Context: an optimization exercise on an open-source flow, tuned for small area. The choices shown serve that exercise and are no tape-out recipe. In this exercise RTL edits were held to simulation tests only and were not proved equivalent to the original. Some runs may be left out. An edit can pass the tests and still lose a function that they never use. In runs 5 to 9 the design's own scripts or RTL, not TritonCTS, make the clock network. The flow treats the clock pin as an ideal source. Dropping or thinning the clock tree relies on that and would not hold on a real chip.

**flow/design.v**
```verilog
`timescale 1ns / 1ps
module digital_clock_clk_gen(
    input fpga_clk,
    input rstn,
    output sec_tick,   
    output min_tick,   
    output hour_tick,  
    output scan_tick   
    );
reg sec_clk;
reg min_clk;
reg hour_clk;
reg clk_5k;
reg [4:0] Dividing_to_1Hz_count;
reg [4:0] sec_count;
reg [4:0] min_count;
reg [2:0] count10k;
wire sec_toggle  = (Dividing_to_1Hz_count == 5'd24);
wire scan_toggle = (count10k == 3'd4);
assign sec_tick  = sec_toggle & ~sec_clk;
assign min_tick  = sec_tick & (sec_count == 5'd29) & ~min_clk;
assign hour_tick = min_tick & (min_count == 5'd29) & ~hour_clk;
assign scan_tick = scan_toggle & ~clk_5k;
always@(posedge fpga_clk, negedge rstn) begin
    if(!rstn) begin
        count10k<=3'd0;
        clk_5k<=1'b0;
    end
    else begin
        if(scan_toggle)begin
          count10k<=3'b0;
          clk_5k<=~clk_5k;
        end
        else begin
            count10k<=count10k+1;
        end
    end
end
always@(posedge fpga_clk, negedge rstn) begin  
    if(!rstn) begin
        Dividing_to_1Hz_count <= 0;
        sec_clk <= 1;
    end
    else if(sec_toggle) begin
        Dividing_to_1Hz_count <= 5'd0;
        sec_clk <= ~sec_clk;
    end
    else begin
        Dividing_to_1Hz_count <= Dividing_to_1Hz_count + 1;
    end
end
always@(posedge fpga_clk, negedge rstn) begin  
    if(!rstn) begin
        min_clk <= 1;
        sec_count <= 0;
    end
    else if(sec_tick) begin
        if(sec_count == 5'd29) begin
            min_clk <= ~min_clk;
            sec_count <= 0;
        end
        else begin
            sec_count <= sec_count + 5'd1;
        end
    end
end
always@(posedge fpga_clk, negedge rstn) begin  
    if(!rstn) begin
        hour_clk <= 1;
        min_count <= 0;
    end
    else if(min_tick) begin
        if(min_count == 5'd29) begin
            hour_clk <= ~hour_clk;
            min_count <= 0;
        end
        else begin
            min_count <= min_count + 5'd1;
        end
    end
end
endmodule
`timescale 1ns / 1ps
module Digital_Clock(
    input clk,
    input rstn,
    input sec_tick,  
    input min_tick,
    input hour_tick,
    input scan_tick,
    output reg [7:0] digit,
    output reg [6:0] seg
    );
    reg  [ 6:0] seg0, seg1, seg3, seg4, seg6, seg7;
    wire [ 6:0] seg2 = 7'b1111110;  
    wire [ 6:0] seg5 = 7'b1111110;  
    reg  [ 5:0] SEC;
    reg  [ 5:0] MIN;
    reg  [ 4:0] HOUR;   
    wire [ 3:0] SEC_ONES  = SEC%10;
    wire [ 3:0] SEC_TENS  = SEC/10;
    wire [ 3:0] MIN_ONES  = MIN%10;
    wire [ 3:0] MIN_TENS  = MIN/10;
    wire [ 3:0] HOUR_ONES = HOUR%10;
    wire [ 3:0] HOUR_TENS = HOUR/10;
    always @(posedge clk, negedge rstn) begin
        if(!rstn) begin
            SEC <= 0;
        end    
        else if(sec_tick && SEC == 6'd59) begin
            SEC <= 6'd0;
        end     
        else if(sec_tick) begin
            SEC <= SEC + 1;
        end
    end
    always @(posedge clk, negedge rstn) begin
        if(!rstn) begin
            MIN <= 0;
        end    
        else if(min_tick && MIN == 6'd59) begin
            MIN <= 6'd0;
        end     
        else if(min_tick) begin
            MIN <= MIN + 1;
        end
    end
    always @(posedge clk, negedge rstn) begin
        if(!rstn) begin
            HOUR <= 0;
        end    
        else if(hour_tick && HOUR == 5'd23) begin
            HOUR <= 5'd0;
        end     
        else if(hour_tick) begin
            HOUR <= HOUR + 1;
        end
    end
    always@(posedge clk, negedge rstn) begin  
        if(!rstn) begin
            digit <= 8'b11111110;
        end
        else if(scan_tick) begin
            digit <= {digit[6:0], digit[7]};
        end
    end
    always@(digit or seg0 or seg1 or seg2 or seg3 or seg4 or seg5 or seg6 or seg7) begin
        case(digit)
        8'b11111110 : seg = seg0;
        8'b11111101 : seg = seg1;
        8'b11111011 : seg = seg2; 
        8'b11110111 : seg = seg3;
        8'b11101111 : seg = seg4;
        8'b11011111 : seg = seg5; 
        8'b10111111 : seg = seg6;
        8'b01111111 : seg = seg7;
        default:seg = 7'b0;
        endcase 
    end
    always@(SEC_ONES) begin
        case(SEC_ONES)
        4'd0 : seg0 = 7'b0000001;
        4'd1 : seg0 = 7'b1001111;
        4'd2 : seg0 = 7'b0010010;
        4'd3 : seg0 = 7'b0000110;
        4'd4 : seg0 = 7'b1001100;
        4'd5 : seg0 = 7'b0100100;
        4'd6 : seg0 = 7'b0100000;
        4'd7 : seg0 = 7'b0001111;
        4'd8 : seg0 = 7'b0000000;
        4'd9 : seg0 = 7'b0000100;
        default:seg0 = 7'b0;
        endcase        
    end
    always@(SEC_TENS) begin
        case(SEC_TENS)
        4'd0 : seg1 = 7'b0000001;
        4'd1 : seg1 = 7'b1001111;
        4'd2 : seg1 = 7'b0010010;
        4'd3 : seg1 = 7'b0000110;
        4'd4 : seg1 = 7'b1001100;
        4'd5 : seg1 = 7'b0100100;
        default:seg1 = 7'b0;
        endcase        
    end
    always@(MIN_ONES) begin
        case(MIN_ONES)
        4'd0 : seg3 = 7'b0000001;
        4'd1 : seg3 = 7'b1001111;
        4'd2 : seg3 = 7'b0010010;
        4'd3 : seg3 = 7'b0000110;
        4'd4 : seg3 = 7'b1001100;
        4'd5 : seg3 = 7'b0100100;
        4'd6 : seg3 = 7'b0100000;
        4'd7 : seg3 = 7'b0001111;
        4'd8 : seg3 = 7'b0000000;
        4'd9 : seg3 = 7'b0000100;
        default:seg3 = 7'b0;
        endcase        
    end
    always@(MIN_TENS) begin
        case(MIN_TENS)
        4'd0 : seg4 = 7'b0000001;
        4'd1 : seg4 = 7'b1001111;
        4'd2 : seg4 = 7'b0010010;
        4'd3 : seg4 = 7'b0000110;
        4'd4 : seg4 = 7'b1001100;
        4'd5 : seg4 = 7'b0100100;
        default:seg4 = 7'b0;
        endcase        
    end
    always@(HOUR_ONES) begin
        case(HOUR_ONES)
        4'd0 : seg6 = 7'b0000001;
        4'd1 : seg6 = 7'b1001111;
        4'd2 : seg6 = 7'b0010010;
        4'd3 : seg6 = 7'b0000110;
        4'd4 : seg6 = 7'b1001100;
        4'd5 : seg6 = 7'b0100100;
        4'd6 : seg6 = 7'b0100000;
        4'd7 : seg6 = 7'b0001111;
        4'd8 : seg6 = 7'b0000000;
        4'd9 : seg6 = 7'b0000100;
        default:seg6 = 7'b0;
        endcase        
    end
    always@(HOUR_TENS) begin
        case(HOUR_TENS)
        4'd0 : seg7 = 7'b0000001;
        4'd1 : seg7 = 7'b1001111;
        4'd2 : seg7 = 7'b0010010;
        default:seg7 = 7'b0;
        endcase        
    end    
endmodule
`timescale 1ns / 1ps
module TOP_Digital_Clock(
    input fpga_clk,
    input rstn,
    output wire [7:0] digit,
    output wire [6:0] seg
);
wire sec_tick;
wire min_tick;
wire hour_tick;
wire scan_tick;
digital_clock_clk_gen inst_clk_gen(
    .fpga_clk(fpga_clk),
    .rstn(rstn),
    .sec_tick(sec_tick),
    .min_tick(min_tick),
    .hour_tick(hour_tick),
    .scan_tick(scan_tick)
);
Digital_Clock inst_Digital_Clock(
    .clk(fpga_clk),
    .rstn(rstn),
    .sec_tick(sec_tick),
    .min_tick(min_tick),
    .hour_tick(hour_tick),
    .scan_tick(scan_tick),
    .digit(digit),
    .seg(seg)
);
endmodule
```
**flow/run.sh**
```bash
#!/bin/bash
# synth_recipe.tcl (not shown) runs the flow's synth.tcl, then flattens the netlist and writes it again
# the make line also repeats each setting of config.mk as NAME=value (left out here)
make -C /OpenROAD-flow-scripts/flow DESIGN_CONFIG=/design/flow/config.mk WORK_HOME=/design/flow/orfs CLKGATE_MAP_FILE= SYNTH_SCRIPT=/design/flow/synth_recipe.tcl finish
```
**flow/config.mk**
```make
export PLATFORM = sky130hd
export DESIGN_NAME = TOP_Digital_Clock
export DESIGN_NICKNAME = TOP_Digital_Clock
export VERILOG_FILES = /design/flow/design.v
export SDC_FILE = /design/flow/constraint.sdc
export NUM_CORES = 4
export LEC_CHECK = 0
export CAP_MARGIN = 20
export CORE_MARGIN = 2
export CORE_UTILIZATION = 40
export SLEW_MARGIN = 20
```
**flow/constraint.sdc**
```tcl
create_clock -name core_clock -period 10.0 [get_ports {fpga_clk}]
set_input_delay 2.0000 -clock core_clock [delete_from_list [all_inputs] [get_ports {fpga_clk}]]
set_output_delay 2.0000 -clock core_clock [all_outputs]
set_load 0.01 [all_outputs]
```
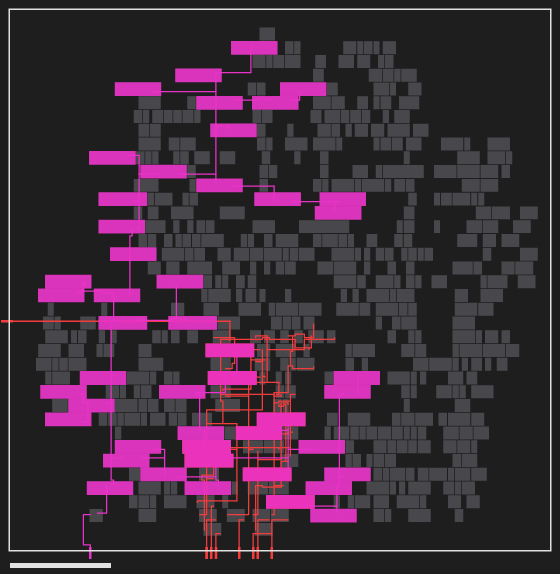
Run 1: nets reached from selected ports
The bar under the picture is 20 um long.
Magenta marks `rstn`, bits 1, direction input, edge bottom, end cells 47, buffers 1, wire 351 um. Red marks `digit`, bits 8, direction output, edge 7 bottom, 1 left, end cells 8, buffers 8, wire 527 um.
buffers added on ports: 16
# IOs: 17

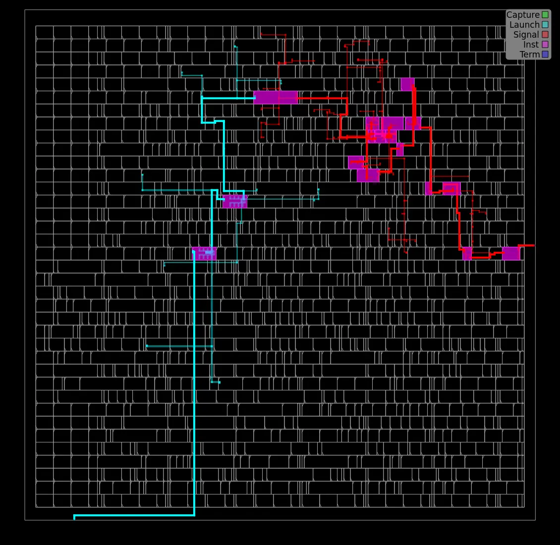
Run 1: path with the least slack
Final WS setup: 3.422 ns
final period demand of the worst path: 6.578 ns
core occupancy in the finished layout: 44.29%
final non-filler cell total: 643

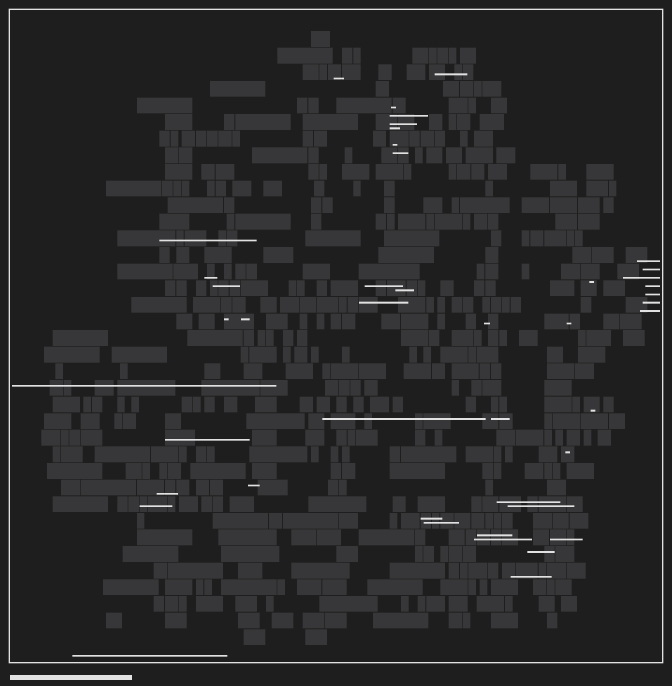
Run 1: the metal 3 layer
The bar under the picture is 20 um long. Cells faint in the background.
The longest straight run is 43.0 um. 35 nets have wire on it. The layer carries 264 um of wire. The layer holds 3.0% of the routed length. The wires run mostly horizontal.
Routed Wire Length: 8872 um
GR Layer Usage met3: 2.249%
vias after detailed routing: 3,557

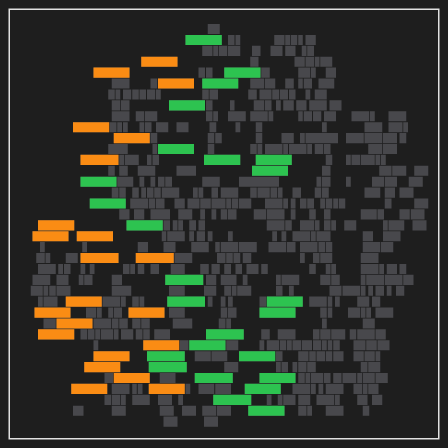
Run 1: flops by top-level scope
Other cells in grey.
Orange marks `inst_clk_gen`, placed flops 22. Green marks `inst_Digital_Clock`, placed flops 25.
overall die area: 11,390 um^2

[run 1: placed cells by master (no fill, tap or decap), types with 10 or more instances in the layout]
cell / synthesis / final
a21oi_1: 22 / 22
clkdlybuf4s50_1: 0 / 15
dfrtp_1: 37 / 37
dfstp_2: 10 / 10
ha_1: 49 / 49
inv_1: 34 / 34
mux2_2: 12 / 12
nand2_1: 54 / 54
nand2b_1: 10 / 10
nand3_1: 18 / 18
nand4_1: 11 / 11
nor2_1: 32 / 32
nor2b_1: 10 / 10
o21ai_0: 49 / 49
[run 1: layout make-up]
cell class | instances | area (um^2) | share of cell area, %
inverters | 36 | 135.1 | 2.969
clock inverters | 3 | 27.53 | 0.6047
well taps | 136 | 170.2 | 3.738
multi-input cells | 399 | 2796 | 61.43
repair buffers | 17 | 165.2 | 3.628
clock buffers | 5 | 68.82 | 1.512
flip-flops and latches | 47 | 1189 | 26.11
[run 1: metrics by stage]
step                cell area [um^2]  hold slack [ns]  std cells  util, %
floorplan                       4223           0.4274        502        -
global placement                4453           0.4410        635    43.33
detailed placement              4453           0.4596        635    43.33
CTS                             4549           0.4742        643    44.27
global route                    4552           0.4970        643    44.29
finish                          4552           0.4701        643    44.29
==> notes.md, run 1 <==
----------------------------------------------------
[Outcome]
  Result of the run ... timing/DRC/antenna clean

[Cells and area]
  Top flop regs ... inst_Digital_Clock.digit (8), inst_Digital_Clock.MIN (6), inst_Digital_Clock.SEC (6)
  # diodes ... 0
  Number of nets at the end of the flow ... 557
  Number of flip-flops under the largest register name ... 8
  Largest Register ... inst_Digital_Clock.digit
  Area added between synthesis and finish ... 7.793%
  Filler cell count ... 1,035
  Layout cells sized above 1 ... 8.679%

[Yosys]
  Count of unique library cells instantiated by Yosys ... 69
  Fraction of synthesized cell area taken by the top area cell type ... 21.93%
  Average instance area after synthesis ... 8.412 um^2
  Area of the mapped netlist ... 4223 um^2
  EDFF count, synth ... 0
  Synthesized net count ... 553
  Sequential cell area fraction in the yosys report ... 28.15%
  Biggest area contributors in the synthesized netlist ... dfrtp_1, ha_1, dfstp_2, o21ai_0, nand2_1
  Post-synthesis register bit count ... 47
  Fraction of synthesized area in multiplexers ... 5.393%
  Post-synthesis simple-gate area fraction ... 21.84%
  Synthesized-area fraction occupied by adder cells ... 14.76%
  Cell type contributing the most total cell area after synthesis ... dfrtp_1
  Most used standard cells in the synthesized netlist ... nand2_1, ha_1, o21ai_0, dfrtp_1, inv_1
  Combinational family with the most area after synthesis ... simple AND/OR/NAND/NOR gates

[Hold path]
  Worst hold path depth ... 2
  Hold worst-path end ... inst_clk_gen.sec_clk
  Launch point of the worst hold path ... inst_clk_gen.sec_clk
  Worst hold path class ... reg2reg

[Drt]
  Detail Route Antenna Nets ... 0
  Highest signal layer in the routed design ... met4
  Met2 Wirelength ... 4029 um
  Drt pass-1 iters ... 5
  Met3 WL ... 263 um
  Number of remaining DRC errors ... 0
  Vias per cell ... 5.532
  Number of DRC markers after the initial detailed-route iteration ... 169

[Global routing]
  Global-route wire length before repair ... 15,770 um
  Met1 Use GR ... 22.73%
  Routing layer with the top usage in global route ... met2
  Via count of the first global-routing pass ... 3,405
  Pin count of the biggest net entering global routing ... 48
  Fraction of met2 tracks used by global routing ... 27.62%

[CTS]
  Number of buffers added by the clock tree synthesis step ... 5
  Clock net sink count ... 47
  Worst-path clk slew ... 0.10 ns
  Root Buffer ... clkbuf_8
  Clock latency on the worst-skew pair ... 0.31 ns
  Max Buffers Root-to-Sink ... 2
  Number of gates given a new drive strength after cts ... 0
  # H-tree levels ... 2

[Critical path]
  FF-to-FF setup slack ... 7.32 ns
  Worst reg2reg path endpoint ... inst_Digital_Clock.HOUR[3]
  Worst Setup End Kind ... output pin
  Critical Path Slowest Stage Cell ... dfrtp_1
  Max FO, Critical Path ... 21
  Number of cells on the critical path ... 14
  Arrival @ worst endpoint ... 4.58 ns
  Worst path bufs/invs ... 2
  Worst endpoint required time ... 8.00 ns
  Stage delay of the slowest cell on the critical path ... 0.61 ns
  Launching element type of the critical path ... flip-flop
  Top delay family on crit path ... simple AND/OR/NAND/NOR gates

[STA]
  Post-route fraction of the period consumed by the critical path ... 65.78%
  Final-report max-slew violation count ... 0
  Count of endpoints failing hold in the final timing report ... 0
  Final setup vio count ... 0
  Setup repair after global routing missed its margin ... no
  Worst setup skew after layout ... 0.01119 ns

[Die]
  Die Y-Extent ... 106.7 um
  Die width ... 106.7 um
  Core region area ... 10,280 um^2
  Number of rows created at floorplan ... 37

[Placement]
  Setup slack after placement ... 3.801 ns

[Flow run]
  Number of max-cap violations ... 0

----------------------------------------------------
==> run 2, diff against run 1 <==
==> flow/design.v (replaced) <==
`timescale 1ns / 1ps
module digital_clock_clk_gen(
    input fpga_clk,
    input rstn,
    output sec_tick,
    output scan_tick
    );
reg [3:0] cyc;     
reg [2:0] tenth;   
wire cyc_last   = (cyc == 4'd9);
assign scan_tick = (cyc == 4'd4);
assign sec_tick  = cyc_last & (tenth == 3'd4);
always @(posedge fpga_clk, negedge rstn) begin
    if (!rstn) begin
        cyc   <= 4'd0;
        tenth <= 3'd0;
    end
    else begin
        cyc <= cyc_last ? 4'd0 : cyc + 4'd1;
        if (cyc_last)
            tenth <= (tenth == 3'd4) ? 3'd0 : tenth + 3'd1;
    end
end
endmodule
`timescale 1ns / 1ps
module Digital_Clock(
    input clk,
    input rstn,
    input sec_tick,
    input scan_tick,
    output wire [7:0] digit,
    output reg  [6:0] seg
    );
reg [3:0] sec_ones;
reg [2:0] sec_tens;
reg [3:0] min_ones;
reg [2:0] min_tens;
reg [3:0] hour_ones;
reg [1:0] hour_tens;
reg [2:0] pos;         
wire sec_ones_last  = (sec_ones == 4'd9);
wire sec_tens_last  = (sec_tens == 3'd5);
wire min_ones_last  = (min_ones == 4'd9);
wire min_tens_last  = (min_tens == 3'd5);
wire hour_ones_last = (hour_ones == 4'd9);
wire day_last       = (hour_tens == 2'd2) && (hour_ones == 4'd3);
wire t1 = sec_tick;
wire t2 = t1 & sec_ones_last;
wire t3 = t2 & sec_tens_last;
wire t4 = t3 & min_ones_last;
wire t5 = t4 & min_tens_last;
always @(posedge clk, negedge rstn) begin
    if (!rstn) begin
        sec_ones  <= 4'd0;
        sec_tens  <= 3'd0;
        min_ones  <= 4'd0;
        min_tens  <= 3'd0;
        hour_ones <= 4'd0;
        hour_tens <= 2'd0;
        pos       <= 3'd0;
    end
    else begin
        if (t1) sec_ones <= sec_ones_last ? 4'd0 : sec_ones + 4'd1;
        if (t2) sec_tens <= sec_tens_last ? 3'd0 : sec_tens + 3'd1;
        if (t3) min_ones <= min_ones_last ? 4'd0 : min_ones + 4'd1;
        if (t4) min_tens <= min_tens_last ? 3'd0 : min_tens + 3'd1;
        if (t5) begin
            if (day_last) begin
                hour_ones <= 4'd0;
                hour_tens <= 2'd0;
            end
            else if (hour_ones_last) begin
                hour_ones <= 4'd0;
                hour_tens <= hour_tens + 2'd1;
            end
            else begin
                hour_ones <= hour_ones + 4'd1;
            end
        end
        if (scan_tick) pos <= pos + 3'd1;
    end
end
assign digit = ~(8'd1 << pos);
reg [3:0] val;
always @(*) begin
    case (pos)
    3'd0: val = sec_ones;
    3'd1: val = {1'b0, sec_tens};
    3'd2: val = 4'd10;
    3'd3: val = min_ones;
    3'd4: val = {1'b0, min_tens};
    3'd5: val = 4'd10;
    3'd6: val = hour_ones;
    default: val = {2'b00, hour_tens};
    endcase
end
always @(*) begin
    case (val)
    4'd0: seg = 7'b0000001;
    4'd1: seg = 7'b1001111;
    4'd2: seg = 7'b0010010;
    4'd3: seg = 7'b0000110;
    4'd4: seg = 7'b1001100;
    4'd5: seg = 7'b0100100;
    4'd6: seg = 7'b0100000;
    4'd7: seg = 7'b0001111;
    4'd8: seg = 7'b0000000;
    4'd9: seg = 7'b0000100;
    default: seg = 7'b1111110;
    endcase
end
endmodule
`timescale 1ns / 1ps
module TOP_Digital_Clock(
    input fpga_clk,
    input rstn,
    output wire [7:0] digit,
    output wire [6:0] seg
);
wire sec_tick;
wire scan_tick;
digital_clock_clk_gen inst_clk_gen(
    .fpga_clk(fpga_clk),
    .rstn(rstn),
    .sec_tick(sec_tick),
    .scan_tick(scan_tick)
);
Digital_Clock inst_Digital_Clock(
    .clk(fpga_clk),
    .rstn(rstn),
    .sec_tick(sec_tick),
    .scan_tick(scan_tick),
    .digit(digit),
    .seg(seg)
);
endmodule
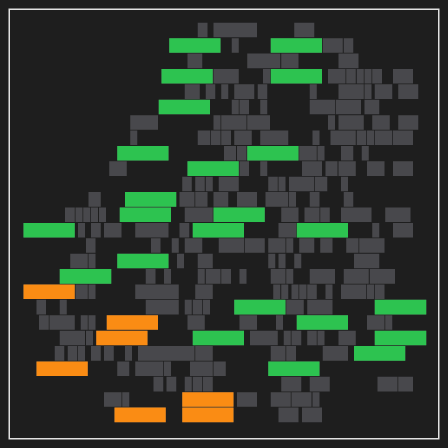
Run 2: flops by top-level scope
Other cells in grey.
Orange marks `inst_clk_gen`, placed flops 7. Green marks `inst_Digital_Clock`, placed flops 23.
final non-filler cell total: 307
core occupancy in the finished layout: 46.70%

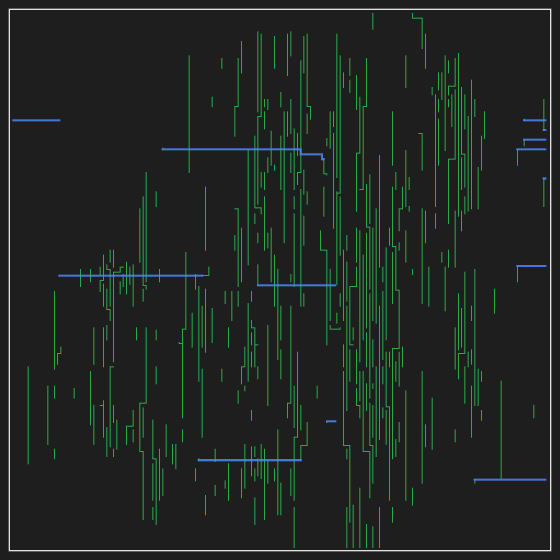
Run 2: routed metal, one colour a layer
Two of the layers only.
Green marks M2, wire length 1,940 um. Blue marks M3, wire length 101 um.
wire length per cell after detailed routing: 13.43 um
Routed Wire Length: 4124 um
vias after detailed routing: 1,574
GR Util All Layers: 16.21%

==> run 2 against run 1 <==
Against the previous run: register-to-register slack gained 0.52 ns; global-route usage shrank 0.49 points; count of clock-buffer cells in the layout grew 2; first-iteration DRC count shrank 50%; non-clock buffer count is the same.
==> notes.md, run 2 <==
----------------------------------------------------
[Outcome]
  Result of the run ... timing/DRC/antenna clean

[Yosys]
  Sequential cell area fraction in the yosys report ... 36.59%
  Cells after synthesis ... 218
  Synthesized net count ... 237
  Fraction of synthesized area in multiplexers ... 2.500%
  Post-synthesis register bit count ... 30
  Area fraction in compound gates after synthesis ... 17.62%
  EDFF count, synth ... 0
  Post-synthesis simple-gate area fraction ... 23.84%
  Total number of yosys warnings ... 2
  Count of unique library cells instantiated by Yosys ... 51
  Area of the mapped netlist ... 2052 um^2
  Synthesized-area fraction occupied by adder cells ... 10.37%
  Average instance area after synthesis ... 9.413 um^2
  Biggest area contributors in the synthesized netlist ... dfrtp_1, ha_1, nand2_1, o21ai_0, inv_1
  Top flip-flop cell by instance count after synthesis ... dfrtp_1
  Most used standard cells in the synthesized netlist ... dfrtp_1, nand2_1, inv_1, ha_1, o21ai_0
  Fraction of synthesized cell area taken by the top area cell type ... 36.59%
  Combinational family with the most area after synthesis ... simple AND/OR/NAND/NOR gates
  Top-count cell post-synth ... dfrtp_1
  Cell type contributing the most total cell area after synthesis ... dfrtp_1
  Xor-xnor portion of the synthesized cell area ... 3.841%
  Proportion of synthesized flip-flops having asynchronous set or reset ... 100.0%

[Critical path]
  Worst reg2reg path endpoint ... inst_Digital_Clock.hour_ones[2]
  Worst Reg-to-Reg Cells ... 7
  Top delay family on crit path ... simple AND/OR/NAND/NOR gates
  Launching element type of the critical path ... flip-flop
  Stage delay of the slowest cell on the critical path ... 0.70 ns
  Worst endpoint required time ... 8.00 ns
  Arrival @ worst endpoint ... 3.41 ns
  Category of the most critical setup path ... reg2out
  Cell Chain, Critical Path ... inv_1 -> ha_1 -> nor4b_2 -> a21oi_2 -> and4bb_2 -> nor2_1 -> inv_1 -> ha_1 -> nor2_1 -> o22a_1 -> clkdlybuf4s50_1
  Number of cells on the critical path ... 11
  Critical path endpoint ... seg[1]
  Worst Setup End Kind ... output pin
  Reg2reg start ... inst_clk_gen.tenth[0]
  Launch point of the worst path ... inst_Digital_Clock.pos[2]
  Critical Path Slowest Stage Cell ... dfrtp_1
  Worst path bufs/invs ... 3
  Max FO, Critical Path ... 18
  FF-to-FF setup slack ... 7.84 ns

[STA]
  Relative slew margins ... 36.91%
  Upper clock frequency limit ... 184.9 MHz
  Setup TNS ... 0 ns
  Hold WS ... 0.5057 ns
  Final period demand of the worst path ... 5.408 ns
  Final setup vio count ... 0
  Final-report max-slew violation count ... 0
  Post-route fraction of the period consumed by the critical path ... 54.08%
  Setup repair after global routing missed its margin ... no
  Count of endpoints failing hold in the final timing report ... 0
  Worst setup skew after layout ... 0.004654 ns
  Transition time of the tightest slew-check pin ... 0.9377 ns

[Placement]
  Instance count after placement with tap cells included ... 300
  Standard cell area after detailed placement ... 2278 um^2
  Buffers added on ports ... 16
  HPWL after detailed placement ... 3031 um
  Gp weighted congestion ... 0.7559

[Die]
  Die width ... 75.63 um
  Number of rows created at floorplan ... 26
  # IOs ... 17
  Core region area ... 5042 um^2
  Effective utilization at floorplan ... 40.69%
  Overall die area ... 5719 um^2
  Die Y-Extent ... 75.63 um

[Cells and area]
  Most common library cell in the layout ignoring fill and taps ... dfrtp_1
  # diodes ... 0
  Final design area excluding fillers ... 2355 um^2
  Number of nets at the end of the flow ... 256
  Commonest cells after routing, fill and taps aside ... dfrtp_1, nand2_1, inv_1
  Layout cells sized above 1 ... 8.439%
  Filler cell count ... 501
  Area added between synthesis and finish ... 14.76%

[Drt]
  Met2 Wirelength ... 1944 um
  Met3 WL ... 100 um
  Met1 WL ... 2038 um
  Number of remaining DRC errors ... 0
  Drt pass-1 iters ... 4
  Number of DRC markers after the initial detailed-route iteration ... 85
  Vias per cell ... 5.127
  Highest signal layer in the routed design ... met4
  Detail Route Antenna Nets ... 0

[Hold path]
  Hold worst-path end ... inst_clk_gen.tenth[2]
  Worst hold path depth ... 1
  Launch point of the worst hold path ... inst_clk_gen.tenth[2]
  Worst hold path class ... reg2reg

[CTS]
  Worst-path clk slew ... 0.06 ns
  Clock latency on the worst-skew pair ... 0.28 ns
  CTS hold repair buffers ... 0
  Root Buffer ... clkbuf_8
  Buffers inserted during post-CTS setup optimization ... 0
  Number of buffers added by the clock tree synthesis step ... 5
  # H-tree levels ... 2
  Number of gates given a new drive strength after cts ... 0
  Max Buffers Root-to-Sink ... 2
  Clock net sink count ... 30
  Clock tree from TritonCTS ... built

[Global routing]
  Fraction of met2 tracks used by global routing ... 25.02%
  Met1 Use GR ... 21.89%
  Antenna violations before repair ... 0
  Pin count of the biggest net entering global routing ... 31
  Routing layer with the top usage in global route ... met2
  Overflow left after global routing ... 0
  Global-route wire length before repair ... 6982 um
  Via count of the first global-routing pass ... 1,453
  GR Layer Usage met3 ... 4.365%

[Flow run]
  Number of max-cap violations ... 0

----------------------------------------------------
## run 2: cell count changes in the layout (fill, tap and decap cells not counted), moves of 7 or more
cell,change
nand2_1,-25
nor2_1,-23
dfstp_2,-10
nand4_1,-11
nand3_1,-9
o21ai_0,-32
mux2_2,-11
dfrtp_1,-7
ha_1,-32
nor2b_1,-8
inv_1,-13
a21oi_1,-15
## run 2: final cells by class
type                            count  area, um^2  area share [%]
Timing Repair Buffer               17       167.7           7.120
Tap cell                           70       87.58           3.719
Sequential cell                    30       750.7           31.88
Inverter                           21       78.83           3.348
Multi-Input combinational cell    162        1194           50.69
Clock buffer                        7       76.32           3.241
## run 2: through the flow
step / setup WS, ns
floorplan: 5.621
global placement: 5.001
detailed placement: 4.897
CTS: 4.576
global route: 4.291
finish: 4.592
## Run 3: files that changed since run 2, shown whole
removed: flow/run.sh
==> flow/design.v <==
`timescale 1ns / 1ps
module digital_clock_clk_gen(
    input fpga_clk,
    input rstn,
    output sec_tick,
    output scan_tick
    );
reg [3:0] cyc;     
reg [2:0] tenth;   
wire cyc_last = cyc[3] & cyc[0];                 
assign scan_tick = cyc[2] & ~cyc[1] & ~cyc[0];   
assign sec_tick  = cyc_last & tenth[2];          
always @(posedge fpga_clk, negedge rstn) begin
    if (!rstn) begin
        cyc   <= 4'd0;
        tenth <= 3'd0;
    end
    else begin
        cyc[0] <= ~cyc[0];
        cyc[1] <= ~cyc[3] & (cyc[1] ^ cyc[0]);
        cyc[2] <= cyc[2] ^ (cyc[1] & cyc[0]);
        cyc[3] <= cyc[3] ? ~cyc[0] : (cyc[2] & cyc[1] & cyc[0]);
        if (cyc_last) begin
            tenth[0] <= ~tenth[0] & ~tenth[2];
            tenth[1] <= tenth[1] ^ tenth[0];
            tenth[2] <= tenth[1] & tenth[0];
        end
    end
end
endmodule
`timescale 1ns / 1ps
module Digital_Clock(
    input clk,
    input rstn,
    input sec_tick,
    input scan_tick,
    output wire [7:0] digit,
    output wire [6:0] seg
    );
reg [3:0] so;
reg [2:0] st;
reg [3:0] mo;
reg [2:0] mt;
reg [3:0] ho;
reg [1:0] ht;
reg [2:0] pos;
wire so_n0 = (~so[0]);
wire so_n1 = (so[0] & ~so[1] & ~so[3]) | (~so[0] & so[1]);
wire so_n2 = (so[0] & so[1] & ~so[2]) | (~so[1] & so[2]) | (~so[0] & so[2]);
wire so_n3 = (~so[0] & so[3]) | (so[0] & so[1] & so[2]);
wire so_last = (so[0] & so[3]);
wire t2 = sec_tick & so_last;
wire st_n0 = (~st[0]);
wire st_n1 = (st[0] & ~st[1] & ~st[2]) | (~st[0] & st[1]);
wire st_n2 = (st[0] & st[1]) | (~st[0] & st[2]);
wire st_last = (st[0] & st[2]);
wire t3 = t2 & st_last;
wire mo_n0 = (~mo[0]);
wire mo_n1 = (mo[0] & ~mo[1] & ~mo[3]) | (~mo[0] & mo[1]);
wire mo_n2 = (mo[0] & mo[1] & ~mo[2]) | (~mo[1] & mo[2]) | (~mo[0] & mo[2]);
wire mo_n3 = (~mo[0] & mo[3]) | (mo[0] & mo[1] & mo[2]);
wire mo_last = (mo[0] & mo[3]);
wire t4 = t3 & mo_last;
wire mt_n0 = (~mt[0]);
wire mt_n1 = (mt[0] & ~mt[1] & ~mt[2]) | (~mt[0] & mt[1]);
wire mt_n2 = (mt[0] & mt[1]) | (~mt[0] & mt[2]);
wire mt_last = (mt[0] & mt[2]);
wire t5 = t4 & mt_last;
wire h_n0 = (~ho[0]);
wire h_n1 = (ho[0] & ~ho[1] & ~ho[3]) | (~ho[0] & ho[1]);
wire h_n2 = (ho[0] & ho[1] & ~ho[2] & ~ht[1]) | (~ho[1] & ho[2]) | (~ho[0] & ho[2]);
wire h_n3 = (~ho[0] & ho[3]) | (ho[0] & ho[1] & ho[2]);
wire h_n4 = (ho[0] & ho[3] & ~ht[0]) | (~ho[3] & ht[0]) | (~ho[0] & ht[0]);
wire h_n5 = (ho[0] & ho[3] & ht[0]) | (~ho[0] & ht[1]) | (~ho[1] & ht[1]);
wire [7:0] sel = 8'd1 << pos;
assign digit = ~sel;
wire val0 = (sel[0] & so[0]) | (sel[1] & st[0]) | (sel[3] & mo[0]) | (sel[4] & mt[0]) | (sel[6] & ho[0]) | (sel[7] & ht[0]);
wire val1 = (sel[0] & so[1]) | (sel[1] & st[1]) | sel[2] | (sel[3] & mo[1]) | (sel[4] & mt[1]) | sel[5] | (sel[6] & ho[1]) | (sel[7] & ht[1]);
wire val2 = (sel[0] & so[2]) | (sel[1] & st[2]) | (sel[3] & mo[2]) | (sel[4] & mt[2]) | (sel[6] & ho[2]);
wire val3 = (sel[0] & so[3]) | sel[2] | (sel[3] & mo[3]) | sel[5] | (sel[6] & ho[3]);
assign seg[0] = (~val1 & ~val2 & ~val3) | (val0 & val1 & val2);
assign seg[1] = (val0 & ~val2 & ~val3) | (val1 & ~val2) | (val0 & val1);
assign seg[2] = (val0) | (~val1 & val2) | (val1 & val3);
assign seg[3] = (val0 & ~val1 & ~val2 & ~val3) | (val1 & val3) | (~val0 & ~val1 & val2) | (val0 & val1 & val2);
assign seg[4] = (~val0 & val1 & ~val2);
assign seg[5] = (val1 & val3) | (val0 & ~val1 & val2) | (~val0 & val1 & val2);
assign seg[6] = (val0 & ~val1 & ~val2 & ~val3) | (val1 & val3) | (~val0 & ~val1 & val2);
always @(posedge clk, negedge rstn) begin
    if (!rstn) begin
        so <= 4'd0;
        st <= 3'd0;
        mo <= 4'd0;
        mt <= 3'd0;
        ho <= 4'd0;
        ht <= 2'd0;
        pos <= 3'd0;
    end
    else begin
        if (sec_tick) so <= {so_n3, so_n2, so_n1, so_n0};
        if (t2) st <= {st_n2, st_n1, st_n0};
        if (t3) mo <= {mo_n3, mo_n2, mo_n1, mo_n0};
        if (t4) mt <= {mt_n2, mt_n1, mt_n0};
        if (t5) begin ho <= {h_n3, h_n2, h_n1, h_n0}; ht <= {h_n5, h_n4}; end
        if (scan_tick) pos <= pos + 3'd1;
    end
end
endmodule
`timescale 1ns / 1ps
module TOP_Digital_Clock(
    input fpga_clk,
    input rstn,
    output wire [7:0] digit,
    output wire [6:0] seg
);
wire sec_tick;
wire scan_tick;
digital_clock_clk_gen inst_clk_gen(
    .fpga_clk(fpga_clk),
    .rstn(rstn),
    .sec_tick(sec_tick),
    .scan_tick(scan_tick)
);
Digital_Clock inst_Digital_Clock(
    .clk(fpga_clk),
    .rstn(rstn),
    .sec_tick(sec_tick),
    .scan_tick(scan_tick),
    .digit(digit),
    .seg(seg)
);
endmodule
==> flow/flow/run.sh <==
#!/bin/bash
# Own layout flow: the standard synthesis, then the combinational logic is
# re-mapped for area with ABC (flip-flops untouched), then the standard ORFS
# flow from floorplan to finish with smaller port buffers and a lighter clock tree.
set -euo pipefail
W=$(pwd)
F=$W/flow
R=$W/orfs/results/sky130hd/TOP_Digital_Clock/base
LIB=$FLOW_HOME/platforms/sky130hd/lib/sky130_fd_sc_hd__tt_025C_1v80.lib
YOSYS=$(command -v yosys || echo $FLOW_HOME/../tools/install/yosys/bin/yosys)

bash standard.sh synth > std_synth.log 2>&1
cp $R/1_2_yosys.v $W/std_netlist.v

best=""; bestarea=""
for s in $F/abc*.abc; do
  n=$(basename $s .abc)
  sed -e "s#@LIB@#$LIB#g" -e "s#@IN@#$W/std_netlist.v#" -e "s#@OUT@#$W/reopt_$n.v#" \
      -e "s#@ABC@#$s#" -e "s#@TOP@#$FLOW_TOP#" $F/reopt.ys.in > $W/reopt_$n.ys
  if $YOSYS -l $W/reopt_$n.log -q $W/reopt_$n.ys > /dev/null 2>&1; then
    a=$(grep "Chip area for module" $W/reopt_$n.log | tail -1 | awk '{print $NF}')
    if [[ -n "$a" ]] && { [[ -z "$bestarea" ]] || python3 -c "import sys; sys.exit(0 if $a < $bestarea else 1)"; }; then
      best=$n; bestarea=$a
    fi
  fi
done
echo "re-mapped netlist: $best ($bestarea um2)" | tee $W/reopt_choice.txt
if [[ -n "$best" ]]; then
  cp $W/reopt_$best.v $R/1_2_yosys.v
  touch $R/1_2_yosys.v
  rm -f $R/1_synth.odb $R/1_synth.sdc
fi

export BUFFER_PORTS_ARGS="-buffer_cell sky130_fd_sc_hd__buf_1"
export CTS_ARGS="-sink_clustering_enable -repair_clock_nets -dont_use_dummy_load -buf_list sky130_fd_sc_hd__clkbuf_4 -root_buf sky130_fd_sc_hd__clkbuf_4"
bash standard.sh finish > std_finish.log 2>&1
==> flow/flow/abc1.abc <==
strash
dch -f
amap
==> flow/flow/abc2.abc <==
strash
balance -l; resub -K 6 -l; rewrite -l; resub -K 6 -N 2 -l; refactor -l; resub -K 8 -l; balance -l; resub -K 8 -N 2 -l; rewrite -l; resub -K 10 -l; rewrite -z -l; resub -K 10 -N 2 -l; balance -l; resub -K 12 -l; refactor -z -l; resub -K 12 -N 2 -l; rewrite -z -l; balance -l
dch -f
amap
==> flow/flow/abc3.abc <==
strash
dc2
dch -f
amap
==> flow/flow/abc4.abc <==
strash
dch -f
&get -n
&nf -p -a -R 1000
&put
==> flow/flow/reopt.ys.in <==
# Re-map the combinational logic of the standard synthesis netlist; the
# flip-flop instances (names, cell types, connections) are kept as they are.
read_liberty -ignore_miss_func @LIB@
blackbox sky130_fd_sc_hd__df*
read_verilog @IN@
hierarchy -top @TOP@
flatten
opt_clean -purge
abc -script @ABC@ -liberty @LIB@ -dont_use *probe* -dont_use *lpflow* -D 10000
opt_clean -purge
hilomap -singleton -hicell sky130_fd_sc_hd__conb_1 HI -locell sky130_fd_sc_hd__conb_1 LO
splitnets
opt_clean -purge
stat -liberty @LIB@
write_verilog -noattr -nohex -nodec @OUT@
==> flow/standard.sh <==
#!/bin/bash
# synth_recipe.tcl (not shown) runs the flow's synth.tcl, then flattens the netlist and writes it again
# the make line also repeats each setting of config.mk as NAME=value (left out here)
make -C /OpenROAD-flow-scripts/flow DESIGN_CONFIG=/design/flow/config.mk WORK_HOME=/design/flow/orfs CLKGATE_MAP_FILE= SYNTH_SCRIPT=/design/flow/synth_recipe.tcl "${@:-finish}"
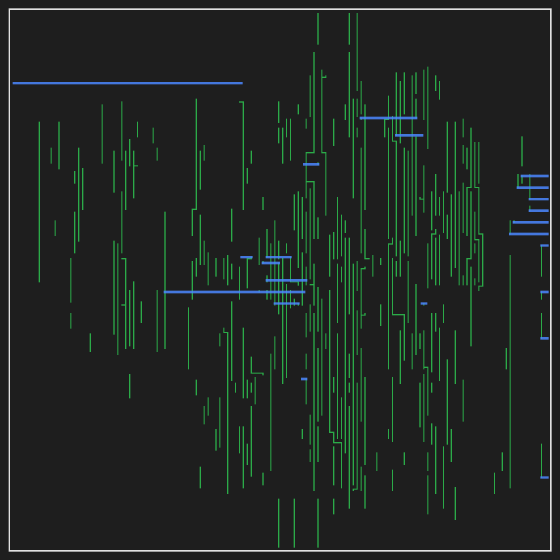
Run 3: routed metal, one colour a layer
Two of the layers only.
Green marks M2, wire length 1,460 um. Blue marks M3, wire length 89.2 um.
vias after detailed routing: 1,233
wire length per cell after detailed routing: 12.35 um
GR Util All Layers: 16.60%

==> run 3 against run 2 <==
Against the previous run: hold slack got worse by 0.033 ns; first-iteration DRC count fell by 42%; count of clock-buffer cells in the layout fell by 2; highest routed layer unchanged; largest cell class is now flip-flops and latches.
==> notes.md, run 3 <==
----------------------------------------------------
[Outcome]
  Result of the run ... timing/DRC/antenna clean

[CTS]
  Number of gates given a new drive strength after cts ... 0
  Buffers inserted during post-CTS setup optimization ... 0
  Max Buffers Root-to-Sink ... 2
  # H-tree levels ... 2
  Clock net sink count ... 30
  Number of buffers added by the clock tree synthesis step ... 5
  Clock latency on the worst-skew pair ... 0.32 ns
  CTS hold repair buffers ... 0

[Flow run]
  Number of max-cap violations ... 0

[Yosys]
  Synthesized net count ... 174
  Average instance area after synthesis ... 8.184 um^2
  Cells after synthesis ... 172
  Total number of yosys warnings ... 2
  Area of the mapped netlist ... 1408 um^2

[STA]
  Transition time of the tightest slew-check pin ... 0.7936 ns
  Setup repair after global routing missed its margin ... no
  Hold WS ... 0.4725 ns
  Worst setup skew after layout ... 0.02252 ns
  Relative slew margins ... 45.72%
  Final WS setup ... 5.051 ns
  Final-report max-slew violation count ... 0
  Final setup vio count ... 0
  Final period demand of the worst path ... 4.949 ns
  Setup TNS ... 0 ns

[Placement]
  Standard cell area after detailed placement ... 1533 um^2
  Setup slack after placement ... 5.464 ns
  Gp weighted congestion ... 0.8376
  Buffers added on ports ... 16
  HPWL after detailed placement ... 2309 um

[Critical path]
  Max FO, Critical Path ... 6
  Worst endpoint required time ... 8.00 ns
  Worst Setup End Kind ... output pin
  Reg2reg start ... inst_clk_gen.cyc[0]
  Arrival @ worst endpoint ... 2.95 ns
  Critical Path Slowest Stage Cell ... a2111oi_0
  Stage delay of the slowest cell on the critical path ... 0.71 ns

[Global routing]
  Overflow left after global routing ... 0
  Global-route wire length before repair ... 5133 um
  Antenna violations before repair ... 0
  Via count of the first global-routing pass ... 1,184

[Cells and area]
  Layout cells sized above 1 ... 3.093%
  Commonest cells after routing, fill and taps aside ... clkinv_1, nor2_1, dfrtp_1
  # diodes ... 0
  Number of nets at the end of the flow ... 198
  Area added between synthesis and finish ... 11.56%

[Die]
  Die Y-Extent ... 63.32 um
  Die width ... 63.32 um
  Number of rows created at floorplan ... 21
  Core region area ... 3363 um^2

[Hold path]
  Launch point of the worst hold path ... inst_Digital_Clock.ht[0]
  Worst hold path class ... reg2reg

[Drt]
  Vias per cell ... 5.138
  Detail Route Antenna Nets ... 0
  Drt pass-1 iters ... 4

----------------------------------------------------
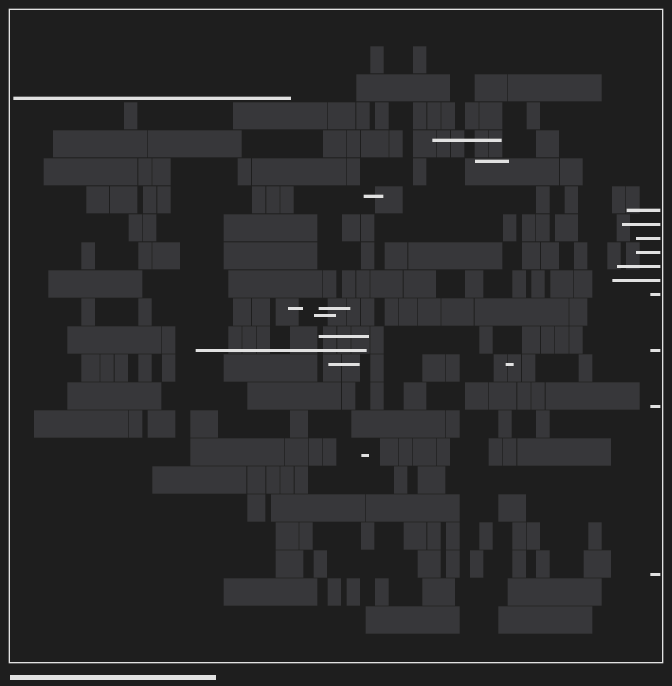
Run 3: the metal 3 layer
The bar under the picture is 20 um long. Cells faint in the background.
The layer carries 89.2 um of wire. The longest straight run is 26.7 um. The wires run mostly horizontal. 18 nets have wire on it.
Routed Wire Length: 2964 um
GR Layer Usage met3: 3.929%

## run 3: worst max-delay path, delay by kind of cell, from the launching register on
kind / cells / cell delay [ns]
buffers and inverters: 3 / 0.63
and+or+nand+nor: 3 / 0.61
DFF: 1 / 0.44
AOI/OAI and AO/OA: 3 / 0.95
## run 3: final cells by class
class                      instances  area [um^2]
multi-input combinational        100        499.2
clock buffer                       5        37.54
timing repair buffer              17        67.56
inverter                          42        157.7
sequential                        30        750.7
fill                             358         1793
tap                               46        57.56
## run 3: worst paths after layout
kind / end / slack, ns / cells past startpoint
max reg2reg: inst_Digital_Clock.ho[2] / 7.15 / 16
max in group asynchronous: inst_Digital_Clock.so[1] / 8.02 / 2
min reg2reg: inst_Digital_Clock.ht[0] / 0.47 / 1
min in group asynchronous: inst_Digital_Clock.so[3] / 1.68 / 2
max: seg[3] / 5.05 / 9
min: inst_Digital_Clock.ht[0] / 0.47 / 1
## run 3: per-layer routing
| layer | vias to the layer above | global-route usage, % | routed length (um) |
|---|---|---|---|
| met1 | 576 | 19.03 | 1346 |
| met2 | 27 | 28.82 | 1462 |
| met5 | - | 0 | 0 |
| met4 | 0 | 8.152 | 65 |
| met3 | 7 | 3.929 | 89 |
| li1 | 623 | - | - |
==> run 4, diff against run 3 <==
--- a/flow/design.v
+++ b/flow/design.v
@@ -6,24 +6,18 @@
     output scan_tick
     );
-reg [3:0] cyc;     
-reg [2:0] tenth;   
-wire cyc_last = cyc[3] & cyc[0];                 
-assign scan_tick = cyc[2] & ~cyc[1] & ~cyc[0];   
-assign sec_tick  = cyc_last & tenth[2];          
+reg [3:0] c;
+reg [2:0] tenth;
+wire c_fb = (c[0] & ~c[3]) | (c[0] & ~c[1]) | (~c[0] & c[1] & c[3]) | (~c[0] & ~c[2]);
+wire c_last = (~c[0] & ~c[2]);    
+assign scan_tick = (~c[0] & c[1] & c[3]);    
+assign sec_tick = c_last & ((~tenth[0] & tenth[1]));    
 always @(posedge fpga_clk, negedge rstn) begin
     if (!rstn) begin
-        cyc   <= 4'd0;
+        c <= 4'd1;
         tenth <= 3'd0;
     end
     else begin
-        cyc[0] <= ~cyc[0];
-        cyc[1] <= ~cyc[3] & (cyc[1] ^ cyc[0]);
-        cyc[2] <= cyc[2] ^ (cyc[1] & cyc[0]);
-        cyc[3] <= cyc[3] ? ~cyc[0] : (cyc[2] & cyc[1] & cyc[0]);
-        if (cyc_last) begin
-            tenth[0] <= ~tenth[0] & ~tenth[2];
-            tenth[1] <= tenth[1] ^ tenth[0];
-            tenth[2] <= tenth[1] & tenth[0];
-        end
+        c <= {c[2:0], c_fb};
+        if (c_last) tenth <= {(tenth[0] & tenth[1]), (tenth[0]), (~tenth[2])};
     end
 end
@@ -42,6 +36,5 @@
 reg [3:0] mo;
 reg [2:0] mt;
-reg [3:0] ho;
-reg [1:0] ht;
+reg [4:0] hr;
 reg [2:0] pos;
 wire so_n0 = (~so[0]);
@@ -67,16 +60,21 @@
 wire mt_last = (mt[0] & mt[2]);
 wire t5 = t4 & mt_last;
-wire h_n0 = (~ho[0]);
-wire h_n1 = (ho[0] & ~ho[1] & ~ho[3]) | (~ho[0] & ho[1]);
-wire h_n2 = (ho[0] & ho[1] & ~ho[2] & ~ht[1]) | (~ho[1] & ho[2]) | (~ho[0] & ho[2]);
-wire h_n3 = (~ho[0] & ho[3]) | (ho[0] & ho[1] & ho[2]);
-wire h_n4 = (ho[0] & ho[3] & ~ht[0]) | (~ho[3] & ht[0]) | (~ho[0] & ht[0]);
-wire h_n5 = (ho[0] & ho[3] & ht[0]) | (~ho[0] & ht[1]) | (~ho[1] & ht[1]);
+wire h_n0 = (~hr[0]);
+wire h_n1 = (hr[0] & ~hr[1] & ~hr[3]) | (~hr[0] & hr[1]) | (hr[0] & ~hr[1] & hr[2]);
+wire h_n2 = (hr[0] & hr[1] & ~hr[2]) | (~hr[1] & hr[2]) | (~hr[0] & hr[2]) | (hr[0] & hr[3] & hr[4]);
+wire h_n3 = (hr[0] & hr[1] & hr[2] & ~hr[3]) | (~hr[0] & hr[3]) | (~hr[1] & hr[2] & hr[3]) | (hr[3] & hr[4]);
+wire h_n4 = (hr[0] & ~hr[2] & hr[3] & ~hr[4]) | (~hr[3] & hr[4]) | (~hr[0] & hr[4]);
+wire hod0 = (hr[0]);
+wire htd0 = (hr[4]);
+wire hod1 = (hr[1]);
+wire htd1 = (hr[2] & hr[3]);
+wire hod2 = (hr[2] & ~hr[3]);
+wire hod3 = (~hr[2] & hr[3]);
 wire [7:0] sel = 8'd1 << pos;
 assign digit = ~sel;
-wire val0 = (sel[0] & so[0]) | (sel[1] & st[0]) | (sel[3] & mo[0]) | (sel[4] & mt[0]) | (sel[6] & ho[0]) | (sel[7] & ht[0]);
-wire val1 = (sel[0] & so[1]) | (sel[1] & st[1]) | sel[2] | (sel[3] & mo[1]) | (sel[4] & mt[1]) | sel[5] | (sel[6] & ho[1]) | (sel[7] & ht[1]);
-wire val2 = (sel[0] & so[2]) | (sel[1] & st[2]) | (sel[3] & mo[2]) | (sel[4] & mt[2]) | (sel[6] & ho[2]);
-wire val3 = (sel[0] & so[3]) | sel[2] | (sel[3] & mo[3]) | sel[5] | (sel[6] & ho[3]);
+wire val0 = (sel[0] & so[0]) | (sel[1] & st[0]) | (sel[3] & mo[0]) | (sel[4] & mt[0]) | (sel[6] & hod0) | (sel[7] & htd0);
+wire val1 = (sel[0] & so[1]) | (sel[1] & st[1]) | sel[2] | (sel[3] & mo[1]) | (sel[4] & mt[1]) | sel[5] | (sel[6] & hod1) | (sel[7] & htd1);
+wire val2 = (sel[0] & so[2]) | (sel[1] & st[2]) | (sel[3] & mo[2]) | (sel[4] & mt[2]) | (sel[6] & hod2);
+wire val3 = (sel[0] & so[3]) | sel[2] | (sel[3] & mo[3]) | sel[5] | (sel[6] & hod3);
 assign seg[0] = (~val1 & ~val2 & ~val3) | (val0 & val1 & val2);
 assign seg[1] = (val0 & ~val2 & ~val3) | (val1 & ~val2) | (val0 & val1);
@@ -92,6 +90,5 @@
         mo <= 4'd0;
         mt <= 3'd0;
-        ho <= 4'd0;
-        ht <= 2'd0;
+        hr <= 5'd0;
         pos <= 3'd0;
     end
@@ -101,5 +98,5 @@
         if (t3) mo <= {mo_n3, mo_n2, mo_n1, mo_n0};
         if (t4) mt <= {mt_n2, mt_n1, mt_n0};
-        if (t5) begin ho <= {h_n3, h_n2, h_n1, h_n0}; ht <= {h_n5, h_n4}; end
+        if (t5) hr <= {h_n4, h_n3, h_n2, h_n1, h_n0};
         if (scan_tick) pos <= pos + 3'd1;
     end
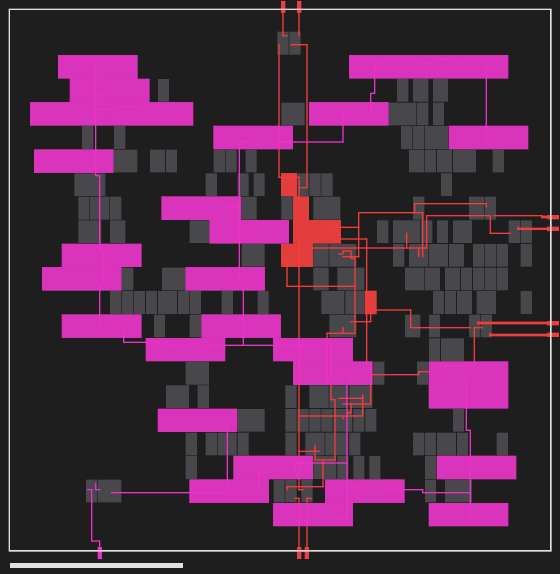
Run 4: nets reached from selected ports
The bar under the picture is 20 um long.

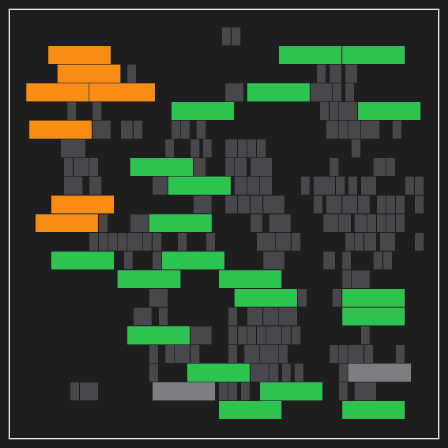
Run 4: flops by top-level scope
Other sequential cells in the stronger grey, the rest of the logic in the fainter grey.
overall die area: 3883 um^2
final non-filler cell total: 227

==> run 4 against run 3 <==
Against the previous run: utilization is 0.70 points lower; sequential cell count is 1 lower; still clean on timing, DRC and antenna; non-clock buffer count stayed put; global-route usage is 0.83 points lower; clock skew is 0.0055 ns lower; sequential share of layout area is 0.068 points lower.
==> notes.md, run 4 <==
----------------------------------------------------
[CTS]
  Worst-path clk slew ... 0.09 ns
  Max Buffers Root-to-Sink ... 2
  Clock latency on the worst-skew pair ... 0.33 ns
  Root Buffer ... clkbuf_4
  Clock net sink count ... 29
  CTS hold repair buffers ... 0
  Clock tree from TritonCTS ... built
  Buffers inserted during post-CTS setup optimization ... 0
  # H-tree levels ... 2
  Number of buffers added by the clock tree synthesis step ... 5
  Number of gates given a new drive strength after cts ... 0

[Global routing]
  Overflow left after global routing ... 0
  Via count of the first global-routing pass ... 1,128
  GR Layer Usage met3 ... 5.072%
  Routing layer with the top usage in global route ... met2
  GR Util All Layers ... 15.77%
  Antenna violations before repair ... 0
  Pin count of the biggest net entering global routing ... 30
  Met1 Use GR ... 18.16%
  Fraction of met2 tracks used by global routing ... 27.04%
  Global-route wire length before repair ... 4733 um

[Critical path]
  Max FO, Critical Path ... 7
  Worst Setup End Kind ... output pin
  Critical Path Slowest Stage Cell ... a2111oi_0
  Arrival @ worst endpoint ... 2.86 ns
  Worst endpoint required time ... 8.00 ns
  Cell Chain, Critical Path ... clkinv_1 -> nand3_1 -> nor2b_1 -> a2111oi_0 -> clkinv_1 -> nor2_1 -> nor2_1 -> o22ai_1 -> buf_1
  Worst path bufs/invs ... 3
  Launching element type of the critical path ... flip-flop
  Top delay family on crit path ... compound AO/OA/AOI/OAI gates
  Category of the most critical setup path ... reg2out
  Stage delay of the slowest cell on the critical path ... 0.69 ns

[Die]
  # IOs ... 17
  Effective utilization at floorplan ... 41.08%
  Die Y-Extent ... 62.31 um
  Number of rows created at floorplan ... 21
  Core region area ... 3311 um^2
  Die width ... 62.31 um

[STA]
  Post-route fraction of the period consumed by the critical path ... 48.62%
  Setup repair after global routing missed its margin ... no
  Upper clock frequency limit ... 205.7 MHz
  Count of endpoints failing hold in the final timing report ... 0
  Final setup vio count ... 0
  Hold WS ... 0.3924 ns
  Final period demand of the worst path ... 4.862 ns
  Final-report max-slew violation count ... 0
  Setup TNS ... 0 ns
  Final WS setup ... 5.138 ns
  Relative slew margins ... 47.01%
  Worst setup skew after layout ... 0.01704 ns
  Transition time of the tightest slew-check pin ... 0.7749 ns

[Cells and area]
  # diodes ... 0
  Core occupancy in the finished layout ... 45.99%
  Number of nets at the end of the flow ... 185
  Most common library cell in the layout ignoring fill and taps ... clkinv_1
  Largest Register ... inst_Digital_Clock.hr
  Layout cells sized above 1 ... 3.867%
  Number of flip-flops under the largest register name ... 5
  Commonest cells after routing, fill and taps aside ... clkinv_1, nor2_1, dfrtp_1
  Final design area excluding fillers ... 1523 um^2
  Area added between synthesis and finish ... 11.96%

[Flow run]
  Number of max-cap violations ... 0

[Drt]
  Vias per cell ... 5.242
  Drt pass-1 iters ... 4
  Number of DRC markers after the initial detailed-route iteration ... 78
  Met2 Wirelength ... 1328 um
  Detail Route Antenna Nets ... 0
  Number of remaining DRC errors ... 0
  Met3 WL ... 133 um
  Highest signal layer in the routed design ... met4
  Wire length per cell after detailed routing ... 11.96 um
  Met1 WL ... 1202 um
  Vias after detailed routing ... 1,190
  Routed Wire Length ... 2716 um

[Placement]
  Gp weighted congestion ... 0.8218
  Standard cell area after detailed placement ... 1485 um^2
  Buffers added on ports ... 16
  Instance count after placement with tap cells included ... 222
  Setup slack after placement ... 5.565 ns
  HPWL after detailed placement ... 2125 um

[Yosys]
  Total number of yosys warnings ... 2
  Cells after synthesis ... 159
  Average instance area after synthesis ... 8.554 um^2
  Synthesized net count ... 161
  Area of the mapped netlist ... 1360 um^2

[Outcome]
  Result of the run ... timing/DRC/antenna clean

[Hold path]
  Worst hold path class ... reg2reg

----------------------------------------------------
## run 4: worst paths after layout
path	from	to	slack (ns)	cells after the start
hold reg to reg	inst_clk_gen.c[2]	inst_clk_gen.c[3]	0.39	0
setup reg to reg	inst_clk_gen.c[0]	inst_Digital_Clock.hr[2]	6.77	16
setup / recovery	inst_Digital_Clock.pos[2]	seg[3]	5.14	9
hold / removal	inst_clk_gen.c[2]	inst_clk_gen.c[3]	0.39	0
max in group asynchronous	rstn	inst_clk_gen.c[0]	8.04	2
min in group asynchronous	rstn	inst_Digital_Clock.so[2]	1.66	2
## run 4: cell type report
| type | instances | area (um^2) |
|---|---|---|
| sequential | 29 | 726.9 |
| multi-input combinational | 94 | 498.0 |
| tap | 46 | 57.56 |
| timing repair buffer | 17 | 67.56 |
| fill | 343 | 1788 |
| inverter | 36 | 135.1 |
| clock buffer | 5 | 37.54 |
==> run 5, diff against run 4 <==
--- a/flow/flow/run.sh
+++ b/flow/flow/run.sh
@@ -34,3 +34,4 @@
 export BUFFER_PORTS_ARGS="-buffer_cell sky130_fd_sc_hd__buf_1"
 export CTS_ARGS="-sink_clustering_enable -repair_clock_nets -dont_use_dummy_load -buf_list sky130_fd_sc_hd__clkbuf_4 -root_buf sky130_fd_sc_hd__clkbuf_4"
+export POST_CTS_TCL=$F/post_cts.tcl
 bash standard.sh finish > std_finish.log 2>&1
==> flow/flow/post_cts.tcl (new file) <==
# Replace the clock tree that CTS built by NBUF clock buffers, each driving a
# cluster of nearby flip-flops; the clock port drives the buffers directly.
set nbuf [expr {[info exists ::env(MY_CLK_NBUF)] ? $::env(MY_CLK_NBUF) : 3}]
set bufm [expr {[info exists ::env(MY_CLK_BUF)] ? $::env(MY_CLK_BUF) : "sky130_fd_sc_hd__clkbuf_4"}]
set block [ord::get_db_block]
set port_net [[$block findBTerm fpga_clk] getNet]
# collect sinks (register clock pins) reachable through the CTS tree
set ::pc_sinks {}
set ::pc_old_insts {}
set ::pc_old_nets {}
proc walk {net} {
  upvar #0 pc_sinks sinks pc_old_insts old_insts pc_old_nets old_nets
  foreach it [$net getITerms] {
    if {[$it getIoType] ne "INPUT"} { continue }
    set inst [$it getInst]
    set m [[$inst getMaster] getName]
    if {[string match "*clkbuf*" $m] || [string match "*clkinv*" $m] || [string match "clkload*" [$inst getName]]} {
      lappend old_insts $inst
      foreach o [$inst getITerms] {
        if {[$o getIoType] eq "OUTPUT" && [$o getNet] ne "NULL"} { lappend old_nets [$o getNet]; walk [$o getNet] }
      }
    } else {
      lappend sinks $it
    }
  }
}
walk $port_net
set sinks $::pc_sinks
set old_insts $::pc_old_insts
set old_nets $::pc_old_nets
puts "post_cts: [llength $sinks] sinks, [llength $old_insts] old clock cells"
# disconnect sinks and remove the old tree
foreach s $sinks { $s disconnect }
foreach inst $old_insts { odb::dbInst_destroy $inst }
foreach n $old_nets { if {[llength [$n getITerms]] == 0} { odb::dbNet_destroy $n } }
# k-means clustering of sink locations
set pts {}
foreach s $sinks { set b [[$s getInst] getBBox]; lappend pts [list [expr {([$b xMin]+[$b xMax])/2}] [expr {([$b yMin]+[$b yMax])/2}]] }
set n [llength $pts]
set sorted [lsort -integer -index 0 [lmap p $pts {lindex $p 0}]]
set cent {}
for {set k 0} {$k < $nbuf} {incr k} {
  set p [lindex [lsort -integer -index 0 $pts] [expr {int(($k + 0.5) * $n / $nbuf)}]]
  lappend cent $p
}
for {set iter 0} {$iter < 30} {incr iter} {
  set assign {}
  foreach p $pts {
    set best 0; set bd 1e18
    for {set k 0} {$k < $nbuf} {incr k} {
      set c [lindex $cent $k]
      set d [expr {pow([lindex $p 0]-[lindex $c 0],2)+pow([lindex $p 1]-[lindex $c 1],2)}]
      if {$d < $bd} { set bd $d; set best $k }
    }
    lappend assign $best
  }
  set newcent {}
  for {set k 0} {$k < $nbuf} {incr k} {
    set sx 0; set sy 0; set c 0
    foreach p $pts a $assign { if {$a == $k} { set sx [expr {$sx+[lindex $p 0]}]; set sy [expr {$sy+[lindex $p 1]}]; incr c } }
    if {$c > 0} { lappend newcent [list [expr {int($sx/$c)}] [expr {int($sy/$c)}]] } else { lappend newcent [lindex $cent $k] }
  }
  set cent $newcent
}
set master [[ord::get_db] findMaster $bufm]
for {set k 0} {$k < $nbuf} {incr k} {
  set net [odb::dbNet_create $block "clknet_my_$k"]
  $net setSigType CLOCK
  set inst [odb::dbInst_create $block $master "clkbuf_my_$k"]
  set c [lindex $cent $k]
  $inst setLocation [expr {[lindex $c 0] - [$master getWidth]/2}] [expr {[lindex $c 1]}]
  $inst setPlacementStatus PLACED
  [$inst findITerm A] connect $port_net
  [$inst findITerm X] connect $net
  set cnt 0
  foreach s $sinks a $assign { if {$a == $k} { $s connect $net; incr cnt } }
  puts "post_cts: clkbuf_my_$k drives $cnt sinks"
}
detailed_placement
check_placement -verbose
estimate_parasitics -placement
report_clock_skew
==> run 5 against run 4 <==
Against the previous run: critical endpoint unchanged; via count down 0.92%; clock skew up 0.039 ns; setup slack better by 0.15 ns.
==> notes.md, run 5 <==
----------------------------------------------------
[Critical path]
  Critical Path Slowest Stage Cell ... a2111oi_0
  FF-to-FF setup slack ... 6.70 ns
  Cell Chain, Critical Path ... clkinv_1 -> nand3_1 -> nor2b_1 -> a2111oi_0 -> clkinv_1 -> nor2_1 -> nor2_1 -> o22ai_1 -> buf_1
  Top delay family on crit path ... compound AO/OA/AOI/OAI gates
  Arrival @ worst endpoint ... 2.72 ns
  Stage delay of the slowest cell on the critical path ... 0.70 ns
  Worst path bufs/invs ... 3
  Max FO, Critical Path ... 7
  Worst endpoint required time ... 8.00 ns
  Launching element type of the critical path ... flip-flop
  Worst Setup End Kind ... output pin
  Category of the most critical setup path ... reg2out

[Cells and area]
  Layout cells sized above 1 ... 2.793%
  Final design area excluding fillers ... 1508 um^2
  Filler cell count ... 341
  Sequential Area ... 726.9 um^2
  Most common library cell in the layout ignoring fill and taps ... clkinv_1
  Largest Register ... inst_Digital_Clock.hr
  Number of flip-flops under the largest register name ... 5
  # diodes ... 0
  Commonest cells after routing, fill and taps aside ... clkinv_1, nor2_1, dfrtp_1
  Multi-input gate area ... 498.0 um^2
  Area added between synthesis and finish ... 10.86%
  Number of nets at the end of the flow ... 183

[Drt]
  Number of DRC markers after the initial detailed-route iteration ... 62
  Vias per cell ... 5.240
  Wire length per cell after detailed routing ... 12.04 um
  Drt pass-1 iters ... 4
  Detail Route Antenna Nets ... 0
  Number of remaining DRC errors ... 0

[Global routing]
  Pin count of the biggest net entering global routing ... 30
  Global-route wire length before repair ... 4726 um
  Overflow left after global routing ... 0
  Antenna violations before repair ... 0
  GR Util All Layers ... 15.50%
  Via count of the first global-routing pass ... 1,111

[STA]
  Upper clock frequency limit ... 212.0 MHz
  Count of endpoints failing hold in the final timing report ... 0
  Post-route fraction of the period consumed by the critical path ... 47.16%
  Setup TNS ... 0 ns
  Worst setup skew after layout ... 0.05623 ns
  Setup repair after global routing missed its margin ... no
  Final period demand of the worst path ... 4.716 ns
  Final-report max-slew violation count ... 0
  Transition time of the tightest slew-check pin ... 0.7847 ns
  Final setup vio count ... 0
  Relative slew margins ... 46.33%

[CTS]
  Clock net sink count ... 29
  Clock latency on the worst-skew pair ... 0.18 ns
  Worst-path clk slew ... 0.12 ns

[Placement]
  Instance count after placement with tap cells included ... 222
  HPWL after detailed placement ... 2125 um
  Buffers added on ports ... 16
  Standard cell area after detailed placement ... 1485 um^2
  Gp weighted congestion ... 0.8218

[Die]
  Effective utilization at floorplan ... 41.08%
  # IOs ... 17
  Core region area ... 3311 um^2
  Overall die area ... 3883 um^2
  Number of rows created at floorplan ... 21
  Die width ... 62.31 um
  Die Y-Extent ... 62.31 um

[Yosys]
  Cells after synthesis ... 159
  Synthesized net count ... 161
  Total number of yosys warnings ... 2
  Average instance area after synthesis ... 8.554 um^2
  Area of the mapped netlist ... 1360 um^2

[Outcome]
  Result of the run ... timing/DRC/antenna clean

[Hold path]
  Worst hold path class ... reg2reg

[Flow run]
  Number of max-cap violations ... 0

----------------------------------------------------
-- run 5: cell type report --
cell class,instances,area share (%)
repair buffers,17,4.481
well taps,46,3.817
inverters,36,8.963
multi-input cells,94,33.03
plain buffers,3,1.494
flip-flops and latches,29,48.22
-- run 5: through the flow --
step                      setup slack (ns)  hold slack [ns]
after floorplan                      5.961           0.3540
after global placement               5.780           0.3628
after detailed placement             5.565           0.3695
after global routing                 4.994           0.4171
final                                5.284           0.3993
-- run 5: worst paths after layout --
| path | startpoint | endpoint | depth (start not counted) |
|---|---|---|---|
| worst max-delay path | inst_Digital_Clock.pos[2] | seg[3] | 9 |
| worst min-delay path | inst_clk_gen.c[2] | inst_clk_gen.c[3] | 0 |
| worst max register to register | inst_clk_gen.c[0] | inst_Digital_Clock.hr[2] | 16 |
| worst min register to register | inst_clk_gen.c[2] | inst_clk_gen.c[3] | 0 |
| max in group asynchronous | rstn | inst_Digital_Clock.hr[1] | 2 |
| min in group asynchronous | rstn | async pin | 2 |
-- run 5: layer usage --
layer  track usage, %  part of all wire, %  vias to the layer above
met5                0                    0                        -
li1                 -                    -                      586
met4            4.167                 0.52                        0
met2            26.90                   50                       27
met1            18.51                   45                      563
met3            5.072                  4.8                        3
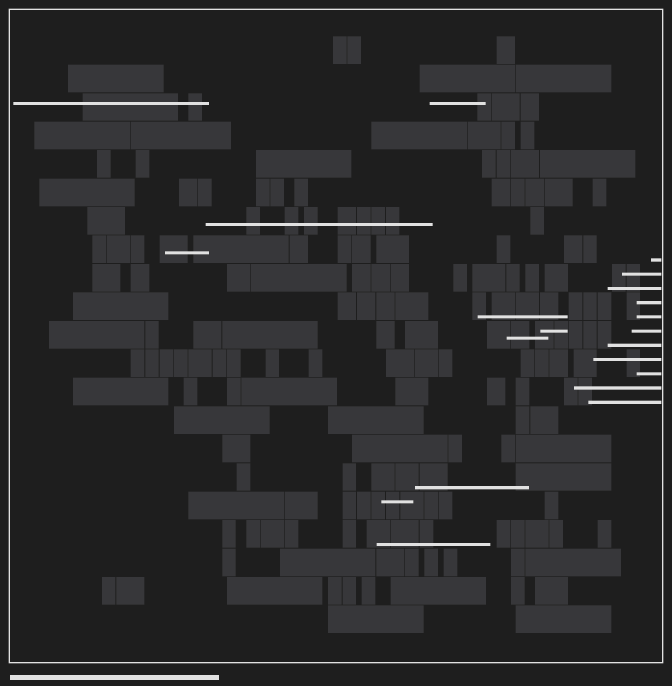
Run 5: the metal 3 layer
The bar under the picture is 20 um long. Cells faint in the background.
GR Layer Usage met3: 5.072%
Routed Wire Length: 2710 um
vias after detailed routing: 1,179

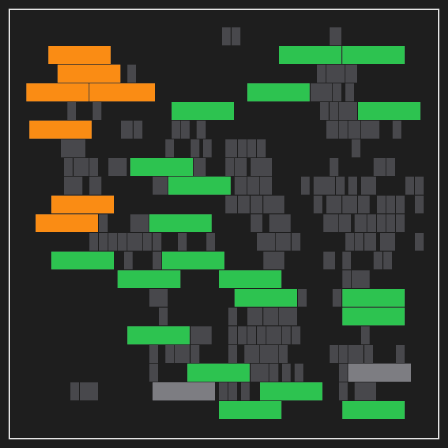
Run 5: flops by top-level scope
Other sequential cells in the stronger grey, the rest of the logic in the fainter grey.
core occupancy in the finished layout: 45.54%
final non-filler cell total: 225

--- run 6 (changed files replaced; the others as in run 5) ---
removed: flow/flow/abc4.abc
==> flow/design.v <==
`timescale 1ns / 1ps
module digital_clock_clk_gen(
    input fpga_clk,
    input rstn,
    output sec_tick,
    output scan_tick
    );
reg  [3:0] c_q;
wire [3:0] c = c_q;
reg  [2:0] tenth_q;
wire [2:0] tenth = tenth_q ^ 3'd1;
wire c_n0 = (c[0] & ~c[3]) | (c[0] & ~c[1]) | (~c[0] & c[1] & c[3]) | (~c[0] & ~c[2]);
wire c_n1 = (c[0]);
wire c_n2 = (c[1]);
wire c_n3 = (c[2]);
wire c_last = (~c[0] & ~c[2]);    
assign scan_tick = (~c[0] & c[1] & c[3]);    
wire tenth_n0 = (~tenth[0] & ~tenth[2]);
wire tenth_n1 = (~tenth[0]) | (tenth[2]);
wire tenth_n2 = (~tenth[1]) | (tenth[0] & tenth[2]);
assign sec_tick = c_last & ((tenth[0] & ~tenth[2]));
always @(posedge fpga_clk, negedge rstn) begin
    if (!rstn) begin
        c_q <= 4'd1;
        tenth_q <= 3'd1;
    end
    else begin
        c_q <= {c_n3, c_n2, c_n1, c_n0} ^ 4'd0;
        if (c_last) tenth_q <= {tenth_n2, tenth_n1, tenth_n0} ^ 3'd1;
    end
end
endmodule
`timescale 1ns / 1ps
module Digital_Clock(
    input clk,
    input rstn,
    input sec_tick,
    input scan_tick,
    output wire [7:0] digit,
    output wire [6:0] seg
    );
reg  [3:0] so_q;
wire [3:0] so = so_q ^ 4'd10;
reg  [2:0] st_q;
wire [2:0] st = st_q ^ 3'd7;
reg  [3:0] mo_q;
wire [3:0] mo = mo_q ^ 4'd11;
reg  [2:0] mt_q;
wire [2:0] mt = mt_q ^ 3'd3;
reg  [4:0] hr_q;
wire [4:0] hr = hr_q ^ 5'd3;
reg  [2:0] pos_q;
wire [2:0] pos = pos_q ^ 3'd4;
wire so_n0 = (~so[0]);
wire so_n1 = (so[0] & ~so[1] & ~so[3]) | (~so[0] & so[1]);
wire so_n2 = (so[0] & so[1] & ~so[2]) | (~so[1] & so[2]) | (~so[0] & so[2]);
wire so_n3 = (~so[0] & so[3]) | (so[0] & so[1] & so[2]);
wire so_last = (so[0] & so[3]);
wire t2 = sec_tick & so_last;
wire st_n0 = (~st[0]);
wire st_n1 = (st[0] & ~st[1] & ~st[2]) | (~st[0] & st[1]);
wire st_n2 = (st[0] & st[1]) | (~st[0] & st[2]);
wire st_last = (st[0] & st[2]);
wire t3 = t2 & st_last;
wire mo_n0 = (~mo[0]);
wire mo_n1 = (mo[0] & ~mo[1] & ~mo[3]) | (~mo[0] & mo[1]);
wire mo_n2 = (mo[0] & mo[1] & ~mo[2]) | (~mo[1] & mo[2]) | (~mo[0] & mo[2]);
wire mo_n3 = (~mo[0] & mo[3]) | (mo[0] & mo[1] & mo[2]);
wire mo_last = (mo[0] & mo[3]);
wire t4 = t3 & mo_last;
wire mt_n0 = (~mt[0]);
wire mt_n1 = (mt[0] & ~mt[1] & ~mt[2]) | (~mt[0] & mt[1]);
wire mt_n2 = (mt[0] & mt[1]) | (~mt[0] & mt[2]);
wire mt_last = (mt[0] & mt[2]);
wire t5 = t4 & mt_last;
wire hr_n0 = (~hr[0]);
wire hr_n1 = (hr[0] & ~hr[1] & ~hr[3]) | (~hr[0] & hr[1]) | (hr[0] & ~hr[1] & hr[2]);
wire hr_n2 = (hr[0] & hr[1] & ~hr[2]) | (~hr[1] & hr[2]) | (~hr[0] & hr[2]) | (hr[0] & hr[3] & hr[4]);
wire hr_n3 = (hr[0] & hr[1] & hr[2] & ~hr[3]) | (~hr[0] & hr[3]) | (~hr[1] & hr[2] & hr[3]) | (hr[3] & hr[4]);
wire hr_n4 = (hr[0] & ~hr[2] & hr[3] & ~hr[4]) | (~hr[3] & hr[4]) | (~hr[0] & hr[4]);
wire h6d0 = (hr[0]);
wire h7d0 = (hr[4]);
wire h6d1 = (hr[1]);
wire h7d1 = (hr[2] & hr[3]);
wire h6d2 = (hr[2] & ~hr[3]);
wire h6d3 = (~hr[2] & hr[3]);
wire pos_n0 = (~pos[0]);
wire pos_n1 = (~pos[0] & ~pos[1] & ~pos[2]) | (pos[0] & pos[2]) | (pos[1] & pos[2]);
wire pos_n2 = (~pos[1]);
wire sel0 = (~pos[0] & ~pos[1] & pos[2]);
wire sel1 = (pos[0] & ~pos[1] & pos[2]);
wire sel2 = (~pos[0] & pos[1] & pos[2]);
wire sel3 = (pos[0] & pos[1] & ~pos[2]);
wire sel4 = (~pos[0] & ~pos[1] & ~pos[2]);
wire sel5 = (pos[0] & pos[1] & pos[2]);
wire sel6 = (~pos[0] & pos[1] & ~pos[2]);
wire sel7 = (pos[0] & ~pos[1] & ~pos[2]);
assign digit = ~{sel7, sel6, sel5, sel4, sel3, sel2, sel1, sel0};
wire val0 = (sel0 & so[0]) | (sel1 & st[0]) | (sel3 & mo[0]) | (sel4 & mt[0]) | (sel6 & h6d0) | (sel7 & h7d0);
wire val1 = (sel0 & so[1]) | (sel1 & st[1]) | sel2 | (sel3 & mo[1]) | (sel4 & mt[1]) | sel5 | (sel6 & h6d1) | (sel7 & h7d1);
wire val2 = (sel0 & so[2]) | (sel1 & st[2]) | (sel3 & mo[2]) | (sel4 & mt[2]) | (sel6 & h6d2);
wire val3 = (sel0 & so[3]) | sel2 | (sel3 & mo[3]) | sel5 | (sel6 & h6d3);
assign seg[0] = (~val1 & ~val2 & ~val3) | (val0 & val1 & val2);
assign seg[1] = (val0 & ~val2 & ~val3) | (val1 & ~val2) | (val0 & val1);
assign seg[2] = (val0) | (~val1 & val2) | (val1 & val3);
assign seg[3] = (val0 & ~val1 & ~val2 & ~val3) | (val1 & val3) | (~val0 & ~val1 & val2) | (val0 & val1 & val2);
assign seg[4] = (~val0 & val1 & ~val2);
assign seg[5] = (val1 & val3) | (val0 & ~val1 & val2) | (~val0 & val1 & val2);
assign seg[6] = (val0 & ~val1 & ~val2 & ~val3) | (val1 & val3) | (~val0 & ~val1 & val2);
always @(posedge clk, negedge rstn) begin
    if (!rstn) begin
        so_q <= 4'd10;
        st_q <= 3'd7;
        mo_q <= 4'd11;
        mt_q <= 3'd3;
        hr_q <= 5'd3;
        pos_q <= 3'd0;
    end
    else begin
        if (sec_tick) so_q <= {so_n3, so_n2, so_n1, so_n0} ^ 4'd10;
        if (t2) st_q <= {st_n2, st_n1, st_n0} ^ 3'd7;
        if (t3) mo_q <= {mo_n3, mo_n2, mo_n1, mo_n0} ^ 4'd11;
        if (t4) mt_q <= {mt_n2, mt_n1, mt_n0} ^ 3'd3;
        if (t5) hr_q <= {hr_n4, hr_n3, hr_n2, hr_n1, hr_n0} ^ 5'd3;
        if (scan_tick) pos_q <= {pos_n2, pos_n1, pos_n0} ^ 3'd4;
    end
end
endmodule
`timescale 1ns / 1ps
module TOP_Digital_Clock(
    input fpga_clk,
    input rstn,
    output wire [7:0] digit,
    output wire [6:0] seg
);
wire sec_tick;
wire scan_tick;
digital_clock_clk_gen inst_clk_gen(
    .fpga_clk(fpga_clk),
    .rstn(rstn),
    .sec_tick(sec_tick),
    .scan_tick(scan_tick)
);
Digital_Clock inst_Digital_Clock(
    .clk(fpga_clk),
    .rstn(rstn),
    .sec_tick(sec_tick),
    .scan_tick(scan_tick),
    .digit(digit),
    .seg(seg)
);
endmodule
==> flow/flow/run.sh <==
#!/bin/bash
# Own layout flow: the standard synthesis; its combinational logic re-mapped
# for area, or an own synthesis with the standard registers (names, cells),
# whichever is smaller; then the standard ORFS flow from floorplan to finish
# with small port buffers and a one-level clock tree of four buffers.
set -euo pipefail
W=$(pwd)
F=$W/flow
R=$W/orfs/results/sky130hd/TOP_Digital_Clock/base
LIB=$FLOW_HOME/platforms/sky130hd/lib/sky130_fd_sc_hd__tt_025C_1v80.lib
YOSYS=$(command -v yosys || echo $FLOW_HOME/../tools/install/yosys/bin/yosys)

bash standard.sh synth > std_synth.log 2>&1
cp $R/1_2_yosys.v $W/std_netlist.v

# candidates: (a) the standard netlist with its combinational logic re-mapped,
# (b) an own synthesis of the design whose registers are then given the
# standard synthesis's names and cell types. The smallest is laid out.
best=""; bestarea=""
consider() {  # consider NAME LOG NETLIST
  local a
  a=$(grep "Chip area for module" $2 | tail -1 | awk '{print $NF}')
  if [[ -n "$a" ]] && { [[ -z "$bestarea" ]] || python3 -c "import sys; sys.exit(0 if $a < $bestarea else 1)"; }; then
    best=$3; bestarea=$a
  fi
  echo "$1: ${a:-failed}" >> $W/reopt_choice.txt
}
: > $W/reopt_choice.txt
for s in $F/abc*.abc; do
  n=$(basename $s .abc)
  sed -e "s#@LIB@#$LIB#g" -e "s#@IN@#$W/std_netlist.v#" -e "s#@OUT@#$W/reopt_$n.v#" \
      -e "s#@ABC@#$s#" -e "s#@TOP@#$FLOW_TOP#" $F/reopt.ys.in > $W/reopt_$n.ys
  if $YOSYS -l $W/reopt_$n.log -q $W/reopt_$n.ys > /dev/null 2>&1; then
    consider reopt_$n $W/reopt_$n.log $W/reopt_$n.v
  fi
  sed -e "s#@LIB@#$LIB#g" -e "s#@DESIGN@#$FLOW_DESIGN#" -e "s#@OUT@#$W/own_$n.raw.v#" \
      -e "s#@ABC@#$s#" -e "s#@TOP@#$FLOW_TOP#" $F/synth_own.ys.in > $W/own_$n.ys
  if $YOSYS -l $W/own_$n.log -q $W/own_$n.ys > /dev/null 2>&1 && \
     python3 $F/match_regs.py $W/std_netlist.v $W/own_$n.raw.v $W/own_$n.v > $W/own_$n.match.log 2>&1; then
    consider own_$n $W/own_$n.log $W/own_$n.v
  fi
done
echo "chosen: $best ($bestarea um2)" | tee -a $W/reopt_choice.txt
if [[ -n "$best" ]]; then
  cp $best $R/1_2_yosys.v
  touch $R/1_2_yosys.v
  rm -f $R/1_synth.odb $R/1_synth.sdc
fi

export BUFFER_PORTS_ARGS="-buffer_cell sky130_fd_sc_hd__buf_1"
export CTS_ARGS="-sink_clustering_enable -repair_clock_nets -dont_use_dummy_load -buf_list sky130_fd_sc_hd__clkbuf_4 -root_buf sky130_fd_sc_hd__clkbuf_4"
export POST_CTS_TCL=$F/post_cts.tcl
export MY_CLK_NBUF=${MY_CLK_NBUF:-4} MY_CLK_BUF=${MY_CLK_BUF:-sky130_fd_sc_hd__clkbuf_4}
bash standard.sh finish > std_finish.log 2>&1
==> flow/flow/match_regs.py <==
"""Give the flip-flops of an own-synthesis netlist the names and cell types
that the standard synthesis gave them, matching them by the register net on
their Q pin.  Exits non-zero if the registers do not pair one to one."""
import re, sys
def flops(text):
    res = {}
    for m in re.finditer(r'(sky130_fd_sc_hd__df\w+)\s+(\\\S+|\S+)\s*\((.*?)\);', text, re.S):
        cell, name, body = m.group(1), m.group(2), m.group(3)
        q = re.search(r'\.Q\(\s*(\\\S+\s|[^\s)]+)\s*\)', body)
        if not q:
            sys.exit(f"flop {name} without Q")
        res[q.group(1).strip()] = (cell, name, m.start(), m.end())
    return res
std_text = open(sys.argv[1]).read()
own_text = open(sys.argv[2]).read()
std = flops(std_text)
own = flops(own_text)
if set(std) != set(own):
    sys.exit(f"registers differ: std-only {sorted(set(std)-set(own))[:5]} own-only {sorted(set(own)-set(std))[:5]}")
out = []
pos = 0
for q, (cell, name, s, e) in sorted(own.items(), key=lambda kv: kv[1][2]):
    scell, sname = std[q][0], std[q][1]
    inst = own_text[s:e]
    inst = inst.replace(cell, scell, 1)
    inst = inst.replace(name, sname, 1)
    out.append(own_text[pos:s]); out.append(inst); pos = e
out.append(own_text[pos:])
new = "".join(out)
# no other instance may already carry one of the standard names
for q, (scell, sname, s, e) in std.items():
    if len(re.findall(r'\s' + re.escape(sname) + r'\s*\(', new)) != 1:
        sys.exit(f"name clash for {sname}")
open(sys.argv[3], "w").write(new)
print(f"matched {len(std)} registers")
==> flow/flow/synth_own.ys.in <==
# Own synthesis of the design: Yosys's generic synthesis (without the fsm and
# share passes, flattened, as the standard synthesis), then ABC maps the
# combinational logic for area. Flip-flops are renamed to the standard
# synthesis's names and cell types afterwards (match_regs.py).
read_verilog @DESIGN@
synth -flatten -top @TOP@ -nofsm -noshare
rename -hide w:*$func$*
dfflibmap -liberty @LIB@ -dont_use *dfxtp* -dont_use *dfrbp* -dont_use *dfbbp* -dont_use *dfsbp*
opt
abc -script @ABC@ -liberty @LIB@ -dont_use *probe* -dont_use *lpflow* -D 10000
opt_clean -purge
hilomap -singleton -hicell sky130_fd_sc_hd__conb_1 HI -locell sky130_fd_sc_hd__conb_1 LO
splitnets
opt_clean -purge
stat -liberty @LIB@
write_verilog -noattr -nohex -nodec @OUT@
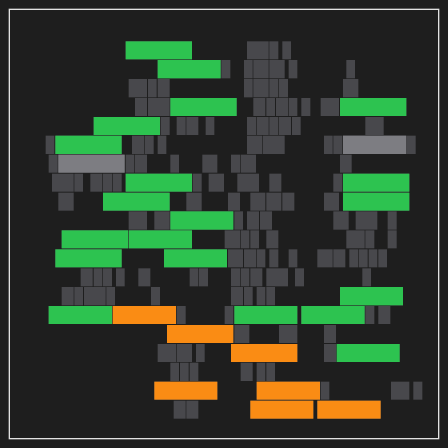
Run 6: flops by top-level scope
Other sequential cells in the stronger grey, the rest of the logic in the fainter grey.
final non-filler cell total: 212
overall die area: 3789 um^2

==> run 6 against run 5 <==
Against the previous run: critical endpoint unchanged; wire length decreased by 2.2%; via count decreased by 6.6%; still clean on timing, DRC and antenna; fmax down 2.7%; clock skew down 0.014 ns; utilization up 2.1 points.
==> notes.md, run 6 <==
----------------------------------------------------
[Hold path]
  Worst hold path class ... reg2reg
  Worst hold path depth ... 0
  Hold worst-path end ... inst_clk_gen.c_q[2]
  Launch point of the worst hold path ... inst_clk_gen.c_q[1]

[Cells and area]
  Commonest cells after routing, fill and taps aside ... nor2_1, clkinv_1, buf_1
  Filler cell count ... 314
  Non-clock inverters ... 22
  Sequential Area ... 743.2 um^2
  Layout cells sized above 1 ... 11.31%
  # diodes ... 0
  Most common library cell in the layout ignoring fill and taps ... nor2_1
  Sequential cell count ... 29
  Seq area share ... 50.30%
  Multi-input gate area ... 499.2 um^2
  Fraction of standard cell area in multi-input logic ... 33.78%
  Core occupancy in the finished layout ... 47.62%
  Final design area excluding fillers ... 1478 um^2
  Layout multi-input combinational cell count ... 96
  Number of nets at the end of the flow ... 172
  Largest Register ... inst_Digital_Clock.hr_q
  Largest cell class by area ... flip-flops and latches
  Area added between synthesis and finish ... 11.52%
  Number of flip-flops under the largest register name ... 5

[Yosys]
  Average instance area after synthesis ... 9.014 um^2
  Cells after synthesis ... 147
  Area of the mapped netlist ... 1325 um^2
  Total number of yosys warnings ... 2
  Synthesized net count ... 149

[Placement]
  Setup slack after placement ... 5.347 ns
  Gp weighted congestion ... 0.7845
  Buffers added on ports ... 16
  HPWL after detailed placement ... 2128 um
  Instance count after placement with tap cells included ... 208
  Standard cell area after detailed placement ... 1448 um^2

[STA]
  Transition time of the tightest slew-check pin ... 0.9003 ns
  Setup TNS ... 0 ns
  Final WS setup ... 5.155 ns
  Final-report max-slew violation count ... 0
  Hold WS ... 0.3823 ns
  Setup repair after global routing missed its margin ... no
  Upper clock frequency limit ... 206.4 MHz
  Final period demand of the worst path ... 4.845 ns
  Relative slew margins ... 39.43%
  Final setup vio count ... 0
  Count of endpoints failing hold in the final timing report ... 0
  Post-route fraction of the period consumed by the critical path ... 48.45%
  Worst setup skew after layout ... 0.04216 ns

[Outcome]
  Result of the run ... timing/DRC/antenna clean

[Global routing]
  Fraction of met2 tracks used by global routing ... 28.57%
  Via count of the first global-routing pass ... 1,060
  Overflow left after global routing ... 0
  Routing layer with the top usage in global route ... met2
  Met1 Use GR ... 18.49%
  Pin count of the biggest net entering global routing ... 30
  Global-route wire length before repair ... 4491 um
  GR Layer Usage met3 ... 6.723%
  Antenna violations before repair ... 0

[Critical path]
  Reg2reg start ... inst_clk_gen.c_q[2]
  Worst endpoint required time ... 8.00 ns
  Max FO, Critical Path ... 7
  Worst reg2reg path endpoint ... inst_Digital_Clock.hr_q[2]
  Worst Setup End Kind ... output pin
  Worst Reg-to-Reg Cells ... 18
  FF-to-FF setup slack ... 6.88 ns
  Launching element type of the critical path ... flip-flop
  Arrival @ worst endpoint ... 2.84 ns
  Category of the most critical setup path ... reg2out

[Die]
  Number of rows created at floorplan ... 20
  Core region area ... 3103 um^2
  Effective utilization at floorplan ... 42.70%
  Die Y-Extent ... 61.56 um
  # IOs ... 17
  Well Taps ... 44
  Die width ... 61.56 um

[Drt]
  Vias per cell ... 5.193
  Number of remaining DRC errors ... 0
  Met3 WL ... 129 um
  Drt pass-1 iters ... 4
  Met1 WL ... 1166 um
  Met2 Wirelength ... 1307 um
  Highest signal layer in the routed design ... met4
  Number of DRC markers after the initial detailed-route iteration ... 50
  Detail Route Antenna Nets ... 0

[CTS]
  Worst-path clk slew ... 0.10 ns
  Clock net sink count ... 29
  Clock latency on the worst-skew pair ... 0.16 ns

[Flow run]
  Number of max-cap violations ... 0

----------------------------------------------------
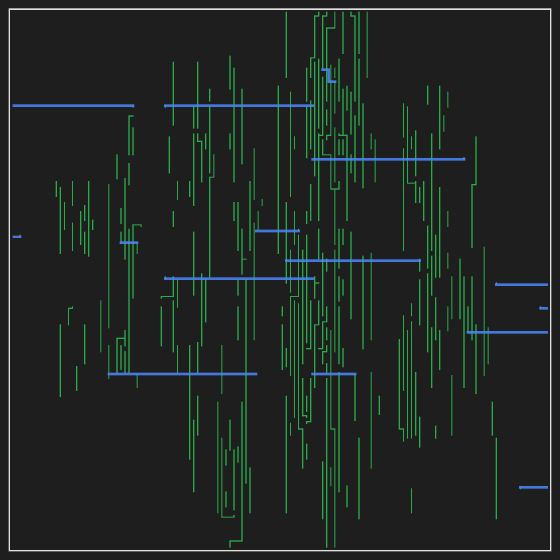
Run 6: routed metal, one colour a layer
Two of the layers only.
Blue marks M3, wire length 130 um. Green marks M2, wire length 1,310 um.
vias after detailed routing: 1,101
GR Util All Layers: 16.54%
wire length per cell after detailed routing: 12.50 um
Routed Wire Length: 2651 um

-- run 6: critical path, cell delays in order (launching register included) --
cell	delay, ns
dfrtp_1	0.45
clkinv_1	0.14
nand3_1	0.20
o22ai_1	0.10
nor4_1	0.78
clkinv_1	0.26
o221ai_1	0.31
o31a_1	0.19
or2_0	0.11
buf_1	0.15
-- run 6: worst max path at each step --
stage | startpoint | end | slack, ns | cells after the start
3_3_place_gp | inst_Digital_Clock.pos_q[2] | seg[3] | 5.56 | 9
3_5_place_dp | inst_Digital_Clock.pos_q[2] | seg[3] | 5.35 | 9
6_report | inst_Digital_Clock.pos_q[0] | seg[3] | 5.16 | 9
2_1_floorplan | inst_Digital_Clock.pos_q[0] | seg[3] | 5.51 | 8
5_1_grt | inst_Digital_Clock.pos_q[2] | seg[3] | 4.83 | 9
==> run 7, diff against run 6 <==
--- a/flow/design.v
+++ b/flow/design.v
@@ -6,26 +6,20 @@
     output scan_tick
     );
-reg  [3:0] c_q;
-wire [3:0] c = c_q;
-reg  [2:0] tenth_q;
-wire [2:0] tenth = tenth_q ^ 3'd1;
-wire c_n0 = (c[0] & ~c[3]) | (c[0] & ~c[1]) | (~c[0] & c[1] & c[3]) | (~c[0] & ~c[2]);
+reg  [5:0] c_q;
+wire [5:0] c = c_q;
+wire c_n0 = (~c[4] & ~c[5]) | (c[3] & ~c[5]) | (c[0] & ~c[3] & c[4] & c[5]) | (~c[0] & ~c[1] & ~c[3] & c[5]) | (c[1] & ~c[2] & ~c[5]);
 wire c_n1 = (c[0]);
 wire c_n2 = (c[1]);
 wire c_n3 = (c[2]);
-wire c_last = (~c[0] & ~c[2]);    
-assign scan_tick = (~c[0] & c[1] & c[3]);    
-wire tenth_n0 = (~tenth[0] & ~tenth[2]);
-wire tenth_n1 = (~tenth[0]) | (tenth[2]);
-wire tenth_n2 = (~tenth[1]) | (tenth[0] & tenth[2]);
-assign sec_tick = c_last & ((tenth[0] & ~tenth[2]));
+wire c_n4 = (c[3]);
+wire c_n5 = (c[4]);
+assign scan_tick = (~c[0] & c[1] & c[2] & c[4]) | (~c[0] & c[2] & c[4] & ~c[5]);    
+assign sec_tick = (~c[0] & c[1] & ~c[2] & c[4] & ~c[5]);    
 always @(posedge fpga_clk, negedge rstn) begin
     if (!rstn) begin
-        c_q <= 4'd1;
-        tenth_q <= 3'd1;
+        c_q <= 6'd37;
     end
     else begin
-        c_q <= {c_n3, c_n2, c_n1, c_n0} ^ 4'd0;
-        if (c_last) tenth_q <= {tenth_n2, tenth_n1, tenth_n0} ^ 3'd1;
+        c_q <= {c_n5, c_n4, c_n3, c_n2, c_n1, c_n0} ^ 6'd0;
     end
 end
@@ -41,15 +35,15 @@
     );
 reg  [3:0] so_q;
-wire [3:0] so = so_q ^ 4'd10;
+wire [3:0] so = so_q ^ 4'd6;
 reg  [2:0] st_q;
-wire [2:0] st = st_q ^ 3'd7;
+wire [2:0] st = st_q ^ 3'd5;
 reg  [3:0] mo_q;
 wire [3:0] mo = mo_q ^ 4'd11;
 reg  [2:0] mt_q;
-wire [2:0] mt = mt_q ^ 3'd3;
+wire [2:0] mt = mt_q ^ 3'd7;
 reg  [4:0] hr_q;
-wire [4:0] hr = hr_q ^ 5'd3;
+wire [4:0] hr = hr_q ^ 5'd15;
 reg  [2:0] pos_q;
-wire [2:0] pos = pos_q ^ 3'd4;
+wire [2:0] pos = pos_q ^ 3'd5;
 wire so_n0 = (~so[0]);
 wire so_n1 = (so[0] & ~so[1] & ~so[3]) | (~so[0] & so[1]);
@@ -98,30 +92,30 @@
 assign digit = ~{sel7, sel6, sel5, sel4, sel3, sel2, sel1, sel0};
 wire val0 = (sel0 & so[0]) | (sel1 & st[0]) | (sel3 & mo[0]) | (sel4 & mt[0]) | (sel6 & h6d0) | (sel7 & h7d0);
-wire val1 = (sel0 & so[1]) | (sel1 & st[1]) | sel2 | (sel3 & mo[1]) | (sel4 & mt[1]) | sel5 | (sel6 & h6d1) | (sel7 & h7d1);
-wire val2 = (sel0 & so[2]) | (sel1 & st[2]) | (sel3 & mo[2]) | (sel4 & mt[2]) | (sel6 & h6d2);
+wire val1 = (sel0 & so[1]) | (sel1 & st[1]) | (sel3 & mo[1]) | (sel4 & mt[1]) | (sel6 & h6d1) | (sel7 & h7d1);
+wire val2 = (sel0 & so[2]) | (sel1 & st[2]) | sel2 | (sel3 & mo[2]) | (sel4 & mt[2]) | sel5 | (sel6 & h6d2);
 wire val3 = (sel0 & so[3]) | sel2 | (sel3 & mo[3]) | sel5 | (sel6 & h6d3);
 assign seg[0] = (~val1 & ~val2 & ~val3) | (val0 & val1 & val2);
-assign seg[1] = (val0 & ~val2 & ~val3) | (val1 & ~val2) | (val0 & val1);
-assign seg[2] = (val0) | (~val1 & val2) | (val1 & val3);
-assign seg[3] = (val0 & ~val1 & ~val2 & ~val3) | (val1 & val3) | (~val0 & ~val1 & val2) | (val0 & val1 & val2);
-assign seg[4] = (~val0 & val1 & ~val2);
-assign seg[5] = (val1 & val3) | (val0 & ~val1 & val2) | (~val0 & val1 & val2);
-assign seg[6] = (val0 & ~val1 & ~val2 & ~val3) | (val1 & val3) | (~val0 & ~val1 & val2);
+assign seg[1] = (val0 & ~val2 & ~val3) | (val1 & ~val2) | (val0 & val1) | (val2 & val3);
+assign seg[2] = (val0) | (~val1 & val2);
+assign seg[3] = (val0 & ~val1 & ~val2 & ~val3) | (~val0 & ~val1 & val2) | (val0 & val1 & val2);
+assign seg[4] = (~val0 & val1 & ~val2) | (val2 & val3);
+assign seg[5] = (val2 & val3) | (val0 & ~val1 & val2) | (~val0 & val1 & val2);
+assign seg[6] = (val0 & ~val1 & ~val2 & ~val3) | (~val0 & ~val1 & val2);
 always @(posedge clk, negedge rstn) begin
     if (!rstn) begin
-        so_q <= 4'd10;
-        st_q <= 3'd7;
+        so_q <= 4'd6;
+        st_q <= 3'd5;
         mo_q <= 4'd11;
-        mt_q <= 3'd3;
-        hr_q <= 5'd3;
-        pos_q <= 3'd0;
+        mt_q <= 3'd7;
+        hr_q <= 5'd15;
+        pos_q <= 3'd1;
     end
     else begin
-        if (sec_tick) so_q <= {so_n3, so_n2, so_n1, so_n0} ^ 4'd10;
-        if (t2) st_q <= {st_n2, st_n1, st_n0} ^ 3'd7;
+        if (sec_tick) so_q <= {so_n3, so_n2, so_n1, so_n0} ^ 4'd6;
+        if (t2) st_q <= {st_n2, st_n1, st_n0} ^ 3'd5;
         if (t3) mo_q <= {mo_n3, mo_n2, mo_n1, mo_n0} ^ 4'd11;
-        if (t4) mt_q <= {mt_n2, mt_n1, mt_n0} ^ 3'd3;
-        if (t5) hr_q <= {hr_n4, hr_n3, hr_n2, hr_n1, hr_n0} ^ 5'd3;
-        if (scan_tick) pos_q <= {pos_n2, pos_n1, pos_n0} ^ 3'd4;
+        if (t4) mt_q <= {mt_n2, mt_n1, mt_n0} ^ 3'd7;
+        if (t5) hr_q <= {hr_n4, hr_n3, hr_n2, hr_n1, hr_n0} ^ 5'd15;
+        if (scan_tick) pos_q <= {pos_n2, pos_n1, pos_n0} ^ 3'd5;
     end
 end
==> flow/flow/abc_x10.abc (new file) <==
strash
dc2
dch
amap
==> flow/flow/abc_x13.abc (new file) <==
strash
drw
drf
dc2
dch -f
amap
==> flow/flow/abc_x4.abc (new file) <==
strash
dc2
dch -f
amap -m
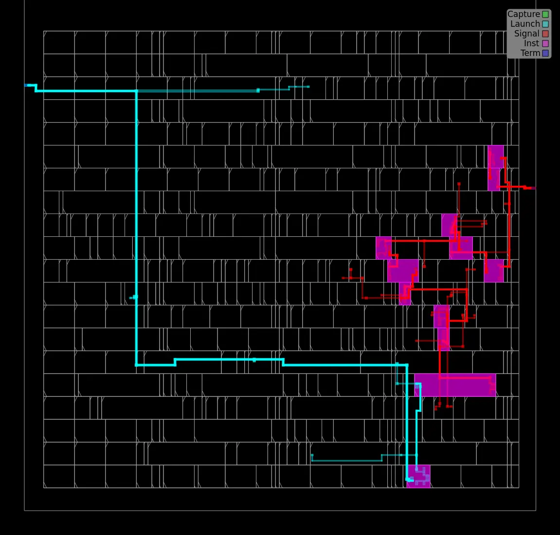
Run 7: path with the least slack
setup TNS: 0 ns
final non-filler cell total: 208

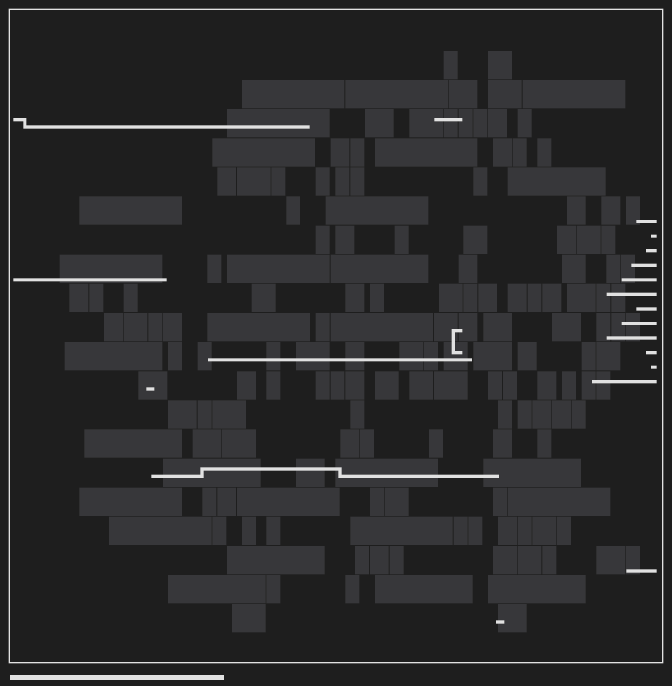
Run 7: the metal 3 layer
The bar under the picture is 20 um long. Cells faint in the background.
The layer holds 5.0% of the routed length. The wires run mostly horizontal. 18 nets have wire on it. The longest straight run is 26.4 um. The layer carries 136 um of wire.
GR Layer Usage met3: 7.036%
Routed Wire Length: 2742 um
vias after detailed routing: 1,105

==> run 7 against run 6 <==
Against the previous run: highest routed layer unchanged; largest cell class unchanged; utilization shrank 0.34 points; sequential cell count fell by 1.
==> notes.md, run 7 <==
----------------------------------------------------
[Outcome]
  Result of the run ... timing/DRC/antenna clean

[Placement]
  HPWL after detailed placement ... 2137 um
  Gp weighted congestion ... 0.8424
  Setup slack after placement ... 5.490 ns
  Buffers added on ports ... 16
  Instance count after placement with tap cells included ... 204
  Standard cell area after detailed placement ... 1425 um^2

[CTS]
  Clock latency on the worst-skew pair ... 0.17 ns
  Clock net sink count ... 28
  Worst-path clk slew ... 0.06 ns

[Global routing]
  Overflow left after global routing ... 0
  Via count of the first global-routing pass ... 1,019
  Fraction of met2 tracks used by global routing ... 27.80%
  Global-route wire length before repair ... 4471 um
  GR Util All Layers ... 17.21%
  Pin count of the biggest net entering global routing ... 29
  Routing layer with the top usage in global route ... met2
  Met1 Use GR ... 20.05%
  Antenna violations before repair ... 0

[Yosys]
  Total number of yosys warnings ... 2
  Area of the mapped netlist ... 1295 um^2
  Cells after synthesis ... 142
  Synthesized net count ... 144
  Average instance area after synthesis ... 9.120 um^2

[Critical path]
  Worst endpoint required time ... 8.00 ns
  Worst Setup End Kind ... output pin
  FF-to-FF setup slack ... 7.39 ns
  Worst reg2reg path endpoint ... inst_Digital_Clock.hr_q[2]
  Launch point of the worst path ... inst_Digital_Clock.pos_q[0]
  Critical path endpoint ... seg[5]
  Worst Reg-to-Reg Cells ... 15
  Max FO, Critical Path ... 6
  Launching element type of the critical path ... flip-flop
  Reg2reg start ... inst_clk_gen.c_q[2]
  Category of the most critical setup path ... reg2out
  Arrival @ worst endpoint ... 2.68 ns

[Drt]
  Met1 WL ... 1281 um
  Number of DRC markers after the initial detailed-route iteration ... 64
  Detail Route Antenna Nets ... 0
  Vias per cell ... 5.313
  Met3 WL ... 136 um
  Highest signal layer in the routed design ... met4
  Number of remaining DRC errors ... 0
  Met2 Wirelength ... 1278 um
  Drt pass-1 iters ... 4
  Wire length per cell after detailed routing ... 13.18 um

[Cells and area]
  Layout cells sized above 1 ... 14.63%
  # diodes ... 0
  Commonest cells after routing, fill and taps aside ... clkinv_1, nand2_1, dfstp_2
  Most common library cell in the layout ignoring fill and taps ... clkinv_1
  Largest Register ... inst_clk_gen.c_q
  Core occupancy in the finished layout ... 47.28%
  Area added between synthesis and finish ... 12.37%
  Number of nets at the end of the flow ... 168
  Top flop regs ... inst_clk_gen.c_q (6), inst_Digital_Clock.hr_q (5)
  Number of flip-flops under the largest register name ... 6
  Final design area excluding fillers ... 1455 um^2

[STA]
  Transition time of the tightest slew-check pin ... 0.5967 ns
  Final-report max-slew violation count ... 0
  Final WS setup ... 5.316 ns
  Setup repair after global routing missed its margin ... no
  Worst setup skew after layout ... 0.04685 ns
  Post-route fraction of the period consumed by the critical path ... 46.84%
  Hold WS ... 0.4131 ns
  Count of endpoints failing hold in the final timing report ... 0
  Final setup vio count ... 0
  Upper clock frequency limit ... 213.5 MHz
  Relative slew margins ... 59.85%
  Final period demand of the worst path ... 4.684 ns

[Hold path]
  Worst hold path class ... reg2reg

[Flow run]
  Number of max-cap violations ... 0

[Die]
  Core region area ... 3078 um^2
  Overall die area ... 3709 um^2
  # IOs ... 17
  Effective utilization at floorplan ... 42.07%
  Die width ... 60.90 um
  Die Y-Extent ... 60.90 um
  Number of rows created at floorplan ... 20

----------------------------------------------------
## run 7: worst min path at each step
stage                                   start  cells after the start                  end
after floorplan           inst_clk_gen.c_q[3]                      0  inst_clk_gen.c_q[4]
after global placement    inst_clk_gen.c_q[3]                      0  inst_clk_gen.c_q[4]
after detailed placement  inst_clk_gen.c_q[4]                      0  inst_clk_gen.c_q[5]
after global routing      inst_clk_gen.c_q[0]                      0  inst_clk_gen.c_q[1]
final                     inst_clk_gen.c_q[4]                      0  inst_clk_gen.c_q[5]
## run 7: layout make-up
cell class | count | area (um^2)
fill | 320 | 1623
timing repair buffer | 18 | 75.07
sequential | 28 | 723.2
multi-input combinational | 93 | 493.0
tap | 44 | 55.05
inverter | 21 | 78.83
buffer | 4 | 30.03
## run 7: worst max-delay path, cell delays in order (launching register included)
cell,delay [ns]
dfstp_2,0.55
clkinv_1,0.14
nand3_1,0.19
clkinv_1,0.10
a32o_1,0.22
nor3_1,0.45
o21ai_0,0.22
o21a_1,0.16
or2_0,0.22
a21oi_1,0.14
buf_1,0.16
==> run 8, diff against run 7 <==
--- a/flow/config.mk
+++ b/flow/config.mk
@@ -9,3 +9,4 @@
 export CORE_MARGIN = 2
 export CORE_UTILIZATION = 40
+export GPL_TIMING_DRIVEN = 0
 export SLEW_MARGIN = 20
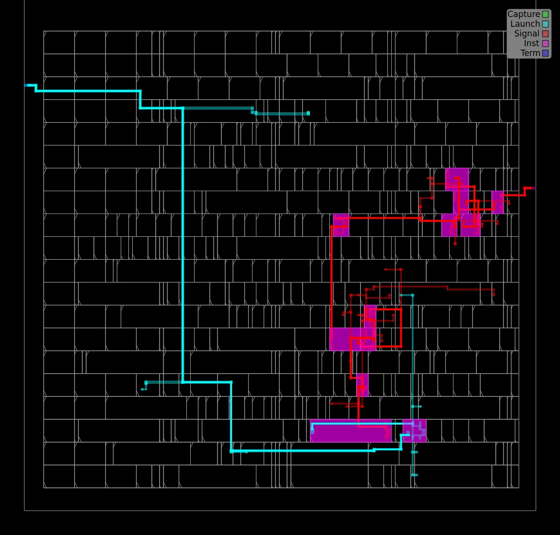
Run 8: path with the least slack
final non-filler cell total: 206
final period demand of the worst path: 4.787 ns

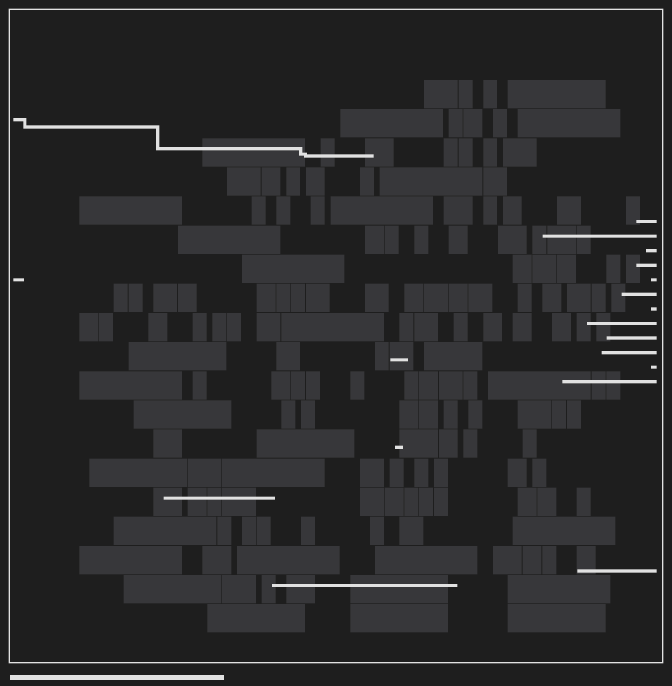
Run 8: the metal 3 layer
The bar under the picture is 20 um long. Cells faint in the background.
The longest straight run is 17.0 um. The layer holds 4.3% of the routed length. 16 nets have wire on it. The wires run mostly horizontal. The layer carries 115 um of wire.
Routed Wire Length: 2684 um
GR Layer Usage met3: 5.117%
vias after detailed routing: 1,072

==> run 8 against run 7 <==
Against the previous run: global-route usage is 0.13 points lower; cell area is 0.52% lower; final cell count is 0.96% lower; critical path depth stayed put; utilization is 0.24 points lower; sequential share of layout area is 0.26 points higher; wire length is 2.1% lower; die area stayed put; critical path type unchanged; largest cell class unchanged; highest routed layer unchanged.
==> notes.md, run 8 <==
----------------------------------------------------
[STA]
  Setup TNS ... 0 ns
  Upper clock frequency limit ... 208.9 MHz
  Final-report max-slew violation count ... 0
  Count of endpoints failing hold in the final timing report ... 0
  Setup repair after global routing missed its margin ... no
  Relative slew margins ... 56.72%
  Worst setup skew after layout ... 0.03148 ns
  Final WS setup ... 5.213 ns
  Post-route fraction of the period consumed by the critical path ... 47.87%
  Transition time of the tightest slew-check pin ... 0.6480 ns
  Final setup vio count ... 0

[Die]
  Number of rows created at floorplan ... 20
  Effective utilization at floorplan ... 42.07%
  Die Y-Extent ... 60.90 um
  Die width ... 60.90 um
  Overall die area ... 3709 um^2
  Core region area ... 3078 um^2
  # IOs ... 17

[Cells and area]
  Number of nets at the end of the flow ... 166
  Layout cells sized above 1 ... 14.81%
  Top flop regs ... inst_clk_gen.c_q (6), inst_Digital_Clock.hr_q (5)
  Sequential Area ... 723.2 um^2
  Largest Register ... inst_clk_gen.c_q
  Commonest cells after routing, fill and taps aside ... clkinv_1, nand2_1, dfstp_2
  # diodes ... 0
  Filler cell count ... 326
  Most common library cell in the layout ignoring fill and taps ... clkinv_1
  Area added between synthesis and finish ... 11.79%
  Number of flip-flops under the largest register name ... 6
  Multi-input gate area ... 499.2 um^2

[Global routing]
  Met1 Use GR ... 21.02%
  Routing layer with the top usage in global route ... met2
  GR Util All Layers ... 17.08%
  Antenna violations before repair ... 0
  Fraction of met2 tracks used by global routing ... 28.42%
  Global-route wire length before repair ... 4485 um
  Pin count of the biggest net entering global routing ... 29
  Via count of the first global-routing pass ... 1,001
  Overflow left after global routing ... 0

[Yosys]
  Synthesized net count ... 144
  Area of the mapped netlist ... 1295 um^2
  Total number of yosys warnings ... 2
  Cells after synthesis ... 142
  Average instance area after synthesis ... 9.120 um^2

[Critical path]
  Reg2reg start ... inst_clk_gen.c_q[2]
  Critical path endpoint ... seg[5]
  Worst endpoint required time ... 8.00 ns
  Max FO, Critical Path ... 6
  Worst reg2reg path endpoint ... inst_Digital_Clock.hr_q[2]
  Arrival @ worst endpoint ... 2.79 ns
  Worst Setup End Kind ... output pin
  Launching element type of the critical path ... flip-flop
  Worst Reg-to-Reg Cells ... 15
  Launch point of the worst path ... inst_Digital_Clock.pos_q[0]
  FF-to-FF setup slack ... 7.19 ns
  Category of the most critical setup path ... reg2out

[Outcome]
  Result of the run ... timing/DRC/antenna clean

[Placement]
  Gp weighted congestion ... 0.8417
  HPWL after detailed placement ... 2032 um
  Setup slack after placement ... 5.102 ns
  Buffers added on ports ... 16

[Drt]
  Number of remaining DRC errors ... 0
  Vias per cell ... 5.204
  Wire length per cell after detailed routing ... 13.03 um
  Drt pass-1 iters ... 4
  Number of DRC markers after the initial detailed-route iteration ... 62
  Detail Route Antenna Nets ... 0

[Hold path]
  Worst hold path class ... reg2reg
  Hold worst-path end ... inst_clk_gen.c_q[5]
  Worst hold path depth ... 0
  Launch point of the worst hold path ... inst_clk_gen.c_q[4]

[CTS]
  Clock net sink count ... 28
  Worst-path clk slew ... 0.06 ns
  Clock latency on the worst-skew pair ... 0.16 ns

[Flow run]
  Number of max-cap violations ... 0

----------------------------------------------------
==> run 8: final cells by class <==
type,instances,area share [%]
sequential,28,49.96
multi-input combinational,93,34.49
inverter,21,5.445
buffer,4,2.074
tap,44,3.803
timing repair buffer,16,4.235
==> run 8: per-layer routing <==
layer	wire length, um	part of all wire, %	up-vias
met2	1226	46	22
met4	40	1.5	0
li1	-	-	546
met3	114	4.2	4
met5	0	0	-
met1	1302	49	500
==> run 8: worst max-delay path, stage by stage (launching register included) <==
cell and delay (ns):
dfstp_2 0.56, clkinv_1 0.15, nand3_1 0.19, clkinv_1 0.14, a32o_1 0.24, nor3_1 0.46
o21ai_0 0.23, o21a_1 0.16, or2_0 0.21, a21oi_1 0.15, buf_1 0.16
==> run 8: metrics by stage <==
step,hold WS (ns),utilization (%),cells,area [um^2]
final,0.4096,47.03,206,1448
after detailed placement,0.3968,45.89,202,1413
after floorplan,0.3746,-,142,1295
after global placement,0.3853,45.81,202,1410
after global routing,0.4169,47.03,206,1448
==> run 9, diff against run 8 <==
--- a/flow/design.v
+++ b/flow/design.v
@@ -14,9 +14,9 @@
 wire c_n4 = (c[3]);
 wire c_n5 = (c[4]);
-assign scan_tick = (~c[0] & c[1] & c[2] & c[4]) | (~c[0] & c[2] & c[4] & ~c[5]);    
-assign sec_tick = (~c[0] & c[1] & ~c[2] & c[4] & ~c[5]);    
+assign scan_tick = (c[1] & c[3] & ~c[4] & ~c[5]) | (c[1] & ~c[2] & c[3] & ~c[5]);    
+assign sec_tick = (~c[0] & c[1] & ~c[2] & c[3] & c[4]);    
 always @(posedge fpga_clk, negedge rstn) begin
     if (!rstn) begin
-        c_q <= 6'd37;
+        c_q <= 6'd52;
     end
     else begin
@@ -35,15 +35,15 @@
     );
 reg  [3:0] so_q;
-wire [3:0] so = so_q ^ 4'd6;
+wire [3:0] so = so_q ^ 4'd3;
 reg  [2:0] st_q;
-wire [2:0] st = st_q ^ 3'd5;
+wire [2:0] st = st_q ^ 3'd3;
 reg  [3:0] mo_q;
 wire [3:0] mo = mo_q ^ 4'd11;
 reg  [2:0] mt_q;
-wire [2:0] mt = mt_q ^ 3'd7;
+wire [2:0] mt = mt_q ^ 3'd5;
 reg  [4:0] hr_q;
 wire [4:0] hr = hr_q ^ 5'd15;
 reg  [2:0] pos_q;
-wire [2:0] pos = pos_q ^ 3'd5;
+wire [2:0] pos = pos_q ^ 3'd3;
 wire so_n0 = (~so[0]);
 wire so_n1 = (so[0] & ~so[1] & ~so[3]) | (~so[0] & so[1]);
@@ -104,18 +104,18 @@
 always @(posedge clk, negedge rstn) begin
     if (!rstn) begin
-        so_q <= 4'd6;
-        st_q <= 3'd5;
+        so_q <= 4'd3;
+        st_q <= 3'd3;
         mo_q <= 4'd11;
-        mt_q <= 3'd7;
+        mt_q <= 3'd5;
         hr_q <= 5'd15;
-        pos_q <= 3'd1;
+        pos_q <= 3'd7;
     end
     else begin
-        if (sec_tick) so_q <= {so_n3, so_n2, so_n1, so_n0} ^ 4'd6;
-        if (t2) st_q <= {st_n2, st_n1, st_n0} ^ 3'd5;
+        if (sec_tick) so_q <= {so_n3, so_n2, so_n1, so_n0} ^ 4'd3;
+        if (t2) st_q <= {st_n2, st_n1, st_n0} ^ 3'd3;
         if (t3) mo_q <= {mo_n3, mo_n2, mo_n1, mo_n0} ^ 4'd11;
-        if (t4) mt_q <= {mt_n2, mt_n1, mt_n0} ^ 3'd7;
+        if (t4) mt_q <= {mt_n2, mt_n1, mt_n0} ^ 3'd5;
         if (t5) hr_q <= {hr_n4, hr_n3, hr_n2, hr_n1, hr_n0} ^ 5'd15;
-        if (scan_tick) pos_q <= {pos_n2, pos_n1, pos_n0} ^ 3'd5;
+        if (scan_tick) pos_q <= {pos_n2, pos_n1, pos_n0} ^ 3'd3;
     end
 end
--- a/flow/flow/run.sh
+++ b/flow/flow/run.sh
@@ -3,5 +3,5 @@
 # for area, or an own synthesis with the standard registers (names, cells),
 # whichever is smaller; then the standard ORFS flow from floorplan to finish
-# with small port buffers and a one-level clock tree of four buffers.
+# with small port buffers and the clock through a single clkbuf_16.
 set -euo pipefail
 W=$(pwd)
@@ -51,4 +51,4 @@
 export CTS_ARGS="-sink_clustering_enable -repair_clock_nets -dont_use_dummy_load -buf_list sky130_fd_sc_hd__clkbuf_4 -root_buf sky130_fd_sc_hd__clkbuf_4"
 export POST_CTS_TCL=$F/post_cts.tcl
-export MY_CLK_NBUF=${MY_CLK_NBUF:-4} MY_CLK_BUF=${MY_CLK_BUF:-sky130_fd_sc_hd__clkbuf_4}
+export MY_CLK_NBUF=${MY_CLK_NBUF:-1} MY_CLK_BUF=${MY_CLK_BUF:-sky130_fd_sc_hd__clkbuf_16}
 bash standard.sh finish > std_finish.log 2>&1
--- a/flow/flow/post_cts.tcl
+++ b/flow/flow/post_cts.tcl
@@ -1,6 +1,7 @@
-# Replace the clock tree that CTS built by NBUF clock buffers, each driving a
-# cluster of nearby flip-flops; the clock port drives the buffers directly.
-set nbuf [expr {[info exists ::env(MY_CLK_NBUF)] ? $::env(MY_CLK_NBUF) : 3}]
-set bufm [expr {[info exists ::env(MY_CLK_BUF)] ? $::env(MY_CLK_BUF) : "sky130_fd_sc_hd__clkbuf_4"}]
+# Replace the clock tree that CTS built by NBUF clock buffers (one clkbuf_16
+# by default), each driving a cluster of nearby flip-flops; the clock port
+# drives the buffers directly.
+set nbuf [expr {[info exists ::env(MY_CLK_NBUF)] ? $::env(MY_CLK_NBUF) : 1}]
+set bufm [expr {[info exists ::env(MY_CLK_BUF)] ? $::env(MY_CLK_BUF) : "sky130_fd_sc_hd__clkbuf_16"}]
 set block [ord::get_db_block]
 set port_net [[$block findBTerm fpga_clk] getNet]
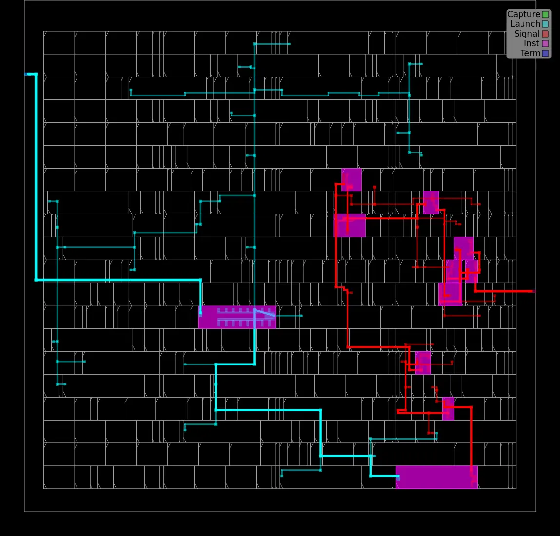
Run 9: path with the least slack
core occupancy in the finished layout: 46.89%
final non-filler cell total: 202

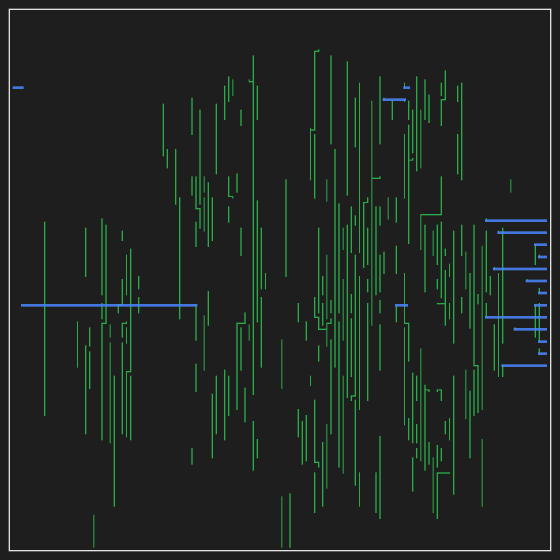
Run 9: routed metal, one colour a layer
Two of the layers only.
Green marks M2, wire length 1,240 um. Blue marks M3, wire length 63.9 um.
vias after detailed routing: 1,041
wire length per cell after detailed routing: 12.86 um
Routed Wire Length: 2598 um

==> run 9 against run 8 <==
Against the previous run: cell area decreased by 1.1%; register-to-register slack got worse by 0.04 ns; sequential share of layout area increased by 0.66 points; critical path depth decreased by 1; fmax decreased by 6.4%; highest routed layer unchanged.
==> notes.md, run 9 <==
----------------------------------------------------
[Die]
  Core region area ... 3053 um^2
  Die width ... 60.76 um
  Overall die area ... 3692 um^2
  Number of rows created at floorplan ... 20
  # IOs ... 17
  Effective utilization at floorplan ... 42.21%
  Die Y-Extent ... 60.76 um

[Drt]
  Number of remaining DRC errors ... 0
  Met3 WL ... 63 um
  Highest signal layer in the routed design ... met4
  Met2 Wirelength ... 1238 um
  Drt pass-1 iters ... 4
  Met1 WL ... 1247 um
  Detail Route Antenna Nets ... 0
  Number of DRC markers after the initial detailed-route iteration ... 97
  Vias per cell ... 5.153

[Yosys]
  Cells after synthesis ... 141
  Area of the mapped netlist ... 1289 um^2
  Synthesized net count ... 143
  Total number of yosys warnings ... 2
  Average instance area after synthesis ... 9.140 um^2

[STA]
  Upper clock frequency limit ... 195.6 MHz
  Hold WS ... 0.3843 ns
  Post-route fraction of the period consumed by the critical path ... 51.12%
  Count of endpoints failing hold in the final timing report ... 0
  Final WS setup ... 4.888 ns
  Relative slew margins ... 34.25%
  Transition time of the tightest slew-check pin ... 0.9838 ns
  Final setup vio count ... 0
  Final-report max-slew violation count ... 0
  Worst setup skew after layout ... 0.003404 ns
  Setup repair after global routing missed its margin ... no
  Setup TNS ... 0 ns
  Final period demand of the worst path ... 5.112 ns

[Critical path]
  Critical path endpoint ... seg[5]
  Worst Setup End Kind ... output pin
  Worst reg2reg path endpoint ... inst_Digital_Clock.hr_q[2]
  FF-to-FF setup slack ... 7.15 ns
  Launch point of the worst path ... inst_Digital_Clock.pos_q[2]
  Reg2reg start ... inst_clk_gen.c_q[1]
  Max FO, Critical Path ... 7
  Worst Reg-to-Reg Cells ... 17
  Critical Path Slowest Stage Cell ... a2111oi_1
  Worst endpoint required time ... 8.00 ns
  Category of the most critical setup path ... reg2out
  Number of cells on the critical path ... 9
  Stage delay of the slowest cell on the critical path ... 0.85 ns
  Top delay family on crit path ... compound AO/OA/AOI/OAI gates
  Worst path bufs/invs ... 2
  Launching element type of the critical path ... flip-flop
  Arrival @ worst endpoint ... 3.11 ns
  Cell Chain, Critical Path ... clkinv_1 -> nand3_1 -> o22ai_1 -> a2111oi_1 -> o21ai_0 -> o21a_1 -> or2_0 -> a21oi_1 -> buf_1

[Placement]
  Instance count after placement with tap cells included ... 201
  HPWL after detailed placement ... 2059 um
  Setup slack after placement ... 5.110 ns
  Gp weighted congestion ... 0.8006
  Standard cell area after detailed placement ... 1406 um^2
  Buffers added on ports ... 16

[Global routing]
  Via count of the first global-routing pass ... 1,012
  GR Util All Layers ... 16.53%
  Antenna violations before repair ... 0
  Overflow left after global routing ... 0
  Pin count of the biggest net entering global routing ... 29
  Global-route wire length before repair ... 4554 um

[Hold path]
  Worst hold path depth ... 0
  Worst hold path class ... reg2reg
  Launch point of the worst hold path ... inst_clk_gen.c_q[4]

[Cells and area]
  Top flop regs ... inst_clk_gen.c_q (6), inst_Digital_Clock.hr_q (5)
  Layout cells sized above 1 ... 13.29%
  Largest Register ... inst_clk_gen.c_q
  # diodes ... 0
  Number of flip-flops under the largest register name ... 6
  Number of nets at the end of the flow ... 162
  Area added between synthesis and finish ... 11.07%
  Final design area excluding fillers ... 1431 um^2
  Most common library cell in the layout ignoring fill and taps ... clkinv_1
  Commonest cells after routing, fill and taps aside ... clkinv_1, dfstp_2, nor2_1

[CTS]
  Clock latency on the worst-skew pair ... 0.16 ns
  Worst-path clk slew ... 0.10 ns
  Clock net sink count ... 28

[Outcome]
  Result of the run ... timing/DRC/antenna clean

[Flow run]
  Number of max-cap violations ... 0

----------------------------------------------------
-- run 9: layout make-up --
cell class                      instances  area (um^2)
Buffer                                  1        25.02
Fill cell                             314         1622
Inverter                               22        82.58
Multi-Input combinational cell         91        483.0
Sequential cell                        28        724.4
Tap cell                               44        55.05
Timing Repair Buffer                   16        61.31
-- run 9: how the worst min path moves through the flow --
stage	to	slack, ns
finish	inst_clk_gen.c_q[5]	0.38
floorplan	inst_clk_gen.c_q[2]	0.36
detailed placement	inst_clk_gen.c_q[5]	0.37
global placement	inst_clk_gen.c_q[5]	0.37
global route	inst_clk_gen.c_q[5]	0.40
-- run 9: per-layer routing --
| metal | track usage (%) | vias up |
|---|---|---|
| met3 | 1.919 | 4 |
| li1 | - | 531 |
| met1 | 22.06 | 488 |
| met2 | 28.11 | 18 |
| met5 | 0 | - |
| met4 | 5.280 | 0 |

==> port drivers added, routing unchanged <==
In the flow no input, the clock included, has a driving cell. The finished layouts below were timed again as built, in two steps. Step 1 assumes that a clkbuf_16 drives the clock port and a buf_2 every other input. Step 2 also shifts input and output timing later by t, the mid clock arrival at the registers, as if the neighbouring blocks saw the same clock. Three values: no drivers, after step 1, after step 2; two values: the first two.
run | shift t [ns] | setup WS [ns] | slew at the worst register clock pin (ns)
run 1 | 0.329 | 3.422 / 3.393 / 3.722 | 0.10 / 0.10
run 2 | 0.306 | 4.592 / 4.567 / 4.874 | 0.06 / 0.06
run 3 | 0.336 | 5.051 / 5.028 / 5.364 | 0.10 / 0.10
run 4 | 0.340 | 5.138 / 5.117 / 5.456 | 0.09 / 0.09
run 5 | 0.186 | 5.284 / 5.247 / 5.433 | 0.12 / 0.12
run 6 | 0.182 | 5.155 / 5.112 / 5.294 | 0.10 / 0.10
run 7 | 0.188 | 5.316 / 5.273 / 5.461 | 0.11 / 0.11
run 8 | 0.185 | 5.213 / 5.171 / 5.356 | 0.10 / 0.10
run 9 | 0.190 | 4.888 / 4.861 / 5.050 | 0.10 / 0.10
After both steps every run listed still meets setup and hold.
